This is an optimization exercise on Yosys and OpenROAD, whose aim is small area, a short achievable clock period and few clock cycles, not a production implementation.
RTL that was checked went through simulation tests only; none was proved equivalent to the original.
Not every run is shown, and edits may drop behaviour that the tests do not exercise.
The RTL of run 2 was laid out without a check of its function.

--- run.sh ---
#!/bin/bash
# synth_recipe.tcl (not shown) runs the flow's synth.tcl, then flattens the netlist and writes it again
# the make line also repeats each setting of config.mk as NAME=value (left out here)
make -C /OpenROAD-flow-scripts/flow DESIGN_CONFIG=/design/flow/config.mk WORK_HOME=/design/flow/orfs CLKGATE_MAP_FILE= SYNTH_SCRIPT=/design/flow/synth_recipe.tcl finish
--- config.mk ---
export PLATFORM = sky130hd
export DESIGN_NAME = MIPS
export DESIGN_NICKNAME = MIPS
export VERILOG_FILES = /design/flow/design.v
export SDC_FILE = /design/flow/constraint.sdc
export NUM_CORES = 4
export LEC_CHECK = 0
export CAP_MARGIN = 20
export CORE_MARGIN = 2
export CORE_UTILIZATION = 30
export PLACE_DENSITY = 0.45
export SLEW_MARGIN = 20
--- constraint.sdc ---
create_clock -name core_clock -period 32.0 [get_ports {clk}]
set_input_delay 6.4000 -clock core_clock [delete_from_list [all_inputs] [get_ports {clk}]]
set_output_delay 6.4000 -clock core_clock [all_outputs]
set_load 0.01 [all_outputs]
--- design.v ---
module MIPS(
    clk,
    rst_n,
    in_valid,
    instruction,
	output_reg,
    out_valid,
    out_1,
	out_2,
	out_3,
	out_4,
	instruction_fail
);
input clk;
input rst_n;
input in_valid;
input [31:0] instruction;
input [19:0] output_reg;
output logic out_valid, instruction_fail;
output logic [15:0] out_1, out_2, out_3, out_4;
logic in_valid_reg;
logic fail_opcode, fail_rs, fail_rt, fail_rd, fail_func, op_0,fail_gcd;
logic instruction_fail_nxt,instruction_fail_delay;
logic op_0_delay;
logic [2:0] rs_address,rs_address_nxt,rt_address,rt_address_nxt,rd_address,rd_address_nxt,func,func_nxt,write_address,write_address_nxt;
logic [15:0] rs_reg,rt_reg,ans_reg,rs_nxt,rt_nxt,ans_nxt;
logic [15:0] imm,imm_nxt;
logic [3:0] shamt,shamt_nxt;
logic [19:0] output_address_reg,output_address_nxt;
logic [15:0]out_1_nxt,out_2_nxt,out_3_nxt,out_4_nxt,out_valid_nxt;
logic [15:0] Mem[0:5],Mem_nxt[0:5];
logic [15:0] GCD_A,GCD_B,GCD_A_nxt,GCD_B_nxt;
logic [2:0] GCD_ans_address,GCD_ans_address_nxt;
logic GCD_done;
logic [1:0] state,state_nxt;
parameter INPUT = 0;
parameter CALCULATE = 1;
parameter GCD = 2;
parameter OUTPUT = 3;
assign op_0 = (in_valid && instruction[31:26] == 6'b000000) ? 1 : 0;
assign fail_opcode = in_valid && !op_0 && instruction[31:26] != 6'b001000;
assign fail_rs = in_valid &&
                 instruction[25:21] != 5'b10001 &&
                 instruction[25:21] != 5'b10010 &&
                 instruction[25:21] != 5'b01000 &&
                 instruction[25:21] != 5'b10111 &&
                 instruction[25:21] != 5'b11111 &&
                 instruction[25:21] != 5'b10000;
assign fail_rt = in_valid &&
                 instruction[20:16] != 5'b10001 && 
                 instruction[20:16] != 5'b10010 &&
                 instruction[20:16] != 5'b01000 &&
                 instruction[20:16] != 5'b10111 &&
                 instruction[20:16] != 5'b11111 &&
                 instruction[20:16] != 5'b10000;
assign fail_rd = in_valid && op_0 && (instruction[15:11] != 5'b10001 &&
                                                        instruction[15:11] != 5'b10010 &&
                                                        instruction[15:11] != 5'b01000 &&
                                                        instruction[15:11] != 5'b10111 &&
                                                        instruction[15:11] != 5'b11111 &&
                                                        instruction[15:11] != 5'b10000);
assign fail_func = in_valid && op_0 && (instruction[6:0] != 7'b0100000 &&
                                                           instruction[6:0] != 7'b0100100 &&
                                                           instruction[6:0] != 7'b0100101 &&
                                                           instruction[6:0] != 7'b0100111 &&
                                                           instruction[6:0] != 7'b0000000 &&
                                                           instruction[6:0] != 7'b0000010 &&
                                                           instruction[6:0] != 7'b1111000);
assign fail_gcd = in_valid && op_0 && instruction[6:0] == 7'b1111000 && (!rs_nxt || !rt_nxt);
assign instruction_fail_nxt = fail_opcode || fail_rs || fail_rt || fail_rd || fail_func || fail_gcd;
always_ff @(posedge clk or negedge rst_n) begin
    if(!rst_n) state <= INPUT;
    else state <= state_nxt;
end
always_comb begin
    case(state)
        INPUT: begin
            if(func_nxt == 7 && in_valid && !instruction_fail_nxt && op_0 ) state_nxt = GCD;
            else if(in_valid) state_nxt = CALCULATE;
            else state_nxt = INPUT;
        end
        CALCULATE: state_nxt = OUTPUT;
        GCD: begin
            if(GCD_done) state_nxt = OUTPUT;
            else state_nxt = GCD;
        end
        OUTPUT: state_nxt = INPUT;
        default: state_nxt = INPUT;
    endcase
end
always_ff @(posedge clk or negedge rst_n) begin
    if(!rst_n) begin
        for(int i = 0;i < 6;i++) begin
            Mem[i] <= 0;
        end
    end
    else begin
        for(int i = 0;i < 6;i++) begin
            Mem[i] <= Mem_nxt[i];
        end
    end
end
always_ff @(posedge clk or negedge rst_n) begin
    if(!rst_n) begin
        in_valid_reg <= 0;
        imm <= 0;
        shamt <= 0;
        output_address_reg <= 0;
        rs_reg <= 0;
        rt_reg <= 0;
        ans_reg <= 0;
        rs_address <= 6;
        rt_address <= 6;
        rd_address <= 6;
        write_address <= 6;
        op_0_delay <= 0;
        func <= 0;
    end
    else begin
        in_valid_reg <= in_valid;
        imm <= imm_nxt;
        shamt <= shamt_nxt;
        output_address_reg <= output_address_nxt;
        rs_reg <= rs_nxt;
        rt_reg <= rt_nxt;
        ans_reg <= ans_nxt;
        rs_address <= rs_address_nxt;
        rt_address <= rt_address_nxt;
        rd_address <= rd_address_nxt;
        write_address <= write_address_nxt;
        op_0_delay <= op_0;
        func <= func_nxt;
    end
end
always_comb begin
    if(in_valid) begin
        imm_nxt = instruction[15:0];
        shamt_nxt = instruction[11:7];
        output_address_nxt = output_reg;
    end
    else  begin
        imm_nxt = imm;
        shamt_nxt = shamt;
        output_address_nxt = output_address_reg;
    end
end
always_comb begin
    if(in_valid) begin
        case(instruction[25:21])
        5'b10001: begin rs_address_nxt = 0;rs_nxt = Mem[0]; end
        5'b10010: begin rs_address_nxt = 1;rs_nxt = Mem[1]; end
        5'b01000: begin rs_address_nxt = 2;rs_nxt = Mem[2]; end
        5'b10111: begin rs_address_nxt = 3;rs_nxt = Mem[3]; end
        5'b11111: begin rs_address_nxt = 4;rs_nxt = Mem[4]; end
        5'b10000: begin rs_address_nxt = 5;rs_nxt = Mem[5]; end
        default:  begin rs_address_nxt = 6;rs_nxt = 0; end
        endcase
        case(instruction[20:16])
        5'b10001: begin rt_address_nxt = 0; rt_nxt = Mem[0];end
        5'b10010: begin rt_address_nxt = 1; rt_nxt = Mem[1];end
        5'b01000: begin rt_address_nxt = 2; rt_nxt = Mem[2];end
        5'b10111: begin rt_address_nxt = 3; rt_nxt = Mem[3];end
        5'b11111: begin rt_address_nxt = 4; rt_nxt = Mem[4];end
        5'b10000: begin rt_address_nxt = 5; rt_nxt = Mem[5];end
        default:  begin rt_address_nxt = 6; rt_nxt = 0;end
        endcase
        case(instruction[15:11])
        5'b10001: begin rd_address_nxt = 0;end
        5'b10010: begin rd_address_nxt = 1;end
        5'b01000: begin rd_address_nxt = 2;end
        5'b10111: begin rd_address_nxt = 3;end
        5'b11111: begin rd_address_nxt = 4;end
        5'b10000: begin rd_address_nxt = 5;end
        default:  begin rd_address_nxt = 6;end
        endcase
        case(instruction[6:0])
        7'b0100000:begin func_nxt = 1;end
        7'b0100100:begin func_nxt = 2;end
        7'b0100101:begin func_nxt = 3;end
        7'b0100111:begin func_nxt = 4;end
        7'b0000000:begin func_nxt = 5;end
        7'b0000010:begin func_nxt = 6;end
        7'b1111000:begin func_nxt = 7;end
        default:   begin func_nxt = 0;end
        endcase
    end
    else begin
        rs_nxt = 0;rt_nxt = 0;
        rs_address_nxt = 6;rt_address_nxt = 6;rd_address_nxt = 6;func_nxt = 0;
    end
end
always_comb begin
    if(op_0) write_address_nxt = rd_address_nxt;
    else write_address_nxt = rt_address_nxt;
end
always_comb begin
    if(state == CALCULATE && op_0_delay && !instruction_fail_delay) begin
        case(func)
            1: ans_nxt = rs_reg + rt_reg;
            2: ans_nxt = rs_reg & rt_reg; 
            3: ans_nxt = rs_reg | rt_reg; 
            4: ans_nxt = ~(rs_reg | rt_reg); 
            5: ans_nxt = rt_reg << shamt;
            default: ans_nxt = rt_reg >> shamt;
        endcase
    end
    else if(state == CALCULATE && !instruction_fail_delay) begin
        ans_nxt = rs_reg + imm_nxt;
    end
    else begin
        ans_nxt = 0;
    end
end
always_ff @(posedge clk or negedge rst_n) begin
    if(!rst_n) begin
        GCD_A <= 0;
        GCD_B <= 0;
        GCD_ans_address <= 0;
    end
    else begin
        GCD_A <= GCD_A_nxt;
        GCD_B <= GCD_B_nxt;
        GCD_ans_address <= GCD_ans_address_nxt;
    end
end
always_comb begin
    if(state == GCD && !instruction_fail_delay && in_valid_reg) begin
        GCD_done = 0;
        if(rs_reg >= rt_reg) begin GCD_A_nxt = rs_reg; GCD_B_nxt = rt_reg; end
        else begin GCD_A_nxt = rt_reg; GCD_B_nxt = rs_reg; end
        GCD_ans_address_nxt = rd_address;
    end        
    else if(!GCD_B) begin  
        GCD_done = 0;
        GCD_A_nxt = 0;
        GCD_B_nxt = 0;
        GCD_ans_address_nxt = 0;
    end
    else begin
        GCD_A_nxt = GCD_B;
        GCD_B_nxt = GCD_A % GCD_B;
        GCD_ans_address_nxt = GCD_ans_address;
        if(!GCD_B_nxt) GCD_done = 1;
        else GCD_done = 0;
    end
end
always_comb begin
    if(state == CALCULATE && !instruction_fail_delay && write_address == 0) Mem_nxt[0] = ans_nxt;
    else if(GCD_done && state == GCD && GCD_ans_address == 0) Mem_nxt[0] = GCD_B;
    else Mem_nxt[0] = Mem[0];
    if(state == CALCULATE && !instruction_fail_delay && write_address == 1) Mem_nxt[1] = ans_nxt;
    else if(GCD_done && state == GCD && GCD_ans_address == 1) Mem_nxt[1] = GCD_B;
    else Mem_nxt[1] = Mem[1];
    if(state == CALCULATE && !instruction_fail_delay && write_address == 2) Mem_nxt[2] = ans_nxt;
    else if(GCD_done && state == GCD && GCD_ans_address == 2) Mem_nxt[2] = GCD_B;
    else Mem_nxt[2] = Mem[2];
    if(state == CALCULATE && !instruction_fail_delay && write_address == 3) Mem_nxt[3] = ans_nxt;
    else if(GCD_done && state == GCD && GCD_ans_address == 3) Mem_nxt[3] = GCD_B;
    else Mem_nxt[3] = Mem[3];
    if(state == CALCULATE && !instruction_fail_delay && write_address == 4) Mem_nxt[4] = ans_nxt;
    else if(GCD_done && state == GCD && GCD_ans_address == 4) Mem_nxt[4] = GCD_B;
    else Mem_nxt[4] = Mem[4];
    if(state == CALCULATE && !instruction_fail_delay && write_address == 5) Mem_nxt[5] = ans_nxt;
    else if(GCD_done && state == GCD && GCD_ans_address == 5) Mem_nxt[5] = GCD_B;
    else Mem_nxt[5] = Mem[5];
end
always_ff @(posedge clk or negedge rst_n) begin
    if(!rst_n) begin
        out_valid <= 0;
        out_1 <= 0;
        out_2 <= 0;
        out_3 <= 0;
        out_4 <= 0;
        instruction_fail <= 0;
        instruction_fail_delay <= 0;
    end
    else begin
        out_valid <= out_valid_nxt;
        out_1 <= out_1_nxt;
        out_2 <= out_2_nxt;
        out_3 <= out_3_nxt;
        out_4 <= out_4_nxt;
        instruction_fail <= instruction_fail_delay;
        instruction_fail_delay <= instruction_fail_nxt;
    end
end
always_comb begin
    if(state_nxt == OUTPUT && !instruction_fail_delay) begin
        case(output_address_reg[4:0])
        5'b10001: out_1_nxt = Mem_nxt[0];
        5'b10010: out_1_nxt = Mem_nxt[1];
        5'b01000: out_1_nxt = Mem_nxt[2];
        5'b10111: out_1_nxt = Mem_nxt[3];
        5'b11111: out_1_nxt = Mem_nxt[4];
        5'b10000: out_1_nxt = Mem_nxt[5];
        default:  out_1_nxt = 0;
        endcase
        case(output_address_reg[9:5])
        5'b10001: out_2_nxt = Mem_nxt[0];
        5'b10010: out_2_nxt = Mem_nxt[1];
        5'b01000: out_2_nxt = Mem_nxt[2];
        5'b10111: out_2_nxt = Mem_nxt[3];
        5'b11111: out_2_nxt = Mem_nxt[4];
        5'b10000: out_2_nxt = Mem_nxt[5];
        default:  out_2_nxt = 0;
        endcase
        case(output_address_reg[14:10])
        5'b10001: out_3_nxt = Mem_nxt[0];
        5'b10010: out_3_nxt = Mem_nxt[1];
        5'b01000: out_3_nxt = Mem_nxt[2];
        5'b10111: out_3_nxt = Mem_nxt[3];
        5'b11111: out_3_nxt = Mem_nxt[4];
        5'b10000: out_3_nxt = Mem_nxt[5];
        default:  out_3_nxt = 0;
        endcase
        case(output_address_reg[19:15])
        5'b10001: out_4_nxt = Mem_nxt[0];
        5'b10010: out_4_nxt = Mem_nxt[1];
        5'b01000: out_4_nxt = Mem_nxt[2];
        5'b10111: out_4_nxt = Mem_nxt[3];
        5'b11111: out_4_nxt = Mem_nxt[4];
        5'b10000: out_4_nxt = Mem_nxt[5];
        default:  out_4_nxt = 0;
        endcase
    end
    else begin
        out_1_nxt = 0;
        out_2_nxt = 0;
        out_3_nxt = 0;
        out_4_nxt = 0;
    end
    if(state_nxt == OUTPUT) out_valid_nxt = 1;
    else out_valid_nxt = 0;
end
endmodule
run_1/power_grid.png
Pins as bars on the die edge. Tap cells in grey.
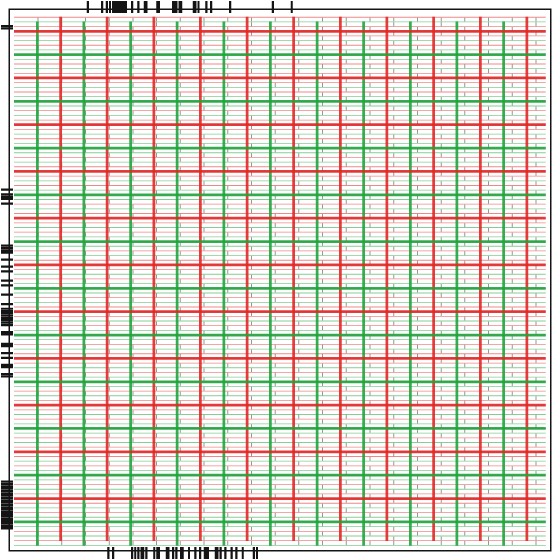
colour	net
green	VSS
red	VDD
met4 straps	22
signal pins	121
met5 straps	22
tap cells	1265
die width: 314 um
die height: 314 um
Core Area: 95200 um^2

run_1/placement_by_type.png
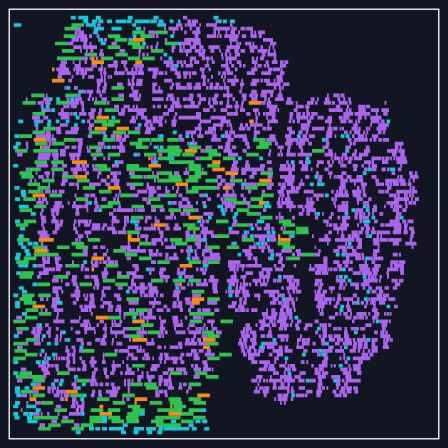
colour	class	cells	share of their area
orange	clock drivers and dummy loads	61	3.6%
purple	combinational and other logic	3139	66%
green	flops	283	22%
cyan	other buffers and delay cells	300	8.0%
Finished Core Util: 35.5%
Site Rows: 113
sequential share of cell area: 21.0%
Final Instance Area: 33800 um^2

run_1/clk_routes.png
The bar under the picture is 100 um long.
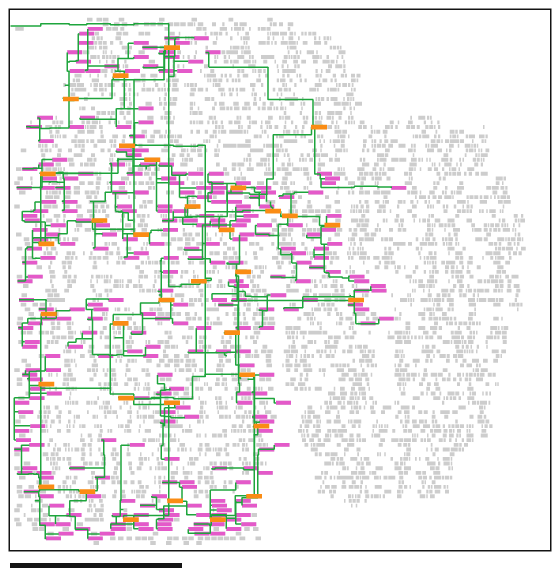
[magenta] flip-flops | count: 283
[orange] clock drivers | count: 34
[green] clock wires | length: 5020 um
routed clock nets	35

run_1/wires.png
The bar under the picture is 100 um long.
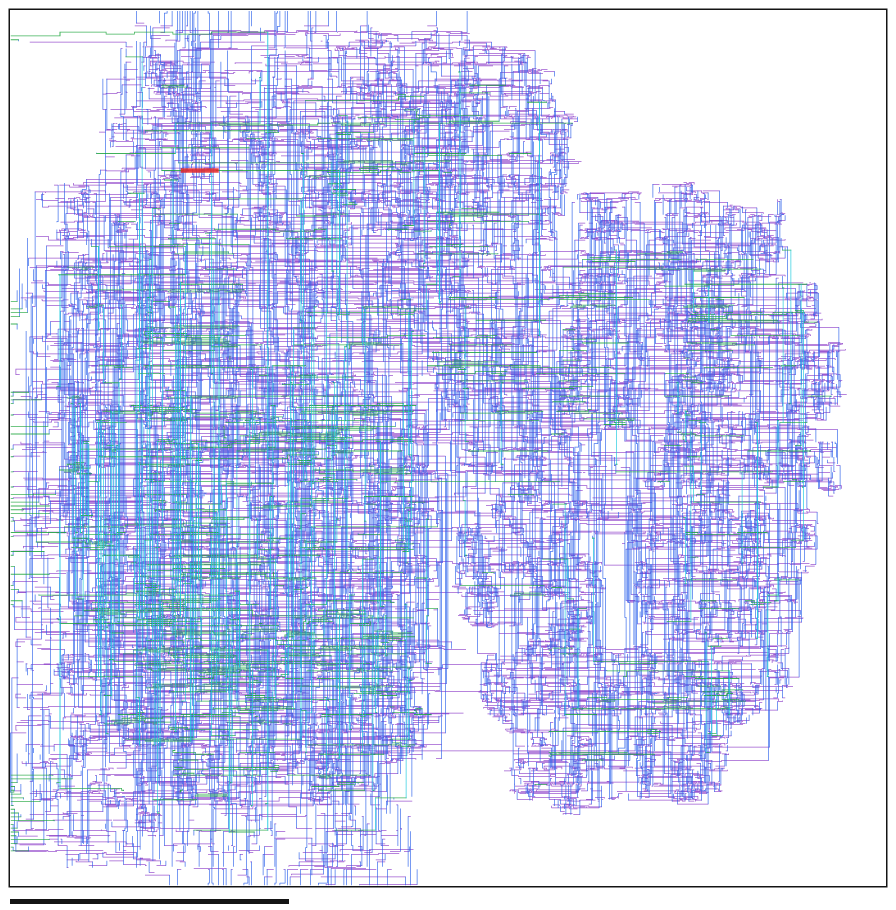
colour	layer	wire length
purple	metal 1	60.5 mm
cyan	metal 4	8600 um
green	metal 3	9930 um
blue	metal 2	64.6 mm
red	metal 5	12.0 um
Routed Wire Length: 144 mm
via count: 31000
WL per Instance: 28.5 um

==> out/qor.txt, run 1 <==
total I/O pin count: 121
run status: complete, no violations
Yosys reg bits: 283
Post-DRT Antenna Nets: 0
most frequent CP cell: ha_1
Syn. warnings: 3
root buffer cell: clkbuf_16
Final Setup Violations: 0
max reg flops: 96
fmax: 32.9 MHz
leading area contributor after synthesis: dfrtp_1
Critical Path RT: 32.44 ns
Post-synth top flop: dfrtp_1
maximum clock path buffer count: 3
WS Path Type: reg -> reg
# hold bufs at CTS: 0
most common cell in the netlist: nor2_1
Initial Util: 30.4%
Placement Setup Slack: -0.505 ns
vias in the first global route: 29600
fin nets: 4019
clk_skew: 0.0481 ns
Worst Path Max Fanout: 23
CP endpoint kind: flip-flop
Worst-Skew Late Latency: 0.60 ns
Post-Syn Area: 28900 um^2
Testbench counts for the RTL of run 1, summed over its fixed seeds: cycles 10,087.
[run 1: final timing paths]
kind	start	end	slack (ns)
max	GCD_B[12]	out_4[9]	1.59
min	imm[3]	imm[3]	0.50
max reg2reg	GCD_B[12]	out_4[9]	1.59
min reg2reg	imm[3]	imm[3]	0.50
max in group asynchronous	rst_n	GCD_B[12]	23.80
min in group asynchronous	rst_n	instruction_fail	5.79
[run 1: cell families (layout without fill, tap and decap cells)]
logic type | count (synthesis) | in the layout | synth area share (%)
xor gates and xnor gates | 96 | 96 | 2.91
DFF | 283 | 283 | 24.5
muxes | 231 | 231 | 8.72
and+or+nand+nor | 1151 | 1151 | 19.1
buffers and inverters | 365 | 521 | 4.98
other | 0 | 1 | 0
adders and majority gates | 206 | 206 | 9.00
AOI/OAI and AO/OA | 1295 | 1295 | 30.8
[run 1: layout by cell type, fill, tap and decap left out, types with 20 or more instances in the layout]
cell type and count:
a21oi_1 276, o21ai_0 173, nor2_1 376, a31oi_1 88
xnor2_1 62, ha_1 203, a211oi_1 41, o221ai_1 24
mux2i_1 146, nand3_1 97, and2_1 27, o22ai_1 75
clkbuf_16 35, and3_1 34, a21bo_2 20, xor2_1 34
o31ai_1 28, o22a_1 26, nor3_1 69, nor2b_1 25
nand4_1 29, dfrtp_1 278, mux2_2 64, buf_4 175
clkdlybuf4s50_1 118, a221oi_1 36, nor4_1 25, nand2b_1 26
o21a_1 45, o211ai_1 40, nand2_1 305, a22oi_1 100
or3_1 32, a21o_1 63, inv_1 158
[run 1: routing by layer]
| layer | up-vias | global-route usage (%) | wire length (um) |
|---|---|---|---|
| met1 | 15000 | 37.5 | 60500 |
| li1 | 14000 | - | - |
| met2 | 1575 | 44.5 | 64600 |
| met4 | 2 | 14.8 | 8600 |
| met5 | - | 0 | 11 |
| met3 | 392 | 3.30 | 9930 |
[run 1: what timing repair did]
item                                    in CTS  in global routing
endpoints found under the setup margin      78                178
setup buffers                                0                  8
gates resized for setup                      7                 83
gates cloned                                 0                  0
hold endpoints to repair                     0                  0
pin swaps                                    0                  8
[run 1: through the flow]
stage                     TNS [ns]  cell area [um^2]  instances  hold WS (ns)
after floorplan                  0             28900       3627         0.428
after detailed placement    -14.31             32200       4979         0.490
after CTS                        0             33400       5040         0.507
after global routing       -0.0512             33800       5048         0.519
final                            0             33800       5049         0.504
after global placement       -8.06             32200       4978         0.487
[run 1: cell type report]
type / count / area (um^2) / share of cell area, %
timing repair buffer: 300 / 2570 / 7.61
multi-input combinational: 2979 / 20800 / 61.6
tap: 1265 / 1580 / 4.68
antenna: 1 / 2.50 / 0.00740
inverter: 160 / 601 / 1.78
clock buffer: 48 / 975 / 2.88
sequential: 283 / 7090 / 21.0
clock inverter: 13 / 171 / 0.507
==> run 2: a larger rewrite; changed files in full <==
==> design.v <==
module MIPS(
    clk,
    rst_n,
    in_valid,
    instruction,
    output_reg,
    out_valid,
    out_1,
    out_2,
    out_3,
    out_4,
    instruction_fail
);
input clk;
input rst_n;
input in_valid;
input [31:0] instruction;
input [19:0] output_reg;
output logic out_valid, instruction_fail;
output logic [15:0] out_1, out_2, out_3, out_4;
function automatic [5:0] dec(input [4:0] c);
    dec[0] = (c == 5'b10001);
    dec[1] = (c == 5'b10010);
    dec[2] = (c == 5'b01000);
    dec[3] = (c == 5'b10111);
    dec[4] = (c == 5'b11111);
    dec[5] = (c == 5'b10000);
endfunction
function automatic [15:0] strip(input [15:0] x);
    logic [15:0] y;
    y = x;
    if (y[7:0] == 8'd0) y = y >> 8;
    if (y[3:0] == 4'd0) y = y >> 4;
    if (y[1:0] == 2'd0) y = y >> 2;
    if (y[0] == 1'b0)   y = y >> 1;
    strip = y;
endfunction
function automatic [3:0] ctz(input [15:0] x);
    logic [15:0] y;
    y = x;
    ctz[3] = (y[7:0] == 8'd0); if (ctz[3]) y = y >> 8;
    ctz[2] = (y[3:0] == 4'd0); if (ctz[2]) y = y >> 4;
    ctz[1] = (y[1:0] == 2'd0); if (ctz[1]) y = y >> 2;
    ctz[0] = (y[0] == 1'b0);
endfunction
function automatic pow2(input [15:0] x);
    pow2 = (x != 16'd0) && ((x & (x - 16'd1)) == 16'd0);
endfunction
logic [15:0] R [0:5];
logic [15:0] A, B;
logic [3:0]  sh;
logic op_add, op_and, op_or, op_nor, op_shl, op_shr;
logic busy;
logic [5:0] dest;
logic [3:0] hit;
logic [5:0] osel [0:3];
logic [5:0]  rs1h, rt1h, rd1h, wdest;
logic        rtype, addi, f_add, f_and, f_or, f_nor, f_shl, f_shr, f_gcd, is_gcd;
logic        fail, za, zb;
logic [15:0] ra, rb;
logic [5:0]  zf;
assign rs1h  = dec(instruction[25:21]);
assign rt1h  = dec(instruction[20:16]);
assign rd1h  = dec(instruction[15:11]);
assign rtype = (instruction[31:26] == 6'b000000);
assign addi  = (instruction[31:26] == 6'b001000);
assign f_add = (instruction[6:0] == 7'b0100000);
assign f_and = (instruction[6:0] == 7'b0100100);
assign f_or  = (instruction[6:0] == 7'b0100101);
assign f_nor = (instruction[6:0] == 7'b0100111);
assign f_shl = (instruction[6:0] == 7'b0000000);
assign f_shr = (instruction[6:0] == 7'b0000010);
assign f_gcd = (instruction[6:0] == 7'b1111000);
assign is_gcd = rtype && f_gcd;
assign wdest = rtype ? rd1h : rt1h;
always_comb begin
    ra = 16'd0;
    rb = 16'd0;
    for (int j = 0; j < 6; j++) begin
        zf[j] = (R[j] == 16'd0);
        ra = ra | ({16{rs1h[j]}} & R[j]);
        rb = rb | ({16{rt1h[j]}} & R[j]);
    end
end
assign za = |(rs1h & zf);
assign zb = |(rt1h & zf);
assign fail = !(rtype || addi) || !(|rs1h) || !(|rt1h) ||
              (rtype && (!(|rd1h) ||
                         !(f_add || f_and || f_or || f_nor || f_shl || f_shr || f_gcd))) ||
              (is_gcd && (za || zb));
logic [15:0] sa, sb;
logic        pa, pb, gterm;
assign sa = strip(ra);
assign sb = strip(rb);
assign pa = pow2(ra);
assign pb = pow2(rb);
assign gterm = (sa == sb) || pa || pb;
logic [16:0] d0a, d1a;
logic [15:0] d0b, d1b, d0, d1;
logic [15:0] u1, v1, u2, v2;
logic        t1, t2;
assign d0a = {1'b0, A} - {1'b0, B};
assign d0b = B - A;
assign d0  = d0a[16] ? d0b : d0a[15:0];
assign u1  = d0a[16] ? A : B;
assign v1  = strip({1'b0, d0[15:1]});
assign t1  = (v1 == 16'd1) || (v1 == u1);
assign d1a = {1'b0, u1} - {1'b0, v1};
assign d1b = v1 - u1;
assign d1  = d1a[16] ? d1b : d1a[15:0];
assign u2  = d1a[16] ? u1 : v1;
assign v2  = strip({1'b0, d1[15:1]});
assign t2  = (v2 == 16'd1) || (v2 == u2);
logic [15:0] res;
always_comb begin
    res = ({16{op_add}} & (A + B))
        | ({16{op_and}} & (A & B))
        | ({16{op_or}}  & (A | B))
        | ({16{op_nor}} & ~(A | B))
        | ({16{op_shl}} & (B << sh))
        | ({16{op_shr}} & (B >> sh));
end
always_ff @(posedge clk or negedge rst_n) begin
    if (!rst_n) begin
        out_valid <= 1'b0;
        busy <= 1'b0;
    end else if (in_valid) begin
        out_valid <= !(is_gcd && !fail && !gterm);
        busy <= is_gcd && !fail && !gterm;
    end else if (busy) begin
        out_valid <= t1 || t2;
        busy <= !(t1 || t2);
    end else begin
        out_valid <= 1'b0;
    end
end
always_ff @(posedge clk) begin
    if (in_valid) begin
        A <= is_gcd ? sa : ra;
        if (is_gcd) B <= {sb[15:1] & {15{!pa}}, sb[0]};
        else if (addi) B <= instruction[15:0];
        else B <= rb;
        sh <= is_gcd ? ctz(ra | rb) : instruction[10:7];
        op_add <= addi || f_add;
        op_and <= !addi && f_and;
        op_or  <= !addi && f_or;
        op_nor <= !addi && f_nor;
        op_shl <= !addi && (f_shl || f_gcd);
        op_shr <= !addi && f_shr;
        instruction_fail <= fail;
        dest <= fail ? 6'd0 : wdest;
        hit[0] <= !fail && |(dec(output_reg[4:0])   & wdest);
        hit[1] <= !fail && |(dec(output_reg[9:5])   & wdest);
        hit[2] <= !fail && |(dec(output_reg[14:10]) & wdest);
        hit[3] <= !fail && |(dec(output_reg[19:15]) & wdest);
        osel[0] <= fail ? 6'd0 : dec(output_reg[4:0])   & ~wdest;
        osel[1] <= fail ? 6'd0 : dec(output_reg[9:5])   & ~wdest;
        osel[2] <= fail ? 6'd0 : dec(output_reg[14:10]) & ~wdest;
        osel[3] <= fail ? 6'd0 : dec(output_reg[19:15]) & ~wdest;
    end else if (busy) begin
        A <= u2;
        B <= t1 ? v1 : v2;
    end
end
always_ff @(posedge clk or negedge rst_n) begin
    if (!rst_n) begin
        for (int j = 0; j < 6; j++) R[j] <= 16'd0;
    end else begin
        for (int j = 0; j < 6; j++)
            if (out_valid && dest[j]) R[j] <= res;
    end
end
logic [15:0] o [0:3];
always_comb begin
    for (int k = 0; k < 4; k++) begin
        o[k] = {16{hit[k]}} & res;
        for (int j = 0; j < 6; j++)
            o[k] = o[k] | ({16{osel[k][j]}} & R[j]);
    end
end
assign out_1 = o[0];
assign out_2 = o[1];
assign out_3 = o[2];
assign out_4 = o[3];
endmodule
run_2/clk_routes.png
The bar under the picture is 100 um long.
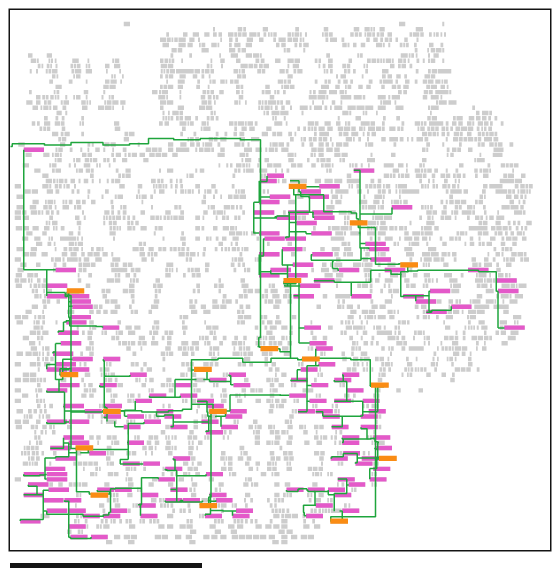
[magenta] flip-flops | count: 175
[green] clock wires | length: 2890 um
[orange] clock drivers | count: 17
routed clock nets	18

==> run 2 against run 1 <==
Synthesized cell count is 13% lower. Routed wire length shrank 17%. Sequential share of layout area is 2.0 points lower. Clock skew shrank 0.024 ns. Register-to-register slack improved by 18 ns. Maximum frequency is 140% higher. Core utilization fell by 2.3 points. Worst setup slack gained 18 ns. First-iteration DRC count up 24%. Via count is 14% lower. Non-clock buffer count shrank 120.
==> out/qor.txt, run 2 <==
post-synthesis adder-cell area fraction: 5.68% (was 9.00%)
Worst Path Max Fanout: 17 (was 23)
fin nets: 3170 (was 4019)
Post-DRT Antenna Nets: 0 (unchanged)
Initial Util: 30.3% (was 30.4%)
XOR/XNOR Fraction of Synth Area: 2.29% (was 2.91%)
maximum clock path buffer count: 2 (was 3)
Synth Area in Simple Gates: 22.7% (was 19.1%)
post-DR vias/cell: 6.63 (was 6.13)
area of the die: 78800 um^2 (was 98800 um^2)
complex-gate fraction of the synthesized area: 35.5% (was 30.8%)
Site Rows: 101 (was 113)
Syn. warnings: 4 (was 3)
clk_skew: 0.0237 ns (was 0.0481 ns)
die width: 281 um (was 314 um)
die height: 281 um (was 314 um)
Final Setup Violations: 0 (unchanged)
Critical Path RT: 32.40 ns (was 32.44 ns)
Post-Syn Area: 23000 um^2 (was 28900 um^2)
global route overflow: 0 (unchanged)
ratio of cells with drive above 1 in the final layout: 6.73% (was 12.6%)
Final Instance Area: 25200 um^2 (was 33800 um^2)
Worst-Skew Late Latency: 0.51 ns (was 0.60 ns)
vias in the first global route: 24600 (was 29600)
Slew @ Worst Pin: 1.21 ns (was 1.19 ns)
mux contribution to synthesized area: 5.30% (was 8.72%)
most common cell in the netlist: nor2_1 (unchanged)
clk slew on worst S/H paths: 0.08 ns (was 0.07 ns)
most common cell after layout, fill and taps aside: nor2_1 (unchanged)
max reg flops: 96 (unchanged)
Placement Setup Slack: 19.13 ns (was -0.505 ns)
placed insts: 3976 (was 4979)
fmax: 80.5 MHz (was 32.9 MHz)
# hold bufs at CTS: 0 (unchanged)
Placed Area: 24500 um^2 (was 32200 um^2)
part of the Yosys area used for sequential elements: 20.7% (was 24.5%)
CP endpoint kind: flip-flop (unchanged)
Core Area: 75800 um^2 (was 95200 um^2)
total I/O pin count: 121 (unchanged)
via count: 26600 (was 31000)
CTS tree: done (unchanged)
run status: complete, no violations (unchanged)
WL per Instance: 29.6 um (was 28.5 um)
PostCTS Resize Cnt: 0 (was 7)
WP data arrival: 12.82 ns (was 30.84 ns)
root buffer cell: clkbuf_16 (unchanged)
Routed Wire Length: 119 mm (was 144 mm)
Post-CTS Setup Bufs: 0 (unchanged)
largest family of logic cells by synthesized area: compound AO/OA/AOI/OAI gates (unchanged)
setup TNS: 0 ns (unchanged)
Post-synth top flop: dfrtp_1 (unchanged)
most frequent cells in the layout: nor2_1 (343), a21oi_1 (281), nand2_1 (260) (was nor2_1 (376), nand2_1 (305), dfrtp_1 (278))
leading area contributor after synthesis: dfrtp_1 (unchanged)
syn_nets: 3305 (was 3888)
Yosys reg bits: 175 (was 283)
H-Tree Depth: 4 (was 2)
Non-Filler Instances: 4010 (was 5049)
WS Path Type: in -> reg (was reg -> reg)
run_2/placement_by_type.png
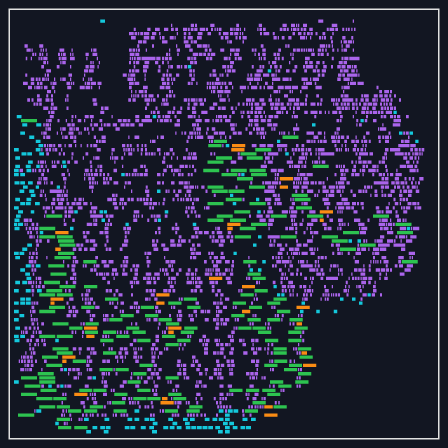
colour	class	cells	share of their area
orange	clock drivers and dummy loads	32	2.6%
purple	combinational and other logic	2643	71%
green	flops	175	20%
cyan	other buffers and delay cells	180	6.9%

-- run 2: per-layer routing --
layer / share of wire, % / routed length, um / vias up / global-route usage, %
li1: - / - / 11600 / -
met1: 44 / 52800 / 13200 / 42.0
met2: 44 / 52200 / 1593 / 44.9
met3: 9.0 / 10700 / 217 / 5.64
met4: 2.6 / 3100 / 2 / 8.17
met5: 0.011 / 13 / - / 0
-- run 2: cells by family after synthesis --
group | Yosys count
buf+inv | 452
simple gates | 1073
compound gates | 1179
flops | 175
mux | 111
xor+xnor | 60
fa+ha+maj | 102
-- run 2: layout make-up --
class,count,area [um^2],area share [%]
inverters,118,448,1.78
diodes,2,5.00,0.0199
flip-flops and latches,175,4760,18.9
clock buffers,18,450,1.79
repair buffers,180,1650,6.54
clock inverters,14,175,0.696
multi-input cells,2525,16500,65.4
well taps,978,1220,4.86
-- run 2: final timing paths --
| kind | slack [ns] | to | startpoint | depth (start not counted) |
|---|---|---|---|---|
| min in group asynchronous | 5.90 | R[3][2] | rst_n | 1 |
| hold reg to reg | 0.53 | busy | busy | 1 |
| hold / removal | 0.53 | busy | busy | 1 |
| setup reg to reg | 19.82 | busy | B[2] | 32 |
| max in group asynchronous | 24.85 | R[0][10] | rst_n | 2 |
| setup / recovery | 19.58 | busy | instruction[17] | 16 |
-- run 2: per-stage QoR --
stage / hold slack, ns / util [%]
2_1_floorplan: 0.474 / -
6_report: 0.529 / 33.2
3_3_place_gp: 0.491 / 32.3
3_5_place_dp: 0.509 / 32.4
4_1_cts: 0.528 / 33.2
5_1_grt: 0.557 / 33.2
-- run 2: critical path, cell delays in order --
cell	delay (ns)
clkdlybuf4s50_1	0.63
and4_1	0.29
and2_1	0.45
a22oi_1	0.29
and3_1	0.57
nand4_1	0.72
nor2_1	0.96
a21oi_1	0.30
o21a_1	0.29
inv_1	0.38
mux2i_1	0.45
xor2_1	0.19
nand4_1	0.13
nor3_1	0.20
a31oi_1	0.25
a31o_1	0.27
run_2/wires.png
The bar under the picture is 100 um long.
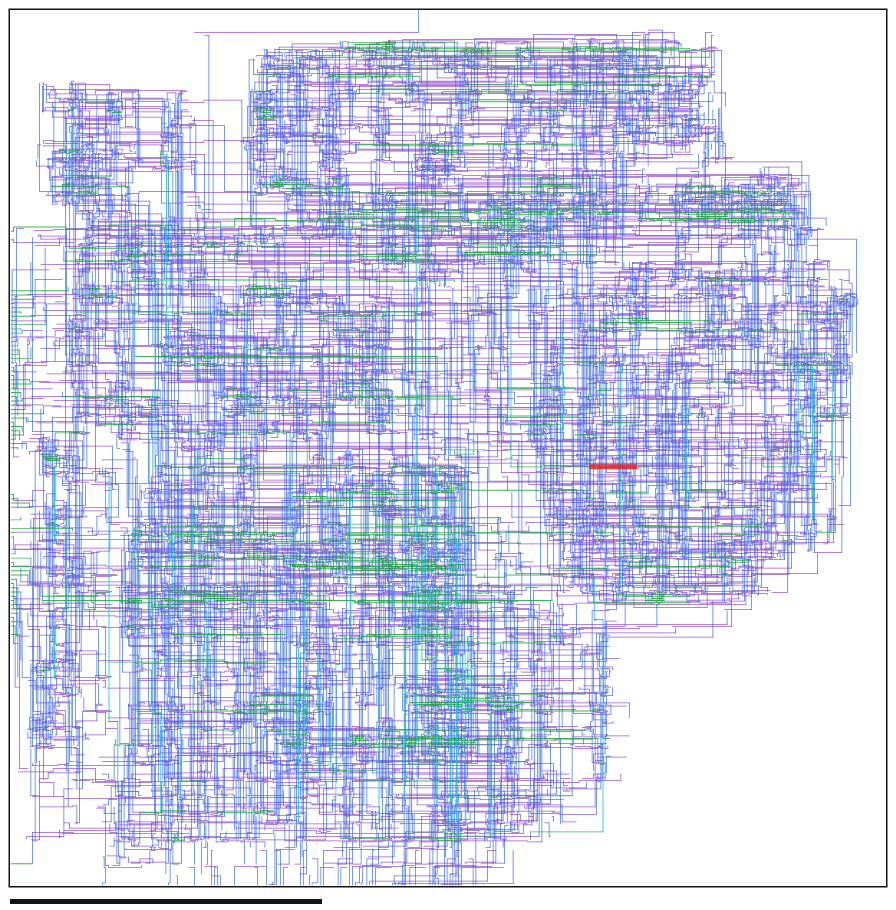

--- run 3 (diff from run 2) ---
--- a/design.v
+++ b/design.v
@@ -45,4 +45,23 @@
 endfunction
-function automatic pow2(input [15:0] x);
-    pow2 = (x != 16'd0) && ((x & (x - 16'd1)) == 16'd0);
+function automatic onehot16(input [15:0] x);
+    logic any, multi;
+    any = 1'b0;
+    multi = 1'b0;
+    for (int i = 0; i < 16; i++) begin
+        multi = multi | (any & x[i]);
+        any = any | x[i];
+    end
+    onehot16 = any && !multi;
+endfunction
+function automatic [15:0] sstrip(input [15:0] x, input neg);
+    logic [16:0] y;
+    y = {neg, x};
+    if (y[7:0] == 8'd0) y = {{8{neg}}, y[16:8]};
+    if (y[3:0] == 4'd0) y = {{4{neg}}, y[16:4]};
+    if (y[1:0] == 2'd0) y = {{2{neg}}, y[16:2]};
+    if (y[0] == 1'b0)   y = {neg, y[16:1]};
+    sstrip = {y[15:1] ^ {15{neg}}, y[0]};
+endfunction
+function automatic [15:0] rev(input [15:0] x);
+    for (int i = 0; i < 16; i++) rev[i] = x[15 - i];
 endfunction
@@ -50,4 +69,5 @@
 logic [15:0] A, B;
+logic        Bneg;
 logic [3:0]  sh;
-logic op_add, op_and, op_or, op_nor, op_shl, op_shr;
+logic op_add, op_and, op_or, op_nor, op_shl, op_shr, op_one;
 logic busy;
@@ -90,26 +110,22 @@
               (is_gcd && (za || zb));
-logic [15:0] sa, sb;
-logic        pa, pb, gterm;
-assign sa = strip(ra);
-assign sb = strip(rb);
-assign pa = pow2(ra);
-assign pb = pow2(rb);
-assign gterm = (sa == sb) || pa || pb;
-logic [16:0] d0a, d1a;
-logic [15:0] d0b, d1b, d0, d1;
-logic [15:0] u1, v1, u2, v2;
+logic        pa, pb, eqab, p2, gterm;
+assign pa = onehot16(ra);
+assign pb = onehot16(rb);
+assign p2 = pa || pb;
+assign eqab = (ra == rb);
+assign gterm = eqab || p2;
+logic [15:0] us1, vs1, vs2, u1, u2;
+logic [16:0] d1, d2;
 logic        t1, t2;
-assign d0a = {1'b0, A} - {1'b0, B};
-assign d0b = B - A;
-assign d0  = d0a[16] ? d0b : d0a[15:0];
-assign u1  = d0a[16] ? A : B;
-assign v1  = strip({1'b0, d0[15:1]});
-assign t1  = (v1 == 16'd1) || (v1 == u1);
-assign d1a = {1'b0, u1} - {1'b0, v1};
-assign d1b = v1 - u1;
-assign d1  = d1a[16] ? d1b : d1a[15:0];
-assign u2  = d1a[16] ? u1 : v1;
-assign v2  = strip({1'b0, d1[15:1]});
-assign t2  = (v2 == 16'd1) || (v2 == u2);
-logic [15:0] res;
+assign us1 = strip(A);
+assign vs1 = sstrip(B, Bneg);
+assign d1  = {1'b0, us1} - {1'b0, vs1};
+assign u1  = d1[16] ? us1 : vs1;
+assign t1  = (d1 == 17'd0) || (vs1 == 16'd1);
+assign vs2 = sstrip(d1[15:0], d1[16]);
+assign d2  = {1'b0, u1} - {1'b0, vs2};
+assign u2  = d2[16] ? u1 : vs2;
+assign t2  = (d2 == 17'd0) || (vs2 == 16'd1);
+logic [15:0] res, shl;
+assign shl = B << sh;
 always_comb begin
@@ -119,4 +135,5 @@
         | ({16{op_nor}} & ~(A | B))
-        | ({16{op_shl}} & (B << sh))
-        | ({16{op_shr}} & (B >> sh));
+        | ({16{op_shl}} & shl)
+        | ({16{op_shr}} & rev(shl))
+        | ({16{op_one}} & (16'd1 << sh));
 end
@@ -138,7 +155,10 @@
     if (in_valid) begin
-        A <= is_gcd ? sa : ra;
-        if (is_gcd) B <= {sb[15:1] & {15{!pa}}, sb[0]};
-        else if (addi) B <= instruction[15:0];
+        A <= ra;
+        if (addi) B <= instruction[15:0];
+        else if (rtype && f_shr) B <= rev(rb);
         else B <= rb;
-        sh <= is_gcd ? ctz(ra | rb) : instruction[10:7];
+        Bneg <= 1'b0;
+        if (!is_gcd) sh <= instruction[10:7];
+        else if (eqab && !p2) sh <= 4'd0;
+        else sh <= ctz(ra | rb);
         op_add <= addi || f_add;
@@ -147,3 +167,4 @@
         op_nor <= !addi && f_nor;
-        op_shl <= !addi && (f_shl || f_gcd);
+        op_shl <= !addi && (f_shl || (f_gcd && !p2));
+        op_one <= !addi && f_gcd && p2;
         op_shr <= !addi && f_shr;
@@ -161,3 +182,6 @@
         A <= u2;
-        B <= t1 ? v1 : v2;
+        if (t1) B <= u1;
+        else if (t2) B <= u2;
+        else B <= d2[15:0];
+        Bneg <= d2[16];
     end
--- a/config.mk
+++ b/config.mk
@@ -7,2 +7,3 @@
 export LEC_CHECK = 0
+export ABC_AREA = 1
 export CAP_MARGIN = 20
run_3/wires.png
The bar under the picture is 100 um long.
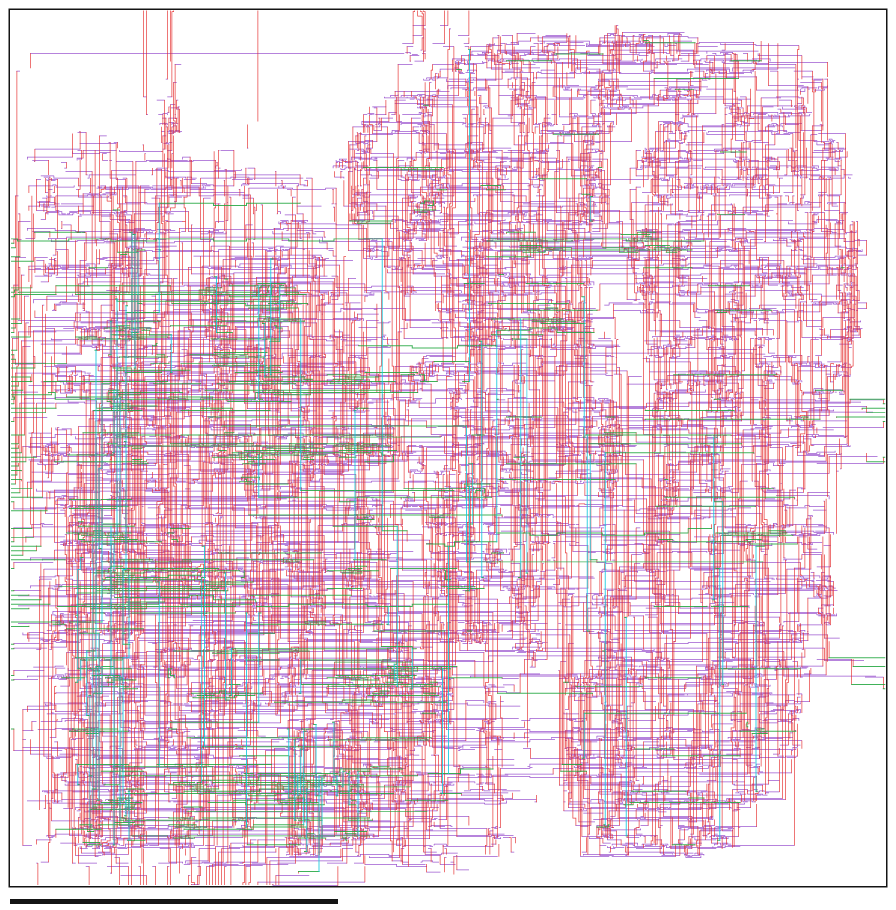
Routed Wire Length: 105 mm
Total Routing Usage GR: 28.9%
via count: 24500

==> run 3 against run 2 <==
Critical endpoint is now out_3[15]. Worst hold slack improved by 0.022 ns. Non-clock buffer count shrank 6. Routed wire length is 12% lower. Global-route usage fell by 0.51 points. Sequential cell count increased by 2. Critical path depth is 19 higher. Still clean.
==> out/qor.txt, run 3 <==
multi-input logic area: 13800 um^2 (was 16500 um^2)
WS Path Type: reg -> out (was in -> reg)
CP peak stage delay: 0.53 ns (was 0.96 ns)
setup TNS: 0 ns (unchanged)
WP data arrival: 5.59 ns (was 12.82 ns)
Syn. warnings: 4 (unchanged)
fmax: 83.4 MHz (was 80.5 MHz)
syn_nets: 3441 (was 3305)
Post-DRT Antenna Nets: 0 (unchanged)
crit path max-delay cell type: clkdlybuf4s50_1 (was nor2_1)
Initial Util: 30.3% (about the same)
Worst-Skew Late Latency: 0.51 ns (about the same)
# hold bufs at CTS: 0 (unchanged)
Finished Core Util: 34.3% (was 33.2%)
most frequent cells in the layout: nand2_1 (944), inv_1 (397), o21ai_0 (297) (was nor2_1 (343), a21oi_1 (281), nand2_1 (260))
worst reg2reg path startpoint: A[7] (was B[2])
Final Instance Area: 23500 um^2 (was 25200 um^2)
Post-synth top flop: dfrtp_1 (unchanged)
Post-CTS Setup Bufs: 0 (unchanged)
Yosys reg bits: 177 (was 175)
Worst Hold Launch: busy (unchanged)
Synth Area in Simple Gates: 37.7% (was 22.7%)
global route overflow: 0 (unchanged)
post-DR vias/cell: 5.68 (was 6.63)
post-synthesis adder-cell area fraction: 4.45% (was 5.68%)
mux contribution to synthesized area: 0.481% (was 5.30%)
Placement Setup Slack: 20.54 ns (was 19.13 ns)
leading area contributor after synthesis: nand2_1 (was dfrtp_1)
Slew @ Worst Pin: 1.17 ns (was 1.21 ns)
die width: 267 um (was 281 um)
Post-Syn Area: 20800 um^2 (was 23000 um^2)
total I/O pin count: 121 (unchanged)
largest family of logic cells by synthesized area: simple AND/OR/NAND/NOR gates (was compound AO/OA/AOI/OAI gates)
Worst Path Max Fanout: 10 (was 17)
run status: complete, no violations (unchanged)
most common cell after layout, fill and taps aside: nand2_1 (was nor2_1)
Testbench counts for the RTL of run 3, summed over its fixed seeds: cycles 6,181.
run_3/power_grid.png
Pins as bars on the die edge. Tap cells in grey.
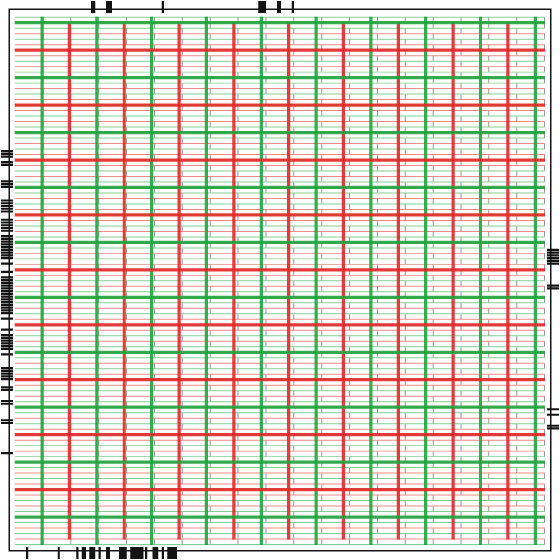
colour	net
red	VDD
green	VSS
met1 rails	97
signal pins	121
met4 straps	19
Core Area: 68600 um^2

[run 3: area by class of cell]
type                    instances  area share (%)
inverters                     421            6.71
flip-flops and latches        177            20.4
clock buffers                  17            1.81
multi-input cells            2570            58.4
clock inverters                15           0.861
repair buffers                174            6.80
well taps                     931            4.95
[run 3: metrics by stage]
step,std cells,hold WS [ns]
after floorplan,3314,0.458
final,4305,0.550
after CTS,4305,0.541
after detailed placement,4273,0.523
after global placement,4273,0.530
after global routing,4305,0.572
[run 3: worst paths after layout]
| path | endpoint | slack (ns) | cells past startpoint |
|---|---|---|---|
| setup reg to reg | B[3] | 22.33 | 44 |
| hold reg to reg | Bneg | 0.55 | 1 |
| setup / recovery | out_3[15] | 20.01 | 35 |
| min in group asynchronous | R[3][13] | 5.88 | 1 |
| max in group asynchronous | R[2][0] | 24.80 | 2 |
| hold / removal | Bneg | 0.55 | 1 |
[run 3: routing by layer]
metal / up-vias / GRT usage [%] / share of wire [%]
li1: 11400 / - / -
met1: 11700 / 38.3 / 43
met2: 1157 / 47.5 / 46
met3: 203 / 5.34 / 7.4
met4: 0 / 9.17 / 3.1
met5: - / 0.347 / 0
[run 3: logic make-up after synthesis]
group,Yosys count
adders and majority gates,73
muxes,10
buffers and inverters,567
DFF,177
and+or+nand+nor,1726
AOI/OAI and AO/OA,736
xor gates and xnor gates,25
[run 3: critical path: cells and delay by family (launching register included)]
kind,cells,cell delay [ns]
compound gates,11,1.75
buf+inv,4,0.98
simple gates,19,1.64
fa+ha+maj,1,0.24
flops,1,0.48
run_3/placement_by_type.png
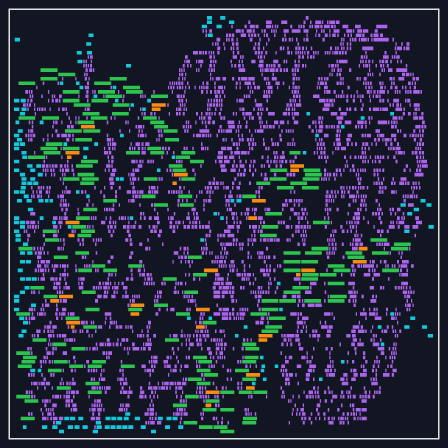

--- run 4 (diff from run 3) ---
--- a/config.mk
+++ b/config.mk
@@ -7,3 +7,2 @@
 export LEC_CHECK = 0
-export ABC_AREA = 1
 export CAP_MARGIN = 20
run_4/placement_by_type.png
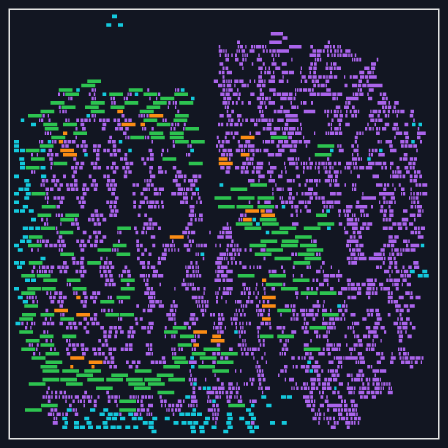
colour	class	cells	share of their area
green	flops	177	22%
cyan	other buffers and delay cells	160	6.8%
orange	clock drivers and dummy loads	32	2.7%
purple	combinational and other logic	2348	69%

==> run 4 against run 3 <==
Sequential cell count did not move. Synthesized cell count fell by 15%. Still clean.
==> out/qor.txt, run 4 <==
setup TNS: 0 ns (unchanged)
Critical Path Stages: 19 (was 35)
max reg flops: 96 (unchanged)
placed insts: 3624 (was 4273)
Worst-Skew Late Latency: 0.48 ns (was 0.51 ns)
Final Setup Violations: 0 (unchanged)
CTS tree: done (unchanged)
antenna fix cells: 0 (unchanged)
part of the Yosys area used for sequential elements: 22.8% (was 23.1%)
ratio of cells with drive above 1 in the final layout: 6.00% (was 7.68%)
Placement Setup Slack: 19.90 ns (was 20.54 ns)
Post-CTS Setup Bufs: 0 (unchanged)
Slew @ Worst Pin: 1.16 ns (was 1.17 ns)
Non-Filler Instances: 3657 (was 4305)
via count: 23400 (was 24500)
crit path cell chain: ha_1 -> fa_1 -> a21o_1 -> a21o_1 -> a21oi_1 -> nor2_1 -> nor2_1 -> o21bai_1 -> a21oi_1 -> o21bai_1 -> a21oi_1 -> o21bai_1 -> a21oi_1 -> xnor2_1 -> a221oi_1 -> buf_4 -> nand2b_1 -> nand4_1 -> clkdlybuf4s50_1
global route overflow: 0 (unchanged)
Crit path buffers/inverters: 2 (was 4)
PostCTS Resize Cnt: 0 (unchanged)
Post-Syn Area: 21100 um^2 (was 20800 um^2)
Post-DRT Antenna Nets: 0 (unchanged)
most frequent CP cell: a21oi_1 (was nor2_1)
WS Path Type: reg -> out (unchanged)
leading area contributor after synthesis: dfrtp_1 (was nand2_1)
multi-input logic area: 14800 um^2 (was 13800 um^2)
clk slew on worst S/H paths: 0.08 ns (about the same)
Finished Core Util: 33.4% (was 34.3%)
Post-synth top flop: dfrtp_1 (unchanged)
Yosys reg bits: 177 (unchanged)
Hold WS: 0.608 ns (was 0.550 ns)
Core Area: 69800 um^2 (was 68600 um^2)
root buffer cell: clkbuf_16 (unchanged)
worst r2r dst: B[0] (was B[3])
# hold bufs at CTS: 0 (unchanged)
run status: complete, no violations (unchanged)
most common cell after layout, fill and taps aside: nor2_1 (was nand2_1)
Worst Path Max Fanout: 15 (was 10)
Total Routing Usage GR: 27.2% (was 28.9%)
post-DR vias/cell: 6.39 (was 5.68)
Site Rows: 97 (was 96)
Initial Util: 30.2% (was 30.3%)
R2R depth: 28 (was 44)
Routed Wire Length: 103 mm (was 105 mm)
worst reg2reg path startpoint: B[0] (was A[7])
most frequent cells in the layout: nor2_1 (296), a21oi_1 (261), a22oi_1 (224) (was nand2_1 (944), inv_1 (397), o21ai_0 (297))
total I/O pin count: 121 (unchanged)
maximum clock path buffer count: 2 (unchanged)
CP peak stage delay: 0.70 ns (was 0.53 ns)
CP endpoint kind: primary output (unchanged)
placer's final routability congestion estimate: 0.950 (was 0.977)
Syn. warnings: 4 (unchanged)
Critical Path RT: 25.60 ns (about the same)
WP data arrival: 5.67 ns (was 5.59 ns)
run_4/power_grid.png
Pins as bars on the die edge. Tap cells in grey.
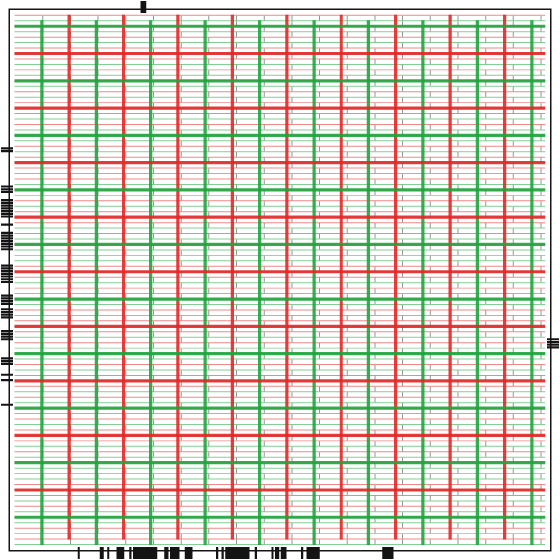
colour	net
red	VDD
green	VSS
met1 rails	98
met5 straps	19
rows	97
tap cells	940
die width: 269 um

==> run 4: changes by cell type after synthesis, moves of 102 or more <==
cell      change
a21oi_1     +123
inv_1       -286
clkbuf_1    +102
nand2_1     -745
nand3_1     -149
a22oi_1     +221
o21ai_0     -174
==> run 4: how the worst min path moves through the flow <==
| stage | endpoint | start | cells after the start |
|---|---|---|---|
| finish | Bneg | busy | 1 |
| global route | Bneg | busy | 1 |
| CTS | Bneg | busy | 1 |
| detailed placement | Bneg | busy | 1 |
| global placement | Bneg | busy | 1 |
| floorplan | Bneg | busy | 1 |
==> run 4: per-layer routing <==
layer | GRT usage [%] | vias up | share of wire (%)
li1 | - | 10400 | -
met1 | 34.2 | 11400 | 40
met2 | 46.1 | 1304 | 48
met3 | 3.58 | 288 | 6.9
met4 | 12.6 | 4 | 5.0
met5 | 0 | - | 0.014
==> run 4: worst register-to-register path, delay by kind of cell, from the launching register on <==
kind                       cells  cell delay (ns)
muxes                          2             0.55
AOI/OAI and AO/OA             15             5.39
buffers and inverters          1             0.27
xor gates and xnor gates       2             1.00
and+or+nand+nor                6             2.94
adders and majority gates      2             0.57
DFF                            1             0.70
==> run 4: final cells by class <==
cell class | count | share of cell area (%)
Clock buffer | 17 | 1.83
Sequential cell | 177 | 20.7
Inverter | 114 | 1.84
Timing Repair Buffer | 160 | 6.42
Tap cell | 940 | 5.05
Clock inverter | 15 | 0.726
Multi-Input combinational cell | 2234 | 63.5
==> run 4: cell families after synthesis <==
family	Yosys count	share of synthesized area, %
buf+inv	408	7.60
mux	122	6.28
flops	177	22.8
compound gates	981	32.3
xor+xnor	77	3.39
simple gates	979	23.1
fa+ha+maj	75	4.49
==> run 4: through the flow <==
stage               cell area [um^2]
finish                         23300
global route                   23300
global placement               22700
CTS                            23300
detailed placement             22700
floorplan                      21100
run_4/wires.png
The bar under the picture is 100 um long.
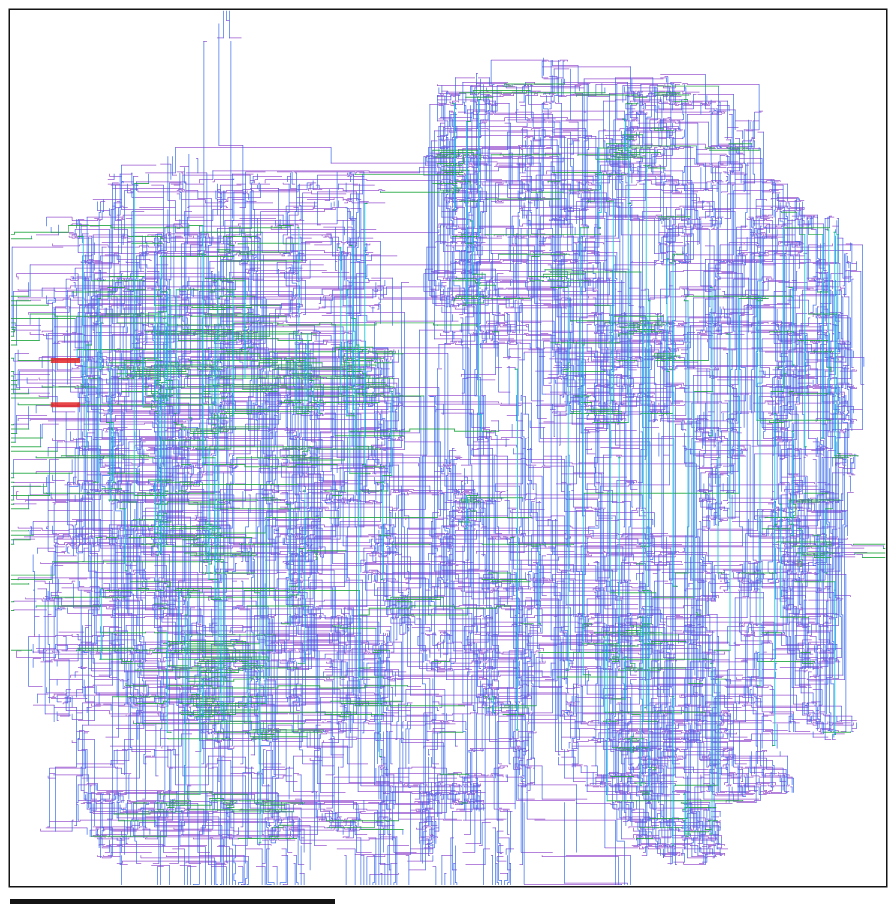

--- run 5 (diff from run 4) ---
==> flow/run.sh (new file) <==
#!/bin/bash
# Standard layout (standard.sh, unchanged synthesis and steps), with
# timing repair asked to over-fix setup by a margin, so that the achieved
# period improves although the 32 ns target is met without repair.
set -euo pipefail
export SETUP_SLACK_MARGIN=22
bash standard.sh > standard.log 2>&1
==> standard.sh (new file) <==
#!/bin/bash
# synth_recipe.tcl (not shown) runs the flow's synth.tcl, then flattens the netlist and writes it again
# the make line also repeats each setting of config.mk as NAME=value (left out here)
make -C /OpenROAD-flow-scripts/flow DESIGN_CONFIG=/design/flow/config.mk WORK_HOME=/design/flow/orfs CLKGATE_MAP_FILE= SYNTH_SCRIPT=/design/flow/synth_recipe.tcl "${@:-finish}"
--- a/config.mk
+++ b/config.mk
@@ -7,2 +7,3 @@
 export LEC_CHECK = 0
+export ABC_AREA = 1
 export CAP_MARGIN = 20
removed: run.sh
run_5/wires.png
The bar under the picture is 100 um long.
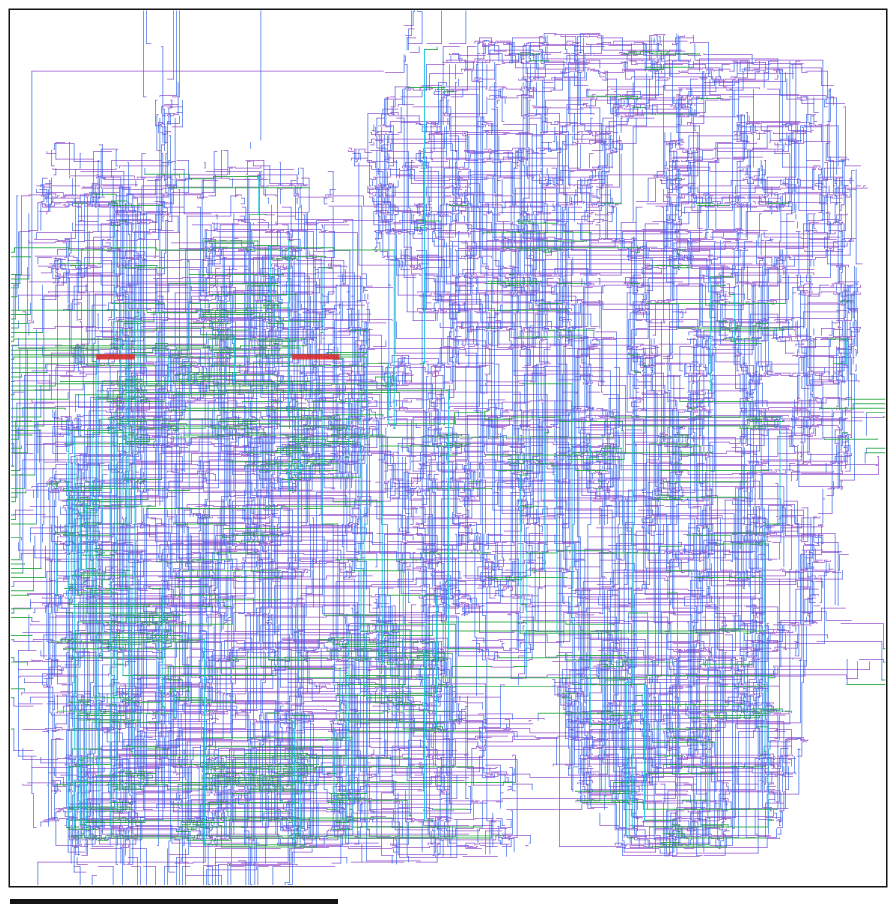
colour	layer	wire length
blue	metal 2	49.2 mm
red	metal 5	23.0 um
green	metal 3	9260 um
purple	metal 1	45.7 mm
cyan	metal 4	4250 um
Total Routing Usage GR: 29.6%
Routed Wire Length: 108 mm

==> run 5 against run 4 <==
Sequential cell count stayed put. Still clean on timing, DRC and antenna. Routed wire length is 5.4% higher. Critical endpoint is now out_2[15]. Core utilization up 3.5 points. Sequential share of layout area decreased by 1.6 points. Worst setup slack better by 0.63 ns. Largest cell class unchanged. Highest routed layer unchanged.
==> out/qor.txt, run 5 <==
total I/O pin count: 121 (unchanged)
Initial Util: 30.3% (was 30.2%)
Post-Syn Area: 20800 um^2 (was 21100 um^2)
WS Path Type: reg -> out (unchanged)
CP peak stage delay: 0.47 ns (was 0.70 ns)
Post-DRT Antenna Nets: 0 (unchanged)
WL per Instance: 24.5 um (was 28.2 um)
Worst-Skew Late Latency: 0.51 ns (was 0.48 ns)
Final Instance Area: 25300 um^2 (was 23300 um^2)
clk_skew: 0.0199 ns (was 0.0141 ns)
most common cell after layout, fill and taps aside: nand2_1 (was nor2_1)
most frequent CP cell: nor2_1 (was a21oi_1)
syn_nets: 3441 (was 2946)
Hold WS: 0.548 ns (was 0.608 ns)
post-DR vias/cell: 5.72 (was 6.39)
die width: 267 um (was 269 um)
die height: 267 um (was 269 um)
setup TNS: 0 ns (unchanged)
most common cell in the netlist: nand2_1 (was nor2_1)
ratio of cells with drive above 1 in the final layout: 16.4% (was 6.00%)
CTS tree: done (unchanged)
Core Area: 68600 um^2 (was 69800 um^2)
part of the Yosys area used for sequential elements: 23.1% (was 22.8%)
Final Setup Violations: 0 (unchanged)
area of the die: 71500 um^2 (was 72500 um^2)
most frequent cells in the layout: nand2_1 (931), inv_1 (384), o21ai_0 (276) (was nor2_1 (296), a21oi_1 (261), a22oi_1 (224))
Crit path buffers/inverters: 4 (was 2)
root buffer cell: clkbuf_16 (unchanged)
max reg flops: 96 (unchanged)
placer's final routability congestion estimate: 0.981 (was 0.950)
fmax: 87.4 MHz (was 82.8 MHz)
H-Tree Depth: 4 (unchanged)
Non-Filler Instances: 4432 (was 3657)
Finished Core Util: 36.8% (was 33.4%)
Yosys reg bits: 177 (unchanged)
crit path max-delay cell type: edfxtp_1 (unchanged)
run status: complete, no violations (unchanged)
WP data arrival: 5.05 ns (was 5.67 ns)
fin nets: 3612 (was 2831)
run_5/power_grid.png
Pins as bars on the die edge. Tap cells in grey.
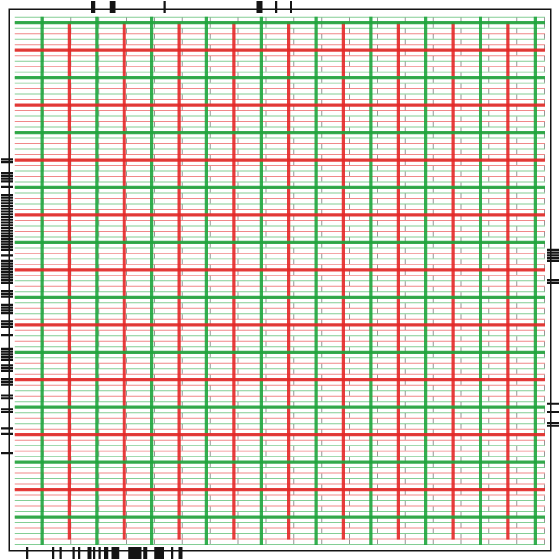
colour	net
green	VSS
red	VDD
signal pins	121
met4 straps	19

[run 5: cell types whose count changed in the layout (fill, tap and decap cells not counted), sizes merged, moves of 175 or more]
cell / delta
a22oi: -222
buf: +183
inv: +301
nand2: +809
nand3: +193
o21ai: +175
[run 5: layout make-up]
cell class	count	area, um^2	area share, %
multi-input combinational	2570	14600	57.7
sequential	177	4810	19.1
timing repair buffer	298	2440	9.66
inverter	421	1640	6.48
tap	931	1160	4.61
clock buffer	17	425	1.68
clock inverter	15	196	0.777
antenna	3	7.51	0.0297
[run 5: cell families (layout without fill, tap and decap cells)]
family	count (synthesis)	count (layout)	share of synthesized area (%)
AOI/OAI and AO/OA	736	736	22.1
xor gates and xnor gates	25	25	1.14
adders and majority gates	73	73	4.45
buffers and inverters	567	751	11.0
DFF	177	177	23.1
muxes	10	10	0.481
other	0	3	0
and+or+nand+nor	1726	1726	37.7
[run 5: timing repair]
item | CTS | global route
endpoints found under the setup margin | 72 | 106
buffers inserted | 89 | 46
hold buffers | 0 | 0
resized for setup | 324 | 120
pin swaps | 24 | 28
[run 5: path summary, 6_finish.rpt]
path,startpoint,to,slack (ns),depth (start not counted)
min,busy,Bneg,0.55,1
min reg2reg,busy,Bneg,0.55,1
max,B[1],out_2[15],20.55,35
max reg2reg,B[1],B[2],22.78,59
min in group asynchronous,rst_n,R[5][12],5.85,1
max in group asynchronous,rst_n,R[2][0],24.77,2
[run 5: layer usage]
metal	part of all wire [%]	track usage, %
met1	42	38.9
met2	45	48.5
met3	8.5	5.39
met4	3.9	10.3
met5	0.021	0
run_5/placement_by_type.png
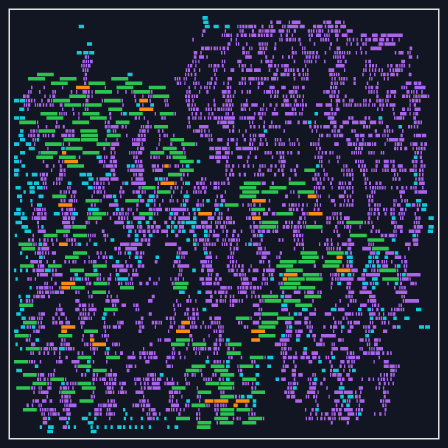

--- run 6 (changed files replaced; the others as in run 5) ---
removed: flow/run.sh
removed: standard.sh
==> design.v <==
module MIPS(
    clk,
    rst_n,
    in_valid,
    instruction,
    output_reg,
    out_valid,
    out_1,
    out_2,
    out_3,
    out_4,
    instruction_fail
);
input clk;
input rst_n;
input in_valid;
input [31:0] instruction;
input [19:0] output_reg;
output logic out_valid, instruction_fail;
output logic [15:0] out_1, out_2, out_3, out_4;
function automatic [5:0] dec(input [4:0] c);
    dec[0] = (c == 5'b10001);
    dec[1] = (c == 5'b10010);
    dec[2] = (c == 5'b01000);
    dec[3] = (c == 5'b10111);
    dec[4] = (c == 5'b11111);
    dec[5] = (c == 5'b10000);
endfunction
function automatic [15:0] strip(input [15:0] x);
    logic [15:0] y;
    y = x;
    if (y[7:0] == 8'd0) y = y >> 8;
    if (y[3:0] == 4'd0) y = y >> 4;
    if (y[1:0] == 2'd0) y = y >> 2;
    if (y[0] == 1'b0)   y = y >> 1;
    strip = y;
endfunction
function automatic [15:0] sstrip(input [15:0] x, input neg);
    logic [16:0] y;
    y = {neg, x};
    if (y[7:0] == 8'd0) y = {{8{neg}}, y[16:8]};
    if (y[3:0] == 4'd0) y = {{4{neg}}, y[16:4]};
    if (y[1:0] == 2'd0) y = {{2{neg}}, y[16:2]};
    if (y[0] == 1'b0)   y = {neg, y[16:1]};
    sstrip = {y[15:1] ^ {15{neg}}, y[0]};
endfunction
function automatic [3:0] ctz(input [15:0] x);
    logic [15:0] y;
    y = x;
    ctz[3] = (y[7:0] == 8'd0); if (ctz[3]) y = y >> 8;
    ctz[2] = (y[3:0] == 4'd0); if (ctz[2]) y = y >> 4;
    ctz[1] = (y[1:0] == 2'd0); if (ctz[1]) y = y >> 2;
    ctz[0] = (y[0] == 1'b0);
endfunction
function automatic [15:0] lowbit(input [15:0] x);
    logic seen;
    seen = 1'b0;
    for (int i = 0; i < 16; i++) begin
        lowbit[i] = x[i] && !seen;
        seen = seen || x[i];
    end
endfunction
function automatic onehot16(input [15:0] x);
    logic any, multi;
    any = 1'b0;
    multi = 1'b0;
    for (int i = 0; i < 16; i++) begin
        multi = multi | (any & x[i]);
        any = any | x[i];
    end
    onehot16 = any && !multi;
endfunction
function automatic [15:0] rev(input [15:0] x);
    for (int i = 0; i < 16; i++) rev[i] = x[15 - i];
endfunction
logic [15:0] R [0:5];
logic [15:0] A, B;
logic        Bneg;
logic [3:0]  sh;
logic op_add, op_and, op_or, op_nor, op_shl, op_shr, op_one;
logic busy, first;
logic [5:0] dest;
logic [3:0] hit;
logic [5:0] osel [0:3];
logic [5:0]  rs1h, rt1h, rd1h, wdest;
logic        rtype, addi, f_add, f_and, f_or, f_nor, f_shl, f_shr, f_gcd, is_gcd;
logic        fail, za, zb, pa, pb, same, gdone;
logic [15:0] ra, rb;
logic [5:0]  zf, pf;
assign rs1h  = dec(instruction[25:21]);
assign rt1h  = dec(instruction[20:16]);
assign rd1h  = dec(instruction[15:11]);
assign rtype = (instruction[31:26] == 6'b000000);
assign addi  = (instruction[31:26] == 6'b001000);
assign f_add = (instruction[6:0] == 7'b0100000);
assign f_and = (instruction[6:0] == 7'b0100100);
assign f_or  = (instruction[6:0] == 7'b0100101);
assign f_nor = (instruction[6:0] == 7'b0100111);
assign f_shl = (instruction[6:0] == 7'b0000000);
assign f_shr = (instruction[6:0] == 7'b0000010);
assign f_gcd = (instruction[6:0] == 7'b1111000);
assign is_gcd = rtype && f_gcd;
assign wdest = rtype ? rd1h : rt1h;
always_comb begin
    ra = 16'd0;
    rb = 16'd0;
    for (int j = 0; j < 6; j++) begin
        zf[j] = (R[j] == 16'd0);
        pf[j] = onehot16(R[j]);
        ra = ra | ({16{rs1h[j]}} & R[j]);
        rb = rb | ({16{rt1h[j]}} & R[j]);
    end
end
assign za = |(rs1h & zf);
assign zb = |(rt1h & zf);
assign pa = |(rs1h & pf);
assign pb = |(rt1h & pf);
assign same = (instruction[25:21] == instruction[20:16]);
assign fail = !(rtype || addi) || !(|rs1h) || !(|rt1h) ||
              (rtype && (!(|rd1h) ||
                         !(f_add || f_and || f_or || f_nor || f_shl || f_shr || f_gcd))) ||
              (is_gcd && (za || zb));
assign gdone = same || pa || pb;
logic [15:0] u1, u2;
logic [16:0] d2;
logic        t1, t2;
MIPS_gcd_step gcd_step (.A(A), .B(B), .Bneg(Bneg), .u1(u1), .u2(u2), .d2(d2), .t1(t1), .t2(t2));
logic [15:0] res;
MIPS_alu_out alu_out (
    .A(A), .B(B), .sh(sh),
    .op_add(op_add), .op_and(op_and), .op_or(op_or), .op_nor(op_nor),
    .op_shl(op_shl), .op_shr(op_shr), .op_one(op_one),
    .hit(hit), .osel0(osel[0]), .osel1(osel[1]), .osel2(osel[2]), .osel3(osel[3]),
    .R0(R[0]), .R1(R[1]), .R2(R[2]), .R3(R[3]), .R4(R[4]), .R5(R[5]),
    .res(res), .out_1(out_1), .out_2(out_2), .out_3(out_3), .out_4(out_4));
always_ff @(posedge clk or negedge rst_n) begin
    if (!rst_n) begin
        out_valid <= 1'b0;
        busy <= 1'b0;
    end else if (in_valid) begin
        out_valid <= !(is_gcd && !fail && !gdone);
        busy <= is_gcd && !fail && !gdone;
    end else if (busy) begin
        out_valid <= t1 || t2;
        busy <= !(t1 || t2);
    end else begin
        out_valid <= 1'b0;
    end
end
always_ff @(posedge clk) begin
    if (busy) begin
        A <= t1 ? u1 : u2;
        B <= d2[15:0];
        Bneg <= d2[16];
    end else begin
        if (rtype && f_shl) A <= rb;
        else if (rtype && f_shr) A <= rev(rb);
        else A <= ra;
        B <= addi ? instruction[15:0] : rb;
        Bneg <= 1'b0;
    end
end
always_ff @(posedge clk) begin
    first <= in_valid;
    if (busy) begin
        if (first) sh <= ctz(A | B);
    end else begin
        sh <= instruction[10:7];
    end
end
always_ff @(posedge clk) begin
    if (!busy) begin
        op_add <= addi || f_add;
        op_and <= !addi && f_and;
        op_or  <= !addi && (f_or || (f_gcd && same));
        op_nor <= !addi && f_nor;
        op_shl <= !addi && (f_shl || (f_gcd && !gdone));
        op_shr <= !addi && f_shr;
        op_one <= !addi && f_gcd && !same && (pa || pb);
        instruction_fail <= fail;
        dest <= fail ? 6'd0 : wdest;
        hit[0] <= !fail && |(dec(output_reg[4:0])   & wdest);
        hit[1] <= !fail && |(dec(output_reg[9:5])   & wdest);
        hit[2] <= !fail && |(dec(output_reg[14:10]) & wdest);
        hit[3] <= !fail && |(dec(output_reg[19:15]) & wdest);
        osel[0] <= fail ? 6'd0 : dec(output_reg[4:0])   & ~wdest;
        osel[1] <= fail ? 6'd0 : dec(output_reg[9:5])   & ~wdest;
        osel[2] <= fail ? 6'd0 : dec(output_reg[14:10]) & ~wdest;
        osel[3] <= fail ? 6'd0 : dec(output_reg[19:15]) & ~wdest;
    end
end
always_ff @(posedge clk or negedge rst_n) begin
    if (!rst_n) begin
        for (int j = 0; j < 6; j++) R[j] <= 16'd0;
    end else begin
        for (int j = 0; j < 6; j++)
            if (out_valid && dest[j]) R[j] <= res;
    end
end
endmodule
module MIPS_gcd_step (
    input  logic [15:0] A,
    input  logic [15:0] B,
    input  logic        Bneg,
    output logic [15:0] u1,
    output logic [15:0] u2,
    output logic [16:0] d2,
    output logic        t1,
    output logic        t2
);
function automatic [5:0] dec(input [4:0] c);
    dec[0] = (c == 5'b10001);
    dec[1] = (c == 5'b10010);
    dec[2] = (c == 5'b01000);
    dec[3] = (c == 5'b10111);
    dec[4] = (c == 5'b11111);
    dec[5] = (c == 5'b10000);
endfunction
function automatic [15:0] strip(input [15:0] x);
    logic [15:0] y;
    y = x;
    if (y[7:0] == 8'd0) y = y >> 8;
    if (y[3:0] == 4'd0) y = y >> 4;
    if (y[1:0] == 2'd0) y = y >> 2;
    if (y[0] == 1'b0)   y = y >> 1;
    strip = y;
endfunction
function automatic [15:0] sstrip(input [15:0] x, input neg);
    logic [16:0] y;
    y = {neg, x};
    if (y[7:0] == 8'd0) y = {{8{neg}}, y[16:8]};
    if (y[3:0] == 4'd0) y = {{4{neg}}, y[16:4]};
    if (y[1:0] == 2'd0) y = {{2{neg}}, y[16:2]};
    if (y[0] == 1'b0)   y = {neg, y[16:1]};
    sstrip = {y[15:1] ^ {15{neg}}, y[0]};
endfunction
function automatic [3:0] ctz(input [15:0] x);
    logic [15:0] y;
    y = x;
    ctz[3] = (y[7:0] == 8'd0); if (ctz[3]) y = y >> 8;
    ctz[2] = (y[3:0] == 4'd0); if (ctz[2]) y = y >> 4;
    ctz[1] = (y[1:0] == 2'd0); if (ctz[1]) y = y >> 2;
    ctz[0] = (y[0] == 1'b0);
endfunction
function automatic [15:0] lowbit(input [15:0] x);
    logic seen;
    seen = 1'b0;
    for (int i = 0; i < 16; i++) begin
        lowbit[i] = x[i] && !seen;
        seen = seen || x[i];
    end
endfunction
function automatic onehot16(input [15:0] x);
    logic any, multi;
    any = 1'b0;
    multi = 1'b0;
    for (int i = 0; i < 16; i++) begin
        multi = multi | (any & x[i]);
        any = any | x[i];
    end
    onehot16 = any && !multi;
endfunction
function automatic [15:0] rev(input [15:0] x);
    for (int i = 0; i < 16; i++) rev[i] = x[15 - i];
endfunction
logic [15:0] us1, vs1, vs2;
logic [16:0] d1;
assign us1 = strip(A);
assign vs1 = sstrip(B, Bneg);
assign d1  = {1'b0, us1} - {1'b0, vs1};
assign u1  = d1[16] ? us1 : vs1;
assign t1  = (d1 == 17'd0) || (vs1 == 16'd1);
assign vs2 = sstrip(d1[15:0], d1[16]);
assign d2  = {1'b0, u1} - {1'b0, vs2};
assign u2  = d2[16] ? u1 : vs2;
assign t2  = (d2 == 17'd0) || (vs2 == 16'd1);
endmodule
module MIPS_alu_out (
    input  logic [15:0] A,
    input  logic [15:0] B,
    input  logic [3:0]  sh,
    input  logic        op_add, op_and, op_or, op_nor, op_shl, op_shr, op_one,
    input  logic [3:0]  hit,
    input  logic [5:0]  osel0, osel1, osel2, osel3,
    input  logic [15:0] R0, R1, R2, R3, R4, R5,
    output logic [15:0] res,
    output logic [15:0] out_1, out_2, out_3, out_4
);
function automatic [5:0] dec(input [4:0] c);
    dec[0] = (c == 5'b10001);
    dec[1] = (c == 5'b10010);
    dec[2] = (c == 5'b01000);
    dec[3] = (c == 5'b10111);
    dec[4] = (c == 5'b11111);
    dec[5] = (c == 5'b10000);
endfunction
function automatic [15:0] strip(input [15:0] x);
    logic [15:0] y;
    y = x;
    if (y[7:0] == 8'd0) y = y >> 8;
    if (y[3:0] == 4'd0) y = y >> 4;
    if (y[1:0] == 2'd0) y = y >> 2;
    if (y[0] == 1'b0)   y = y >> 1;
    strip = y;
endfunction
function automatic [15:0] sstrip(input [15:0] x, input neg);
    logic [16:0] y;
    y = {neg, x};
    if (y[7:0] == 8'd0) y = {{8{neg}}, y[16:8]};
    if (y[3:0] == 4'd0) y = {{4{neg}}, y[16:4]};
    if (y[1:0] == 2'd0) y = {{2{neg}}, y[16:2]};
    if (y[0] == 1'b0)   y = {neg, y[16:1]};
    sstrip = {y[15:1] ^ {15{neg}}, y[0]};
endfunction
function automatic [3:0] ctz(input [15:0] x);
    logic [15:0] y;
    y = x;
    ctz[3] = (y[7:0] == 8'd0); if (ctz[3]) y = y >> 8;
    ctz[2] = (y[3:0] == 4'd0); if (ctz[2]) y = y >> 4;
    ctz[1] = (y[1:0] == 2'd0); if (ctz[1]) y = y >> 2;
    ctz[0] = (y[0] == 1'b0);
endfunction
function automatic [15:0] lowbit(input [15:0] x);
    logic seen;
    seen = 1'b0;
    for (int i = 0; i < 16; i++) begin
        lowbit[i] = x[i] && !seen;
        seen = seen || x[i];
    end
endfunction
function automatic onehot16(input [15:0] x);
    logic any, multi;
    any = 1'b0;
    multi = 1'b0;
    for (int i = 0; i < 16; i++) begin
        multi = multi | (any & x[i]);
        any = any | x[i];
    end
    onehot16 = any && !multi;
endfunction
function automatic [15:0] rev(input [15:0] x);
    for (int i = 0; i < 16; i++) rev[i] = x[15 - i];
endfunction
logic [15:0] shl;
assign shl = A << sh;
always_comb begin
    res = ({16{op_add}} & (A + B))
        | ({16{op_and}} & (A & B))
        | ({16{op_or}}  & (A | B))
        | ({16{op_nor}} & ~(A | B))
        | ({16{op_shl}} & shl)
        | ({16{op_shr}} & rev(shl))
        | ({16{op_one}} & lowbit(A | B));
end
logic [15:0] R [0:5];
logic [5:0]  osel [0:3];
assign R[0] = R0; assign R[1] = R1; assign R[2] = R2;
assign R[3] = R3; assign R[4] = R4; assign R[5] = R5;
assign osel[0] = osel0; assign osel[1] = osel1; assign osel[2] = osel2; assign osel[3] = osel3;
logic [15:0] o [0:3];
always_comb begin
    for (int k = 0; k < 4; k++) begin
        o[k] = {16{hit[k]}} & res;
        for (int j = 0; j < 6; j++)
            o[k] = o[k] | ({16{osel[k][j]}} & R[j]);
    end
end
assign out_1 = o[0];
assign out_2 = o[1];
assign out_3 = o[2];
assign out_4 = o[3];
endmodule
==> run.sh <==
#!/bin/bash
# synth_recipe.tcl (not shown) runs the flow's synth.tcl, then flattens the netlist and writes it again
# the make line also repeats each setting of config.mk as NAME=value (left out here)
make -C /OpenROAD-flow-scripts/flow DESIGN_CONFIG=/design/flow/config.mk WORK_HOME=/design/flow/orfs CLKGATE_MAP_FILE= SYNTH_SCRIPT=/design/flow/synth_recipe.tcl finish
==> config.mk <==
export PLATFORM = sky130hd
export DESIGN_NAME = MIPS
export DESIGN_NICKNAME = MIPS
export VERILOG_FILES = /design/flow/design.v
export SDC_FILE = /design/flow/constraint.sdc
export NUM_CORES = 4
export LEC_CHECK = 0
export CAP_MARGIN = 20
export CORE_MARGIN = 2
export CORE_UTILIZATION = 30
export PLACE_DENSITY = 0.45
export SLEW_MARGIN = 20
export SYNTH_HIERARCHICAL = 1
run_6/placement_by_type.png
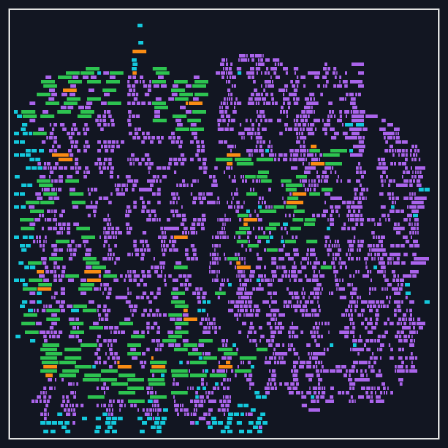
colour	class	cells	share of their area
orange	clock drivers and dummy loads	32	2.8%
purple	combinational and other logic	2237	71%
cyan	other buffers and delay cells	158	6.7%
green	flops	178	20%
Core Area: 69900 um^2
Final Instance Area: 23800 um^2

==> run 6 against run 5 <==
Core utilization shrank 2.9 points. Non-clock buffer count shrank 140. Synthesized cell count shrank 22%. Worst hold slack gained 0.25 ns. Count of clock-buffer cells in the layout grew 3. Maximum frequency grew 2.4%. First-iteration DRC count grew 3.5%. Critical path type unchanged.
==> out/qor.txt, run 6 <==
run status: complete, no violations (unchanged)
global route overflow: 0 (unchanged)
maximum clock path buffer count: 2 (unchanged)
Worst-Skew Late Latency: 0.50 ns (was 0.51 ns)
WS Path Type: reg -> out (unchanged)
antenna fix cells: 0 (was 3)
# hold bufs at CTS: 0 (unchanged)
R2R Setup Slk: 21.65 ns (was 22.78 ns)
crit path cell chain: inv_1 -> ha_1 -> a21oi_1 -> nor3b_1 -> o31ai_1 -> o41a_1 -> xor2_1 -> o21a_1 -> o21ai_0 -> clkdlybuf4s50_1
most common cell in the netlist: a22oi_1 (was nand2_1)
WL per Instance: 28.2 um (was 24.5 um)
root buffer cell: clkbuf_16 (unchanged)
clk_skew: 0.0153 ns (was 0.0199 ns)
placer's final routability congestion estimate: 0.966 (was 0.981)
Site Rows: 97 (was 96)
Worst Path Max Fanout: 18 (was 5)
CP peak stage delay: 0.81 ns (was 0.47 ns)
Critical Path RT: 25.60 ns (about the same)
Syn. warnings: 16 (was 4)
Placed Area: 23100 um^2 (was 22900 um^2)
Total Routing Usage GR: 26.5% (was 29.6%)
fin nets: 2702 (was 3612)
Yosys reg bits: 178 (was 177)
Post-synth top flop: dfrtp_1 (unchanged)
Initial Util: 30.3% (about the same)
leading area contributor after synthesis: dfrtp_1 (was nand2_1)
H-Tree Depth: 4 (unchanged)
Post-DRT Antenna Nets: 0 (unchanged)
area of the die: 72600 um^2 (was 71500 um^2)
setup TNS: 0 ns (unchanged)
Post-Syn Area: 21100 um^2 (was 20800 um^2)
via count: 22800 (was 25400)
Critical Path Stages: 10 (was 35)
max reg flops: 96 (unchanged)
Testbench counts for the RTL of run 6, summed over its fixed seeds: cycles 6,193.
run_6/power_grid.png
Pins as bars on the die edge. Tap cells in grey.
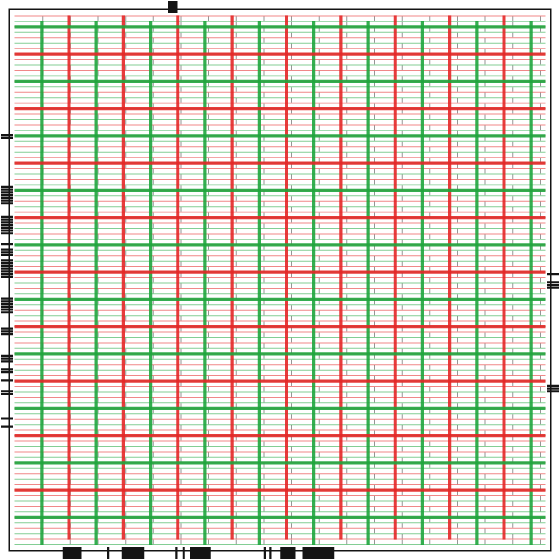
colour	net
red	VDD
green	VSS
rows	97
met1 rails	98
met4 straps	19
die width: 270 um
die height: 270 um

==> run 6: changes by cell type after synthesis, moves of 44 or more <==
cell	delta
o21ai_0	-158
mux2i_1	+78
o2111ai_1	-66
nand3_1	-109
mux2_2	+113
a21o_1	+58
nand2_2	-44
nor2_1	-121
nand2_1	-731
a22oi_1	+259
inv_1	-309
o221ai_1	-60
xnor2_1	+59
==> run 6: final cells by class <==
class | count | area [um^2]
timing repair buffer | 158 | 1510
clock inverter | 12 | 166
inverter | 90 | 339
fill | 7352 | 46100
sequential | 178 | 4520
tap | 940 | 1180
multi-input combinational | 2147 | 15600
clock buffer | 20 | 457
==> run 6: cell families after synthesis <==
logic type / count (synthesis) / share of synthesized area, %
buffers and inverters: 264 / 5.16
AND/OR/NAND/NOR: 841 / 21.4
XOR/XNOR: 83 / 3.76
multiplexers: 224 / 12.3
AO/OA/AOI/OAI: 932 / 32.2
flip-flops: 178 / 21.3
adder cells (fa/ha/maj): 67 / 3.91
==> run 6: how the worst min path moves through the flow <==
stage | from | endpoint | slack (ns)
5_1_grt | R[3][5] | R[3][5] | 0.82
2_1_floorplan | first | sh[0] | 0.59
6_report | R[3][5] | R[3][5] | 0.80
3_3_place_gp | R[5][1] | R[5][1] | 0.76
4_1_cts | R[3][5] | R[3][5] | 0.79
3_5_place_dp | R[3][5] | R[3][5] | 0.77
==> run 6: per-module statistics from Yosys, one instance, submodules excluded <==
module	area (um^2)	cells	flops+latches	copies in the design
MIPS	10400	1041	178	1
MIPS_alu_out	4980	731	0	1
MIPS_gcd_step	5820	817	0	1
==> run 6: through the flow <==
stage	instances	util [%]	hold slack, ns	setup slack [ns]
6_report	3545	34.0	0.796	20.82
5_1_grt	3545	34.0	0.820	20.66
4_1_cts	3543	33.9	0.788	20.92
3_5_place_dp	3511	33.0	0.770	21.48
3_3_place_gp	3510	33.0	0.760	21.58
2_1_floorplan	2589	-	0.590	23.17
==> run 6: per-layer routing <==
layer	track usage, %	part of all wire [%]	wire (um)	vias up
met3	4.13	7.0	6970	217
met2	44.0	47	47500	1198
met5	0	0.013	13	-
met4	11.5	4.2	4230	2
li1	-	-	-	10200
met1	34.0	41	41300	11200
run_6/clk_routes.png
The bar under the picture is 100 um long.
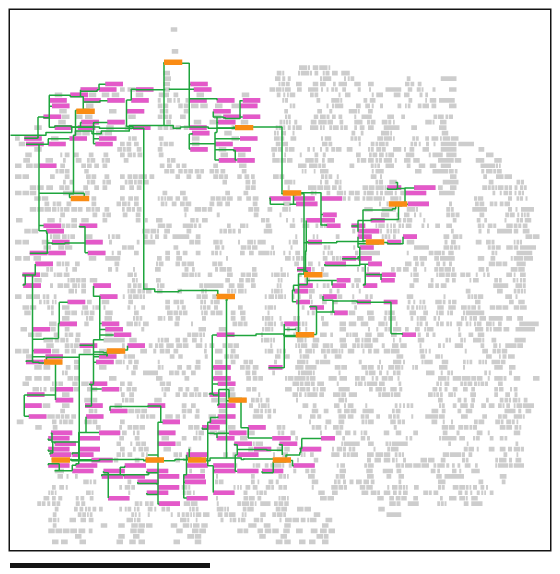

--- run 7 (diff from run 6) ---
--- a/config.mk
+++ b/config.mk
@@ -7,2 +7,3 @@
 export LEC_CHECK = 0
+export ABC_AREA = 1
 export CAP_MARGIN = 20
run_7/clk_routes.png
The bar under the picture is 100 um long.
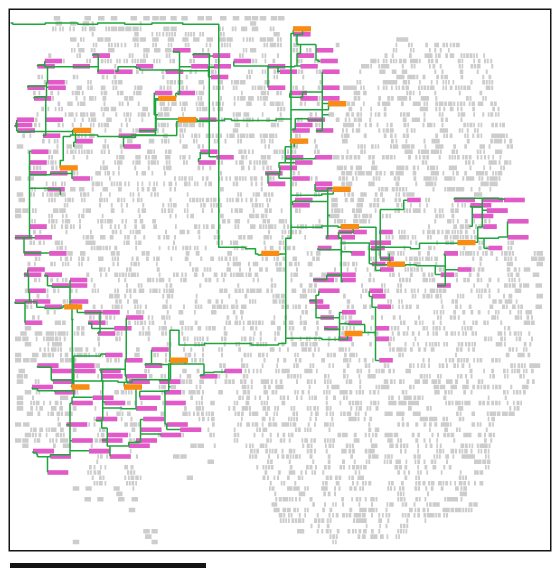
[magenta] flip-flops | count: 178
[orange] clock drivers | count: 17
[green] clock wires | length: 2930 um
flops lie	spread over the die
routed clock nets	18

run_7/wires.png
The bar under the picture is 100 um long.
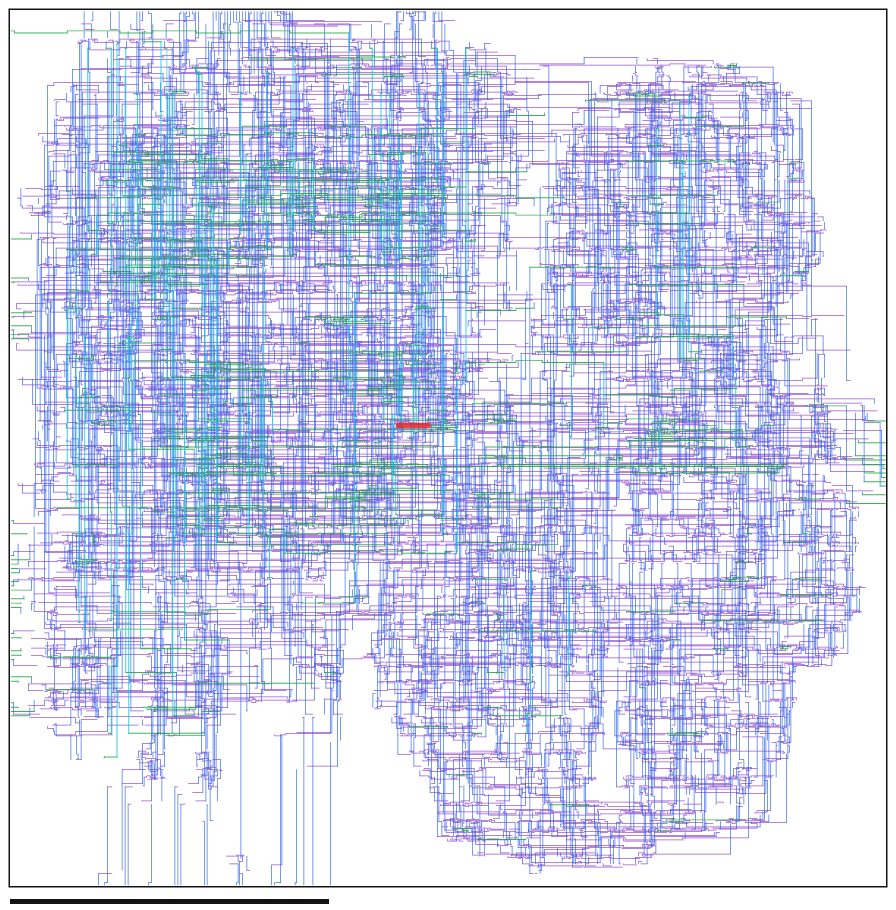
WL per Instance: 22.8 um
via count: 25900
Routed Wire Length: 107 mm

==> run 7 against run 6 <==
Worst hold slack worse by 0.23 ns. Via count is 13% higher. Largest cell class unchanged. Cell area is 2.4% higher. Register-to-register slack better by 1.2 ns. Still clean. Synthesized cell count is 44% higher. Core utilization is 0.57 points lower. Non-clock buffer count is 22 lower.
==> out/qor.txt, run 7 <==
run status: complete, no violations (unchanged)
Post-synth top flop: dfrtp_1 (unchanged)
fmax: 100 MHz (was 89.4 MHz)
post-DR vias/cell: 5.49 (was 6.44)
Worst Path Max Fanout: 7 (was 18)
Post-DRT Antenna Nets: 0 (unchanged)
Yosys reg bits: 178 (unchanged)
R2R depth: 42 (was 33)
# hold bufs at CTS: 0 (unchanged)
WP data arrival: 3.55 ns (was 4.78 ns)
fin nets: 3850 (was 2702)
worst reg2reg path startpoint: B[6] (was B[1])
Finished Core Util: 33.4% (was 34.0%)
Total Routing Usage GR: 28.1% (was 26.5%)
CTS tree: done (unchanged)
die width: 275 um (was 270 um)
most frequent cells in the layout: nand2_1 (1271), inv_1 (452), nand3_1 (314) (was a22oi_1 (262), nand2_1 (211), nor2_1 (154))
vias in the first global route: 24600 (was 21600)
clk_skew: 0.0215 ns (was 0.0153 ns)
placed insts: 4680 (was 3511)
Core Area: 72800 um^2 (was 69900 um^2)
Syn. warnings: 16 (unchanged)
root buffer cell: clkbuf_16 (unchanged)
run 7: cell count changes after synthesis, sizes merged, moves of 51 or more:
cell / change
mux2i: -93
mux2: -118
nand3: +263
nor3: -51
inv: +384
o21ai: +163
xnor2: -64
nand4: +71
a21o: -59
a22oi: -259
nand2: +1125
nor2: +147
run 7: logic make-up after synthesis:
logic type	count (synthesis)	share of synthesized area (%)
xor+xnor	18	0.751
flops	178	20.5
compound gates	679	19.2
fa+ha+maj	55	3.20
mux	2	0.0910
simple gates	2177	44.6
buf+inv	621	11.7
run 7: cell type report:
| cell class | instances | area (um^2) | area share [%] |
|---|---|---|---|
| clock buffer | 20 | 448 | 1.84 |
| timing repair buffer | 136 | 1320 | 5.42 |
| tap | 959 | 1200 | 4.93 |
| sequential | 178 | 4510 | 18.5 |
| multi-input combinational | 2931 | 14900 | 61.4 |
| clock inverter | 12 | 115 | 0.473 |
| inverter | 476 | 1800 | 7.38 |
run 7: path summary, 6_finish.rpt:
kind,end
min reg2reg,R[2][10]
min in group asynchronous,R[0][11]
max reg2reg,A[5]
max in group asynchronous,busy
min,R[2][10]
max,out_4[5]
run 7: routing by layer:
| layer | track usage (%) | part of all wire [%] | vias to the layer above |
|---|---|---|---|
| li1 | - | - | 12400 |
| met4 | 11.7 | 4.4 | 2 |
| met5 | 0 | 0.0084 | - |
| met2 | 45.6 | 45 | 1040 |
| met3 | 4.43 | 6.3 | 230 |
| met1 | 37.2 | 44 | 12100 |
run 7: modules after synthesis (local to each module, per instance):
module / cells / flops+latches / area (um^2)
MIPS_gcd_step: 1185 / 0 / 5840
MIPS: 1469 / 178 / 10600
MIPS_alu_out: 1076 / 0 / 5560
run 7: through the flow:
| step | cell area [um^2] | worst slack, ns |
|---|---|---|
| after global placement | 23800 | 22.20 |
| after detailed placement | 23800 | 22.24 |
| after floorplan | 22000 | 23.80 |
| after CTS | 24300 | 22.13 |
| after global routing | 24300 | 21.86 |
| final | 24300 | 22.05 |
run 7: critical path, stage by stage (launching register included):
cell and delay, ns:
dfxtp_1 0.55, inv_1 0.12, ha_1 0.39, a21oi_1 0.24, o21ai_2 0.13, nand2_1 0.08, nand2_1 0.09, o21ai_0 0.33
nand3b_1 0.41, nand2_1 0.15, nand2_1 0.06, clkdlybuf4s50_1 0.49
run_7/placement_by_type.png
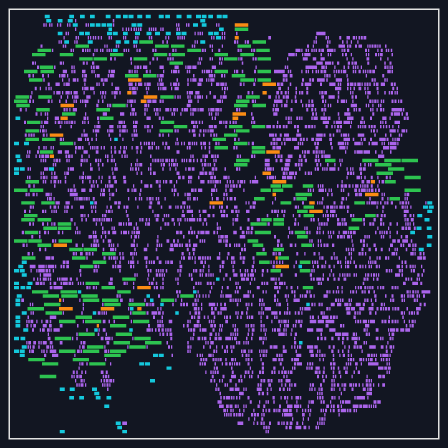

--- run 8 (diff from run 7) ---
--- a/config.mk
+++ b/config.mk
@@ -10,4 +10,4 @@
 export CORE_MARGIN = 2
-export CORE_UTILIZATION = 30
-export PLACE_DENSITY = 0.45
+export CORE_UTILIZATION = 55
+export PLACE_DENSITY = 0.65
 export SLEW_MARGIN = 20
run_8/placement_by_type.png
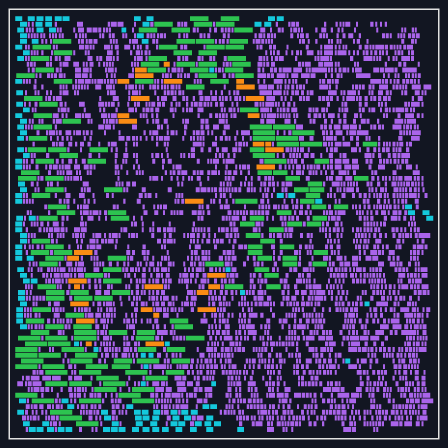
colour	class	cells	share of their area
purple	combinational and other logic	3407	72%
orange	clock drivers and dummy loads	32	2.7%
cyan	other buffers and delay cells	133	5.6%
green	flops	178	19%

run_8/power_grid.png
Pins as bars on the die edge. Tap cells in grey.
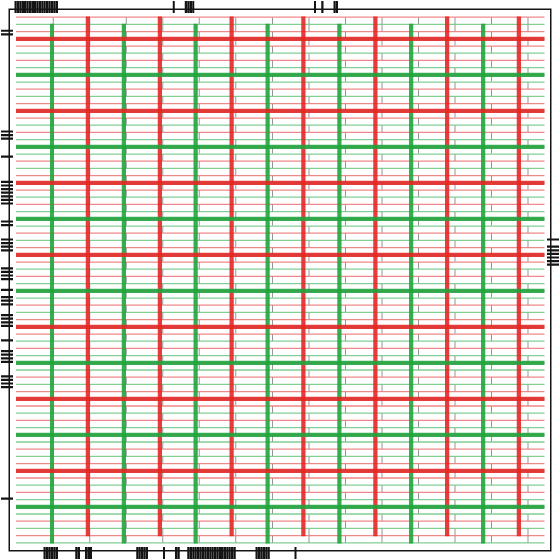
colour	net
green	VSS
red	VDD
tap cells	525
met5 straps	14
signal pins	121
met4 straps	14
rows	73
Core Area: 39600 um^2
die height: 204 um
die width: 204 um

==> run 8 against run 7 <==
Core utilization is 27 points higher. Cell area is 2.1% lower. Die area is 45% lower. Global-route usage is 17 points higher. Count of clock-buffer cells in the layout is 3 lower. Critical path depth stayed put. Clock skew is 0.0035 ns lower. First-iteration DRC count is 56% higher. Via count is 7.3% higher. Non-clock buffer count is 3 lower. Critical endpoint is now out_1[5]. Largest cell class unchanged. Highest routed layer unchanged.
==> out/qor.txt, run 8 <==
run status: complete, no violations (unchanged)
Worst-Skew Late Latency: 0.46 ns (was 0.51 ns)
clk_skew: 0.0180 ns (was 0.0215 ns)
Non-Filler Instances: 4277 (was 4712)
Fill cells: 3957 (was 8320)
Post-synth top flop: dfrtp_1 (unchanged)
root buffer cell: clkbuf_16 (unchanged)
Crit. Startpoint: A[2] (unchanged)
total I/O pin count: 121 (unchanged)
R2R depth: 43 (was 42)
setup TNS: 0 ns (unchanged)
Final Setup Violations: 0 (unchanged)
leading area contributor after synthesis: nand2_1 (unchanged)
Total Routing Usage GR: 44.9% (was 28.1%)
Site Rows: 73 (was 99)
H-Tree Depth: 4 (unchanged)
worst r2r dst: A[0] (was A[5])
CP endpoint kind: primary output (unchanged)
placed insts: 4243 (was 4680)
WS Path Type: reg -> out (unchanged)
ratio of cells with drive above 1 in the final layout: 7.28% (was 7.38%)
Post-DRT Antenna Nets: 0 (unchanged)
clk slew on worst S/H paths: 0.09 ns (was 0.07 ns)
via count: 27700 (was 25900)
Slew @ Worst Pin: 1.06 ns (was 1.11 ns)
WL per Instance: 22.3 um (was 22.8 um)
Yosys reg bits: 178 (unchanged)
Initial Util: 55.5% (was 30.2%)
worst reg2reg path startpoint: B[1] (was B[6])
fin nets: 3847 (was 3850)
most frequent cells in the layout: nand2_1 (1272), inv_1 (452), nand3_1 (314) (was nand2_1 (1271), inv_1 (452), nand3_1 (314))
WP data arrival: 3.65 ns (was 3.55 ns)
R2R Setup Slk: 23.05 ns (was 22.87 ns)
PostCTS Resize Cnt: 0 (unchanged)
post-DR vias/cell: 6.48 (was 5.49)
CTS tree: done (unchanged)
vias in the first global route: 25900 (was 24600)
Post-Syn Area: 22000 um^2 (unchanged)
placer's final routability congestion estimate: 1.11 (was 1.00)
most common cell after layout, fill and taps aside: nand2_1 (unchanged)
area of the die: 41600 um^2 (was 75500 um^2)
global route overflow: 0 (unchanged)
part of the Yosys area used for sequential elements: 20.5% (unchanged)
==> run 8: cell counts after synthesis <==
Identical to the previous run, type by type.
==> run 8: worst min-delay path by stage <==
stage,startpoint,endpoint,slack [ns],cells past startpoint
2_1_floorplan,R[2][10],R[2][10],0.50,2
3_3_place_gp,R[2][9],R[2][9],0.55,2
3_5_place_dp,R[2][9],R[2][9],0.56,2
4_1_cts,first,sh[1],0.58,1
5_1_grt,first,sh[1],0.59,1
6_report,first,sh[1],0.58,1
==> run 8: layout make-up <==
cell class                 count  area (um^2)  area share, %
multi-input combinational   2931        14900           62.7
clock inverter                15          201          0.845
antenna                        2         5.00         0.0210
inverter                     476         1800           7.54
clock buffer                  17          425           1.78
timing repair buffer         133         1300           5.44
sequential                   178         4510           18.9
tap                          525          657           2.76
==> run 8: cell families (layout without fill, tap and decap cells) <==
| group | count (synthesis) | in the layout | synth area share (%) |
|---|---|---|---|
| flops | 178 | 178 | 20.5 |
| simple gates | 2177 | 2177 | 44.6 |
| compound gates | 679 | 679 | 19.2 |
| buf+inv | 621 | 641 | 11.7 |
| fa+ha+maj | 55 | 55 | 3.20 |
| xor+xnor | 18 | 18 | 0.751 |
| other cells | 0 | 2 | 0 |
| mux | 2 | 2 | 0.0910 |
==> run 8: routing by layer <==
| metal | global-route usage, % | vias up | wire length (um) |
|---|---|---|---|
| met4 | 29.2 | 2 | 7720 |
| met3 | 10.4 | 617 | 12300 |
| met2 | 71.8 | 2078 | 41300 |
| met1 | 54.3 | 12600 | 34000 |
| met5 | 1.43 | - | 77 |
| li1 | - | 12500 | - |
==> run 8: critical path: stages (launching register included) <==
cell and delay, ns:
dfxtp_1 0.51, inv_1 0.11, ha_1 0.40, a21oi_1 0.23, o21ai_2 0.12, nand2_1 0.07
nand2_1 0.13, o21ai_0 0.29, nand3b_1 0.54, nand2_1 0.21, nand2_1 0.08, clkdlybuf4s50_1 0.49
==> run 8: stage by stage <==
step / instance area [um^2] / setup WS (ns) / hold slack, ns / utilization, %
2_1_floorplan: 22000 / 23.80 / 0.495 / -
3_3_place_gp: 23200 / 22.39 / 0.550 / 58.5
6_report: 23800 / 21.95 / 0.580 / 60.1
3_5_place_dp: 23200 / 22.46 / 0.564 / 58.5
4_1_cts: 23800 / 22.17 / 0.583 / 60.1
5_1_grt: 23800 / 21.88 / 0.590 / 60.1
==> run 8: modules after synthesis (local to each module, per instance) <==
module         flip-flops and latches  cells  copies in the design
MIPS_gcd_step                       0   1185                     1
MIPS_alu_out                        0   1076                     1
MIPS                              178   1469                     1
run_8/wires.png
The bar under the picture is 50 um long.
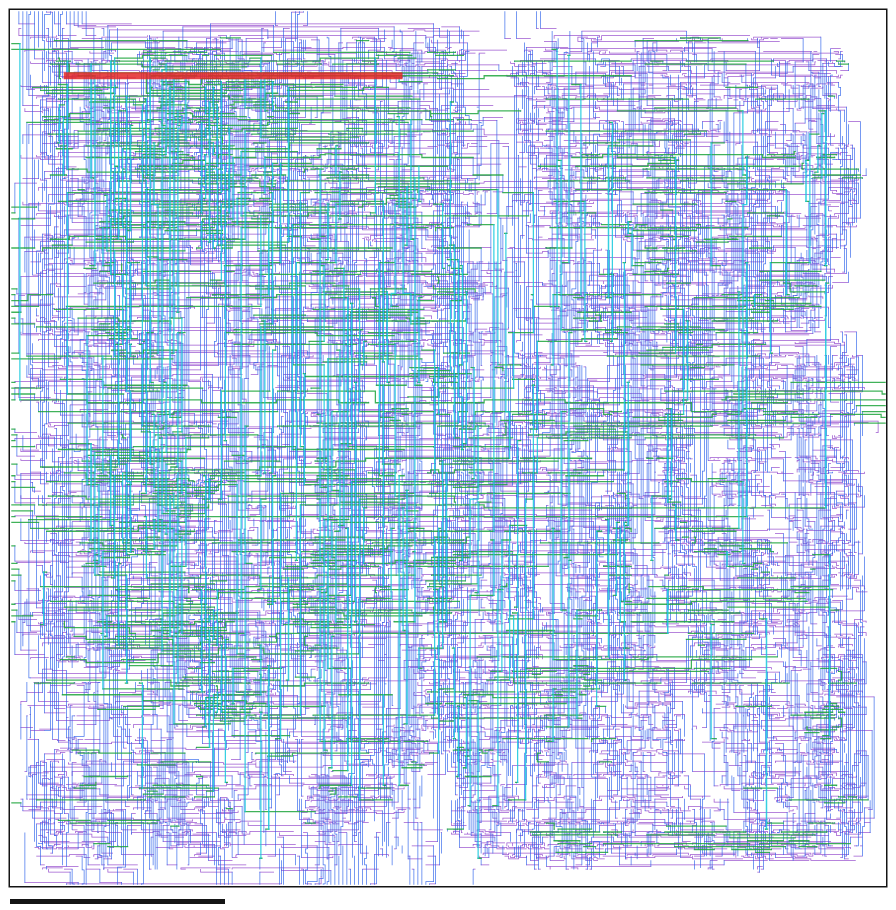

--- run 9 (diff from run 8) ---
==> flow/run.sh (new file) <==
#!/bin/bash
# The standard layout (standard.sh: standard synthesis and ORFS steps),
# with two changes: port buffers are sky130_fd_sc_hd__buf_2 (instead of the
# slow delay buffer buffer_ports picks by default), and timing repair aims
# 22.6 ns above the 32 ns target's zero slack, so that it also shortens the
# few slowest paths.
set -euo pipefail
export BUFFER_PORTS_ARGS="-buffer_cell sky130_fd_sc_hd__buf_2"
export SETUP_SLACK_MARGIN=22.6
bash standard.sh > standard.log 2>&1
==> standard.sh (new file) <==
#!/bin/bash
# synth_recipe.tcl (not shown) runs the flow's synth.tcl, then flattens the netlist and writes it again
# the make line also repeats each setting of config.mk as NAME=value (left out here)
make -C /OpenROAD-flow-scripts/flow DESIGN_CONFIG=/design/flow/config.mk WORK_HOME=/design/flow/orfs CLKGATE_MAP_FILE= SYNTH_SCRIPT=/design/flow/synth_recipe.tcl "${@:-finish}"
--- a/config.mk
+++ b/config.mk
@@ -10,4 +10,4 @@
 export CORE_MARGIN = 2
-export CORE_UTILIZATION = 55
-export PLACE_DENSITY = 0.65
+export CORE_UTILIZATION = 30
+export PLACE_DENSITY = 0.45
 export SLEW_MARGIN = 20
removed: run.sh
run_9/wires.png
The bar under the picture is 100 um long.
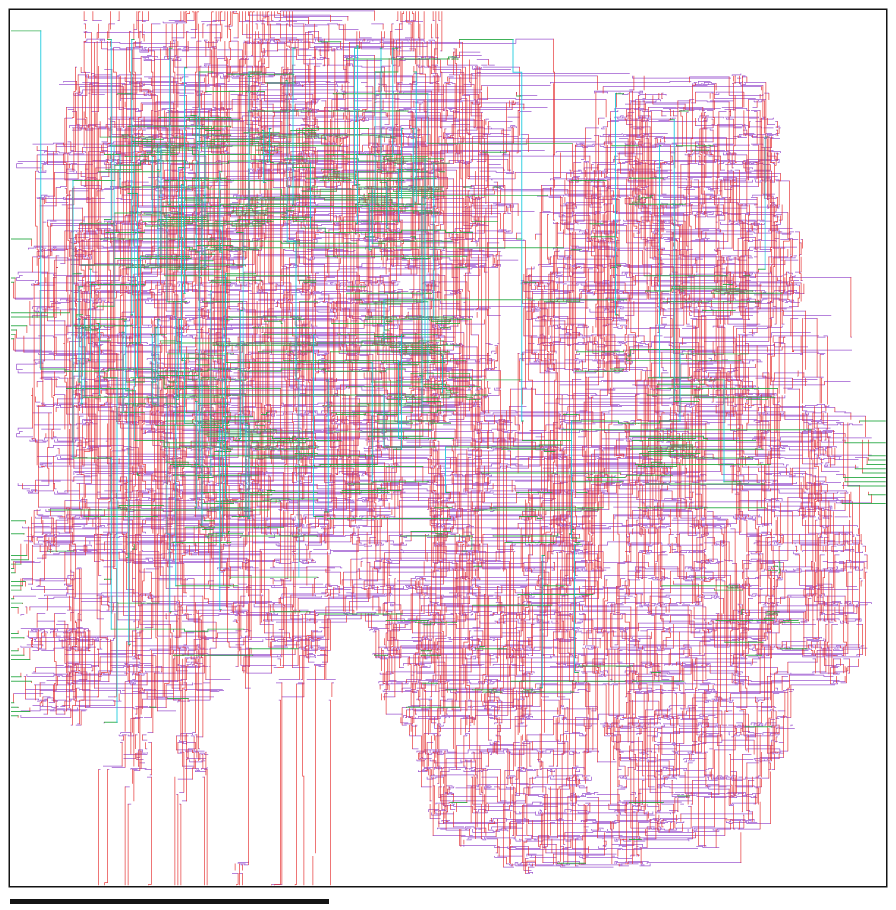
colour	layer	wire length
red	metal 2	48.4 mm
cyan	metal 4	4020 um
green	metal 3	7480 um
purple	metal 1	46.4 mm
WL per Instance: 22.5 um
Routed Wire Length: 106 mm

run_9/clk_routes.png
The bar under the picture is 100 um long.
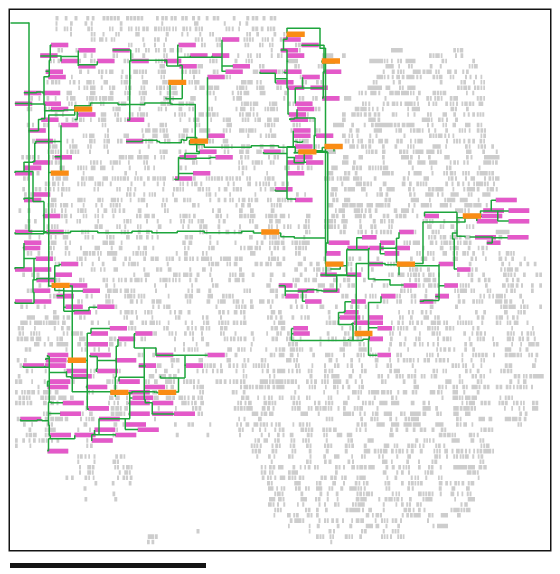
[green] clock wires | length: 3000 um
[magenta] flip-flops | count: 178
[orange] clock drivers | count: 17
routed clock nets	18
clk_skew: 0.0318 ns
Worst-Skew Late Latency: 0.51 ns

==> run 9 against run 8 <==
Critical path depth fell by 2. Critical endpoint is now out_4[0]. Non-clock buffer count rose by 11. Worst setup slack improved by 0.76 ns. Still clean.
==> out/qor.txt, run 9 <==
clk slew on worst S/H paths: 0.08 ns (was 0.09 ns)
Non-Filler Instances: 4721 (was 4277)
largest family of logic cells by synthesized area: simple AND/OR/NAND/NOR gates (unchanged)
total of max-cap violations: 0 (unchanged)
synth cell count leaders: nand2_1 (1273), inv_1 (452), nand3_1 (314), o21ai_0 (284), nor2_1 (260) (unchanged)
Placed Area: 23200 um^2 (about the same)
Post-synth top flop: dfrtp_1 (unchanged)
CTS tree: done (unchanged)
Fill cells: 8321 (was 3957)
Site Rows: 99 (was 73)
mux contribution to synthesized area: 0.0910% (unchanged)
part of the Yosys area used for sequential elements: 20.5% (unchanged)
post-synthesis adder-cell area fraction: 3.20% (unchanged)
area of the die: 75500 um^2 (was 41600 um^2)
syn_nets: 3840 (unchanged)
placed insts: 4680 (was 4243)
Initial Util: 30.2% (was 55.5%)
complex-gate fraction of the synthesized area: 19.2% (unchanged)
CP endpoint kind: primary output (unchanged)
Final Setup Violations: 0 (unchanged)
most common cell in the netlist: nand2_1 (unchanged)
Total Routing Usage GR: 27.7% (was 44.9%)
Slew @ Worst Pin: 1.11 ns (was 1.06 ns)
WP data arrival: 2.89 ns (was 3.65 ns)
Hold WS: 0.577 ns (was 0.580 ns)
via count: 26000 (was 27700)
Post-DRT Antenna Nets: 0 (unchanged)
final setup margin: 22.71 ns (was 21.95 ns)
root buffer cell: clkbuf_16 (unchanged)
Finished Core Util: 32.9% (was 60.1%)
max reg flops: 96 (unchanged)
XOR/XNOR Fraction of Synth Area: 0.751% (unchanged)
antenna fix cells: 0 (was 2)
H-Tree Depth: 4 (unchanged)
setup TNS: 0 ns (unchanged)
maximum clock path buffer count: 2 (unchanged)
run status: complete, no violations (unchanged)
vias in the first global route: 24500 (was 25900)
die width: 275 um (was 204 um)
Core Area: 72800 um^2 (was 39600 um^2)
post-DR vias/cell: 5.50 (was 6.48)
Critical Path RT: 25.60 ns (about the same)
placer's final routability congestion estimate: 1.02 (was 1.11)
ratio of cells with drive above 1 in the final layout: 11.6% (was 7.28%)
die height: 275 um (was 204 um)
fin nets: 3859 (was 3847)
Placement Setup Slack: 22.79 ns (was 22.46 ns)
fmax: 108 MHz (was 99.5 MHz)
Yosys reg bits: 178 (unchanged)
run 9: final cells by class:
| class | instances | area (um^2) | area share, % |
|---|---|---|---|
| clock buffer | 17 | 425 | 1.78 |
| clock inverter | 15 | 159 | 0.664 |
| timing repair buffer | 144 | 800 | 3.34 |
| timing repair inverter | 1 | 5.00 | 0.0209 |
| inverter | 476 | 1800 | 7.52 |
| tap | 959 | 1200 | 5.01 |
| multi-input combinational | 2931 | 15000 | 62.6 |
| sequential | 178 | 4560 | 19.0 |
run 9: Yosys stat by module, one instance, submodules excluded:
module | copies in the design | flip-flops and latches
MIPS | 1 | 178
MIPS_alu_out | 1 | 0
MIPS_gcd_step | 1 | 0
run 9: kinds of logic (layout without fill, tap and decap cells):
family	Yosys count	after routing
muxes	2	2
and+or+nand+nor	2177	2177
AOI/OAI and AO/OA	679	679
DFF	178	178
adders and majority gates	55	55
xor gates and xnor gates	18	18
buffers and inverters	621	653
run 9: repair_timing:
action	in CTS	in global routing
setup endpoints to repair	38	74
resized for setup	8	38
pin swaps	1	3
gates cloned	0	1
setup buffers	5	3
run 9: critical path, stage by stage (launching register included):
cell and delay (ns):
edfxtp_1 0.69, inv_1 0.27, o21ai_0 0.28, a21oi_1 0.06, o21ai_0 0.16, a31oi_1 0.08, nand2_1 0.38, nand2_1 0.09
nand2_1 0.19, buf_2 0.17
run 9: layer usage:
layer / vias to the layer above / track usage (%) / part of all wire (%)
met5: - / 0 / 0
met4: 0 / 11.1 / 3.8
met3: 207 / 4.27 / 7.0
met2: 1108 / 45.1 / 46
met1: 12200 / 36.6 / 44
li1: 12500 / - / -
run 9: final timing paths:
kind / slack (ns) / depth (start not counted) / end / start
setup / recovery: 22.71 / 9 / out_4[0] / op_and
hold reg to reg: 0.58 / 2 / R[2][10] / R[2][10]
max in group asynchronous: 24.91 / 2 / R[3][14] / rst_n
setup reg to reg: 23.34 / 42 / A[2] / B[1]
hold / removal: 0.58 / 2 / R[2][10] / R[2][10]
min in group asynchronous: 5.89 / 1 / R[2][11] / rst_n
run_9/placement_by_type.png
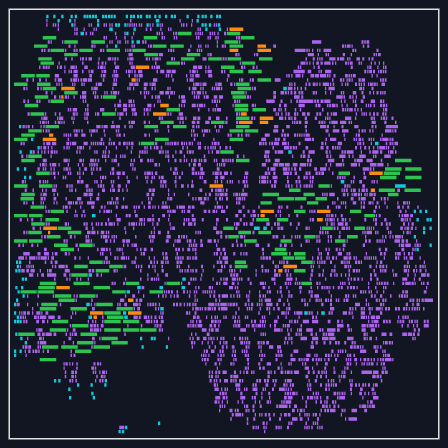

--- run 10 (diff from run 9) ---
==> flow/run.sh (replaced) <==
#!/bin/bash
# The standard layout (standard.sh: standard synthesis and ORFS steps),
# with one change: the buffers that global placement puts on every input and
# output port are sky130_fd_sc_hd__buf_2 instead of the cell buffer_ports
# picks by default (a slow delay buffer, clkdlybuf4s50_1).
set -euo pipefail
export BUFFER_PORTS_ARGS="-buffer_cell sky130_fd_sc_hd__buf_2"
bash standard.sh > standard.log 2>&1
--- a/config.mk
+++ b/config.mk
@@ -8,3 +8,3 @@
 export ABC_AREA = 1
-export CAP_MARGIN = 20
+export CAP_MARGIN = 50
 export CORE_MARGIN = 2
@@ -12,3 +12,3 @@
 export PLACE_DENSITY = 0.45
-export SLEW_MARGIN = 20
+export SLEW_MARGIN = 50
 export SYNTH_HIERARCHICAL = 1
run_10/placement_by_type.png
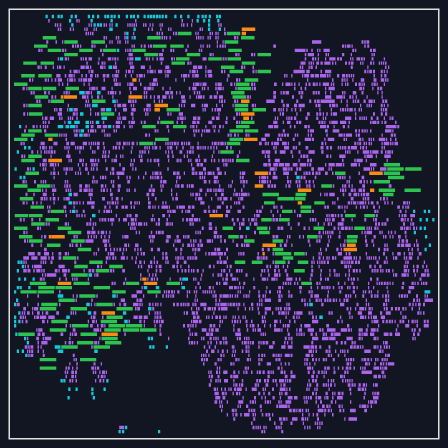
Finished Core Util: 33.1%
Core Area: 72800 um^2

==> run 10 against run 9 <==
Synthesized cell count did not move. Cell area rose by 0.68%. Register-to-register slack got worse by 0.16 ns. Final cell count rose by 0.47%. First-iteration DRC count fell by 1.4%. Via count rose by 0.73%. Sequential share of layout area fell by 0.30 points. Worst setup slack got worse by 0.20 ns. Clock skew fell by 0.0087 ns. Sequential cell count did not move. Critical endpoint is now out_1[5].
==> out/qor.txt, run 10 <==
crit path cell chain: inv_1 -> ha_1 -> a21oi_1 -> o21ai_2 -> nand2_1 -> nand2_1 -> o21ai_0 -> nand3b_1 -> nand2_1 -> nand2_1 -> buf_2 (was inv_1 -> o21ai_0 -> a21oi_1 -> o21ai_0 -> a31oi_1 -> nand2_1 -> nand2_1 -> nand2_1 -> buf_2)
Worst Path Max Fanout: 7 (was 11)
most frequent CP cell: nand2_1 (unchanged)
Worst-Skew Late Latency: 0.51 ns (about the same)
Largest delay share family, worst path: simple AND/OR/NAND/NOR gates (was flip-flops)
global route overflow: 0 (unchanged)
Site Rows: 99 (unchanged)
syn_nets: 3840 (unchanged)
part of the Yosys area used for sequential elements: 20.5% (unchanged)
Post-synth top flop: dfrtp_1 (unchanged)
crit path max-delay cell type: dfxtp_1 (was edfxtp_1)
run status: complete, no violations (unchanged)
total I/O pin count: 121 (unchanged)
die height: 275 um (unchanged)
most common cell after layout, fill and taps aside: nand2_1 (unchanged)
CP endpoint kind: primary output (unchanged)
CTS tree: done (unchanged)
max reg flops: 96 (unchanged)
total of max-cap violations: 0 (unchanged)
Post-CTS Setup Bufs: 0 (was 5)
root buffer cell: clkbuf_16 (unchanged)
ratio of cells with drive above 1 in the final layout: 11.4% (was 11.6%)
area of the die: 75500 um^2 (unchanged)
Syn. warnings: 16 (unchanged)
fmax: 105 MHz (was 108 MHz)
Placed Area: 23500 um^2 (was 23200 um^2)
Post-DRT Antenna Nets: 0 (unchanged)
via count: 26200 (was 26000)
setup TNS: 0 ns (unchanged)
Slew @ Worst Pin: 0.807 ns (was 1.11 ns)
Initial Util: 30.2% (unchanged)
post-DR vias/cell: 5.52 (was 5.50)
die width: 275 um (unchanged)
fin nets: 3881 (was 3859)
most common cell in the netlist: nand2_1 (unchanged)
synth cell count leaders: nand2_1 (1273), inv_1 (452), nand3_1 (314), o21ai_0 (284), nor2_1 (260) (unchanged)
# hold bufs at CTS: 0 (unchanged)
WS Path Type: reg -> out (unchanged)
maximum clock path buffer count: 2 (unchanged)
CP peak stage delay: 0.48 ns (was 0.69 ns)
run_10/wires.png
The bar under the picture is 100 um long.
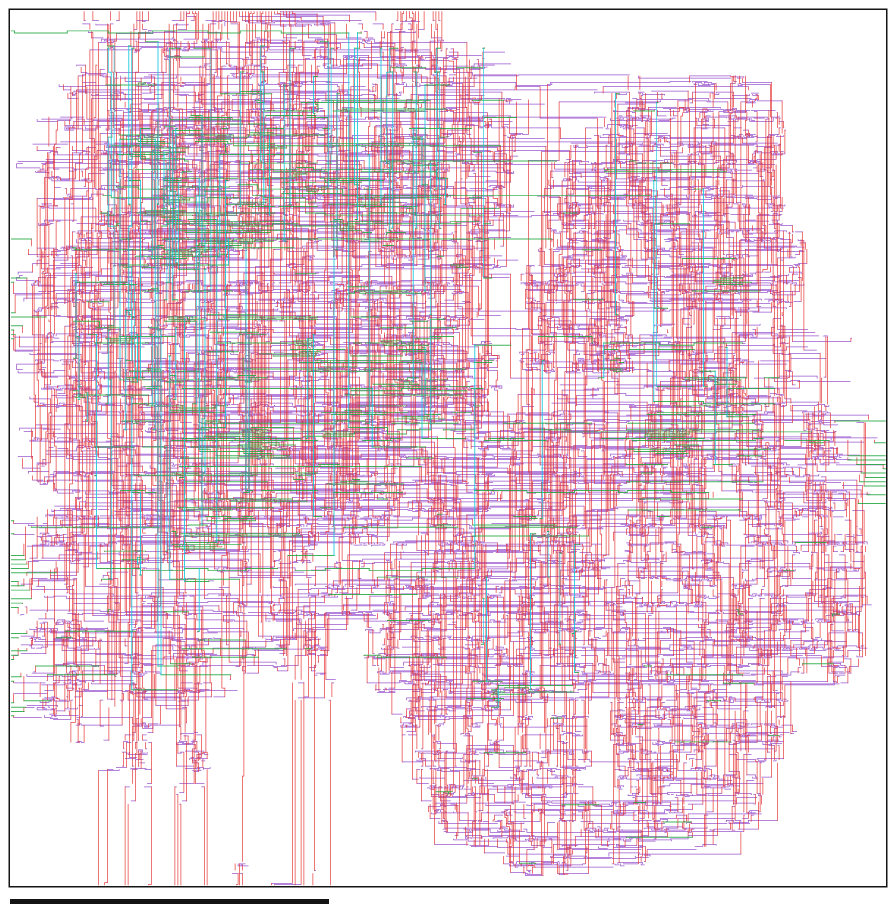
colour	layer	wire length
cyan	metal 4	4740 um
purple	metal 1	46.5 mm
green	metal 3	7150 um
red	metal 2	47.9 mm

==> run 10: cell counts after synthesis <==
No cell type changed its count.
==> run 10: worst paths after layout <==
kind                        from        to  slack [ns]  cells after the start
min reg2reg                first     sh[1]        0.59                      1
max                         A[2]  out_1[5]       22.51                     11
max reg2reg                 B[6]      A[2]       23.18                     45
min in group asynchronous  rst_n  R[2][11]        5.89                      1
max in group asynchronous  rst_n      busy       25.14                      2
min                        first     sh[1]        0.59                      1
==> run 10: per-module statistics from Yosys, one instance, submodules excluded <==
module	cell area, um^2	cells inside	flops+latches	times used
MIPS	10600	1469	178	1
MIPS_alu_out	5560	1076	0	1
MIPS_gcd_step	5840	1185	0	1
==> run 10: through the flow <==
| step | setup WS (ns) | instances | hold WS (ns) |
|---|---|---|---|
| after detailed placement | 23.05 | 4710 | 0.572 |
| after floorplan | 23.80 | 3730 | 0.495 |
| after global routing | 22.22 | 4743 | 0.600 |
| after global placement | 22.83 | 4680 | 0.563 |
| final | 22.51 | 4743 | 0.585 |
| after CTS | 22.50 | 4742 | 0.593 |
==> run 10: cell families after synthesis <==
kind of cell | synth area share [%]
AND/OR/NAND/NOR | 44.6
multiplexers | 0.0910
adder cells (fa/ha/maj) | 3.20
flip-flops | 20.5
AO/OA/AOI/OAI | 19.2
buffers and inverters | 11.7
XOR/XNOR | 0.751
==> run 10: cell type report <==
| type | instances | area [um^2] |
|---|---|---|
| fillers | 8289 | 48700 |
| multi-input cells | 2931 | 15000 |
| flip-flops and latches | 178 | 4510 |
| inverters | 476 | 1800 |
| well taps | 959 | 1200 |
| repair buffers | 167 | 1000 |
| clock buffers | 19 | 433 |
| clock inverters | 13 | 159 |
==> run 10: worst reg2reg max path: cells and delay by family (launching register included) <==
family / cells / cell delay, ns
adders and majority gates: 2 / 0.68
AOI/OAI and AO/OA: 9 / 1.72
xor gates and xnor gates: 3 / 1.06
buffers and inverters: 3 / 0.44
DFF: 1 / 0.51
and+or+nand+nor: 28 / 4.31
==> run 10: metal layers <==
metal	share of wire, %	track usage (%)
met5	0	0
met1	44	36.7
met4	4.5	12.3
met3	6.7	4.00
met2	45	44.6

## separate check: timing with driven ports
In the flow no input, the clock included, has a driving cell. The finished layouts below were timed again as built, in two steps.
Step 1: set_driving_cell puts a clkbuf_16 on clk and a buf_2 on each other input, an assumption about the parent block.
Step 2, shift: input delay + t, output delay - t, t = (earliest + latest rising clock arrival at the registers) / 2. This alone moves slack from input paths to output paths.
Slacks: ideal / step 1 / step 2; pairs: ideal / step 1.
| run | t, ns | setup slack, ns | slew at the worst register clock pin (ns) |
|---|---|---|---|
| run 1 | 0.641 | 1.594 / 1.594 / 1.594 | 0.08 / 0.08 |
| run 2 | 0.565 | 19.580 / 19.623 / 19.058 | 0.09 / 0.09 |
| run 3 | 0.559 | 20.011 / 19.950 / 20.446 | 0.09 / 0.09 |
| run 4 | 0.533 | 19.925 / 19.869 / 19.742 | 0.08 / 0.08 |
| run 5 | 0.557 | 20.554 / 20.500 / 21.057 | 0.09 / 0.09 |
| run 6 | 0.546 | 20.817 / 20.759 / 21.305 | 0.08 / 0.08 |
| run 7 | 0.561 | 22.049 / 21.984 / 22.240 | 0.08 / 0.08 |
| run 8 | 0.504 | 21.952 / 21.897 / 22.096 | 0.09 / 0.09 |
| run 9 | 0.563 | 22.709 / 22.644 / 22.722 | 0.09 / 0.09 |
| run 10 | 0.562 | 22.507 / 22.441 / 22.970 | 0.08 / 0.08 |
After both steps setup and hold are still met in every run listed. The setup slack of run 2, which loses most, moves by +0.043 ns with the drivers and by -0.522 ns with both steps.
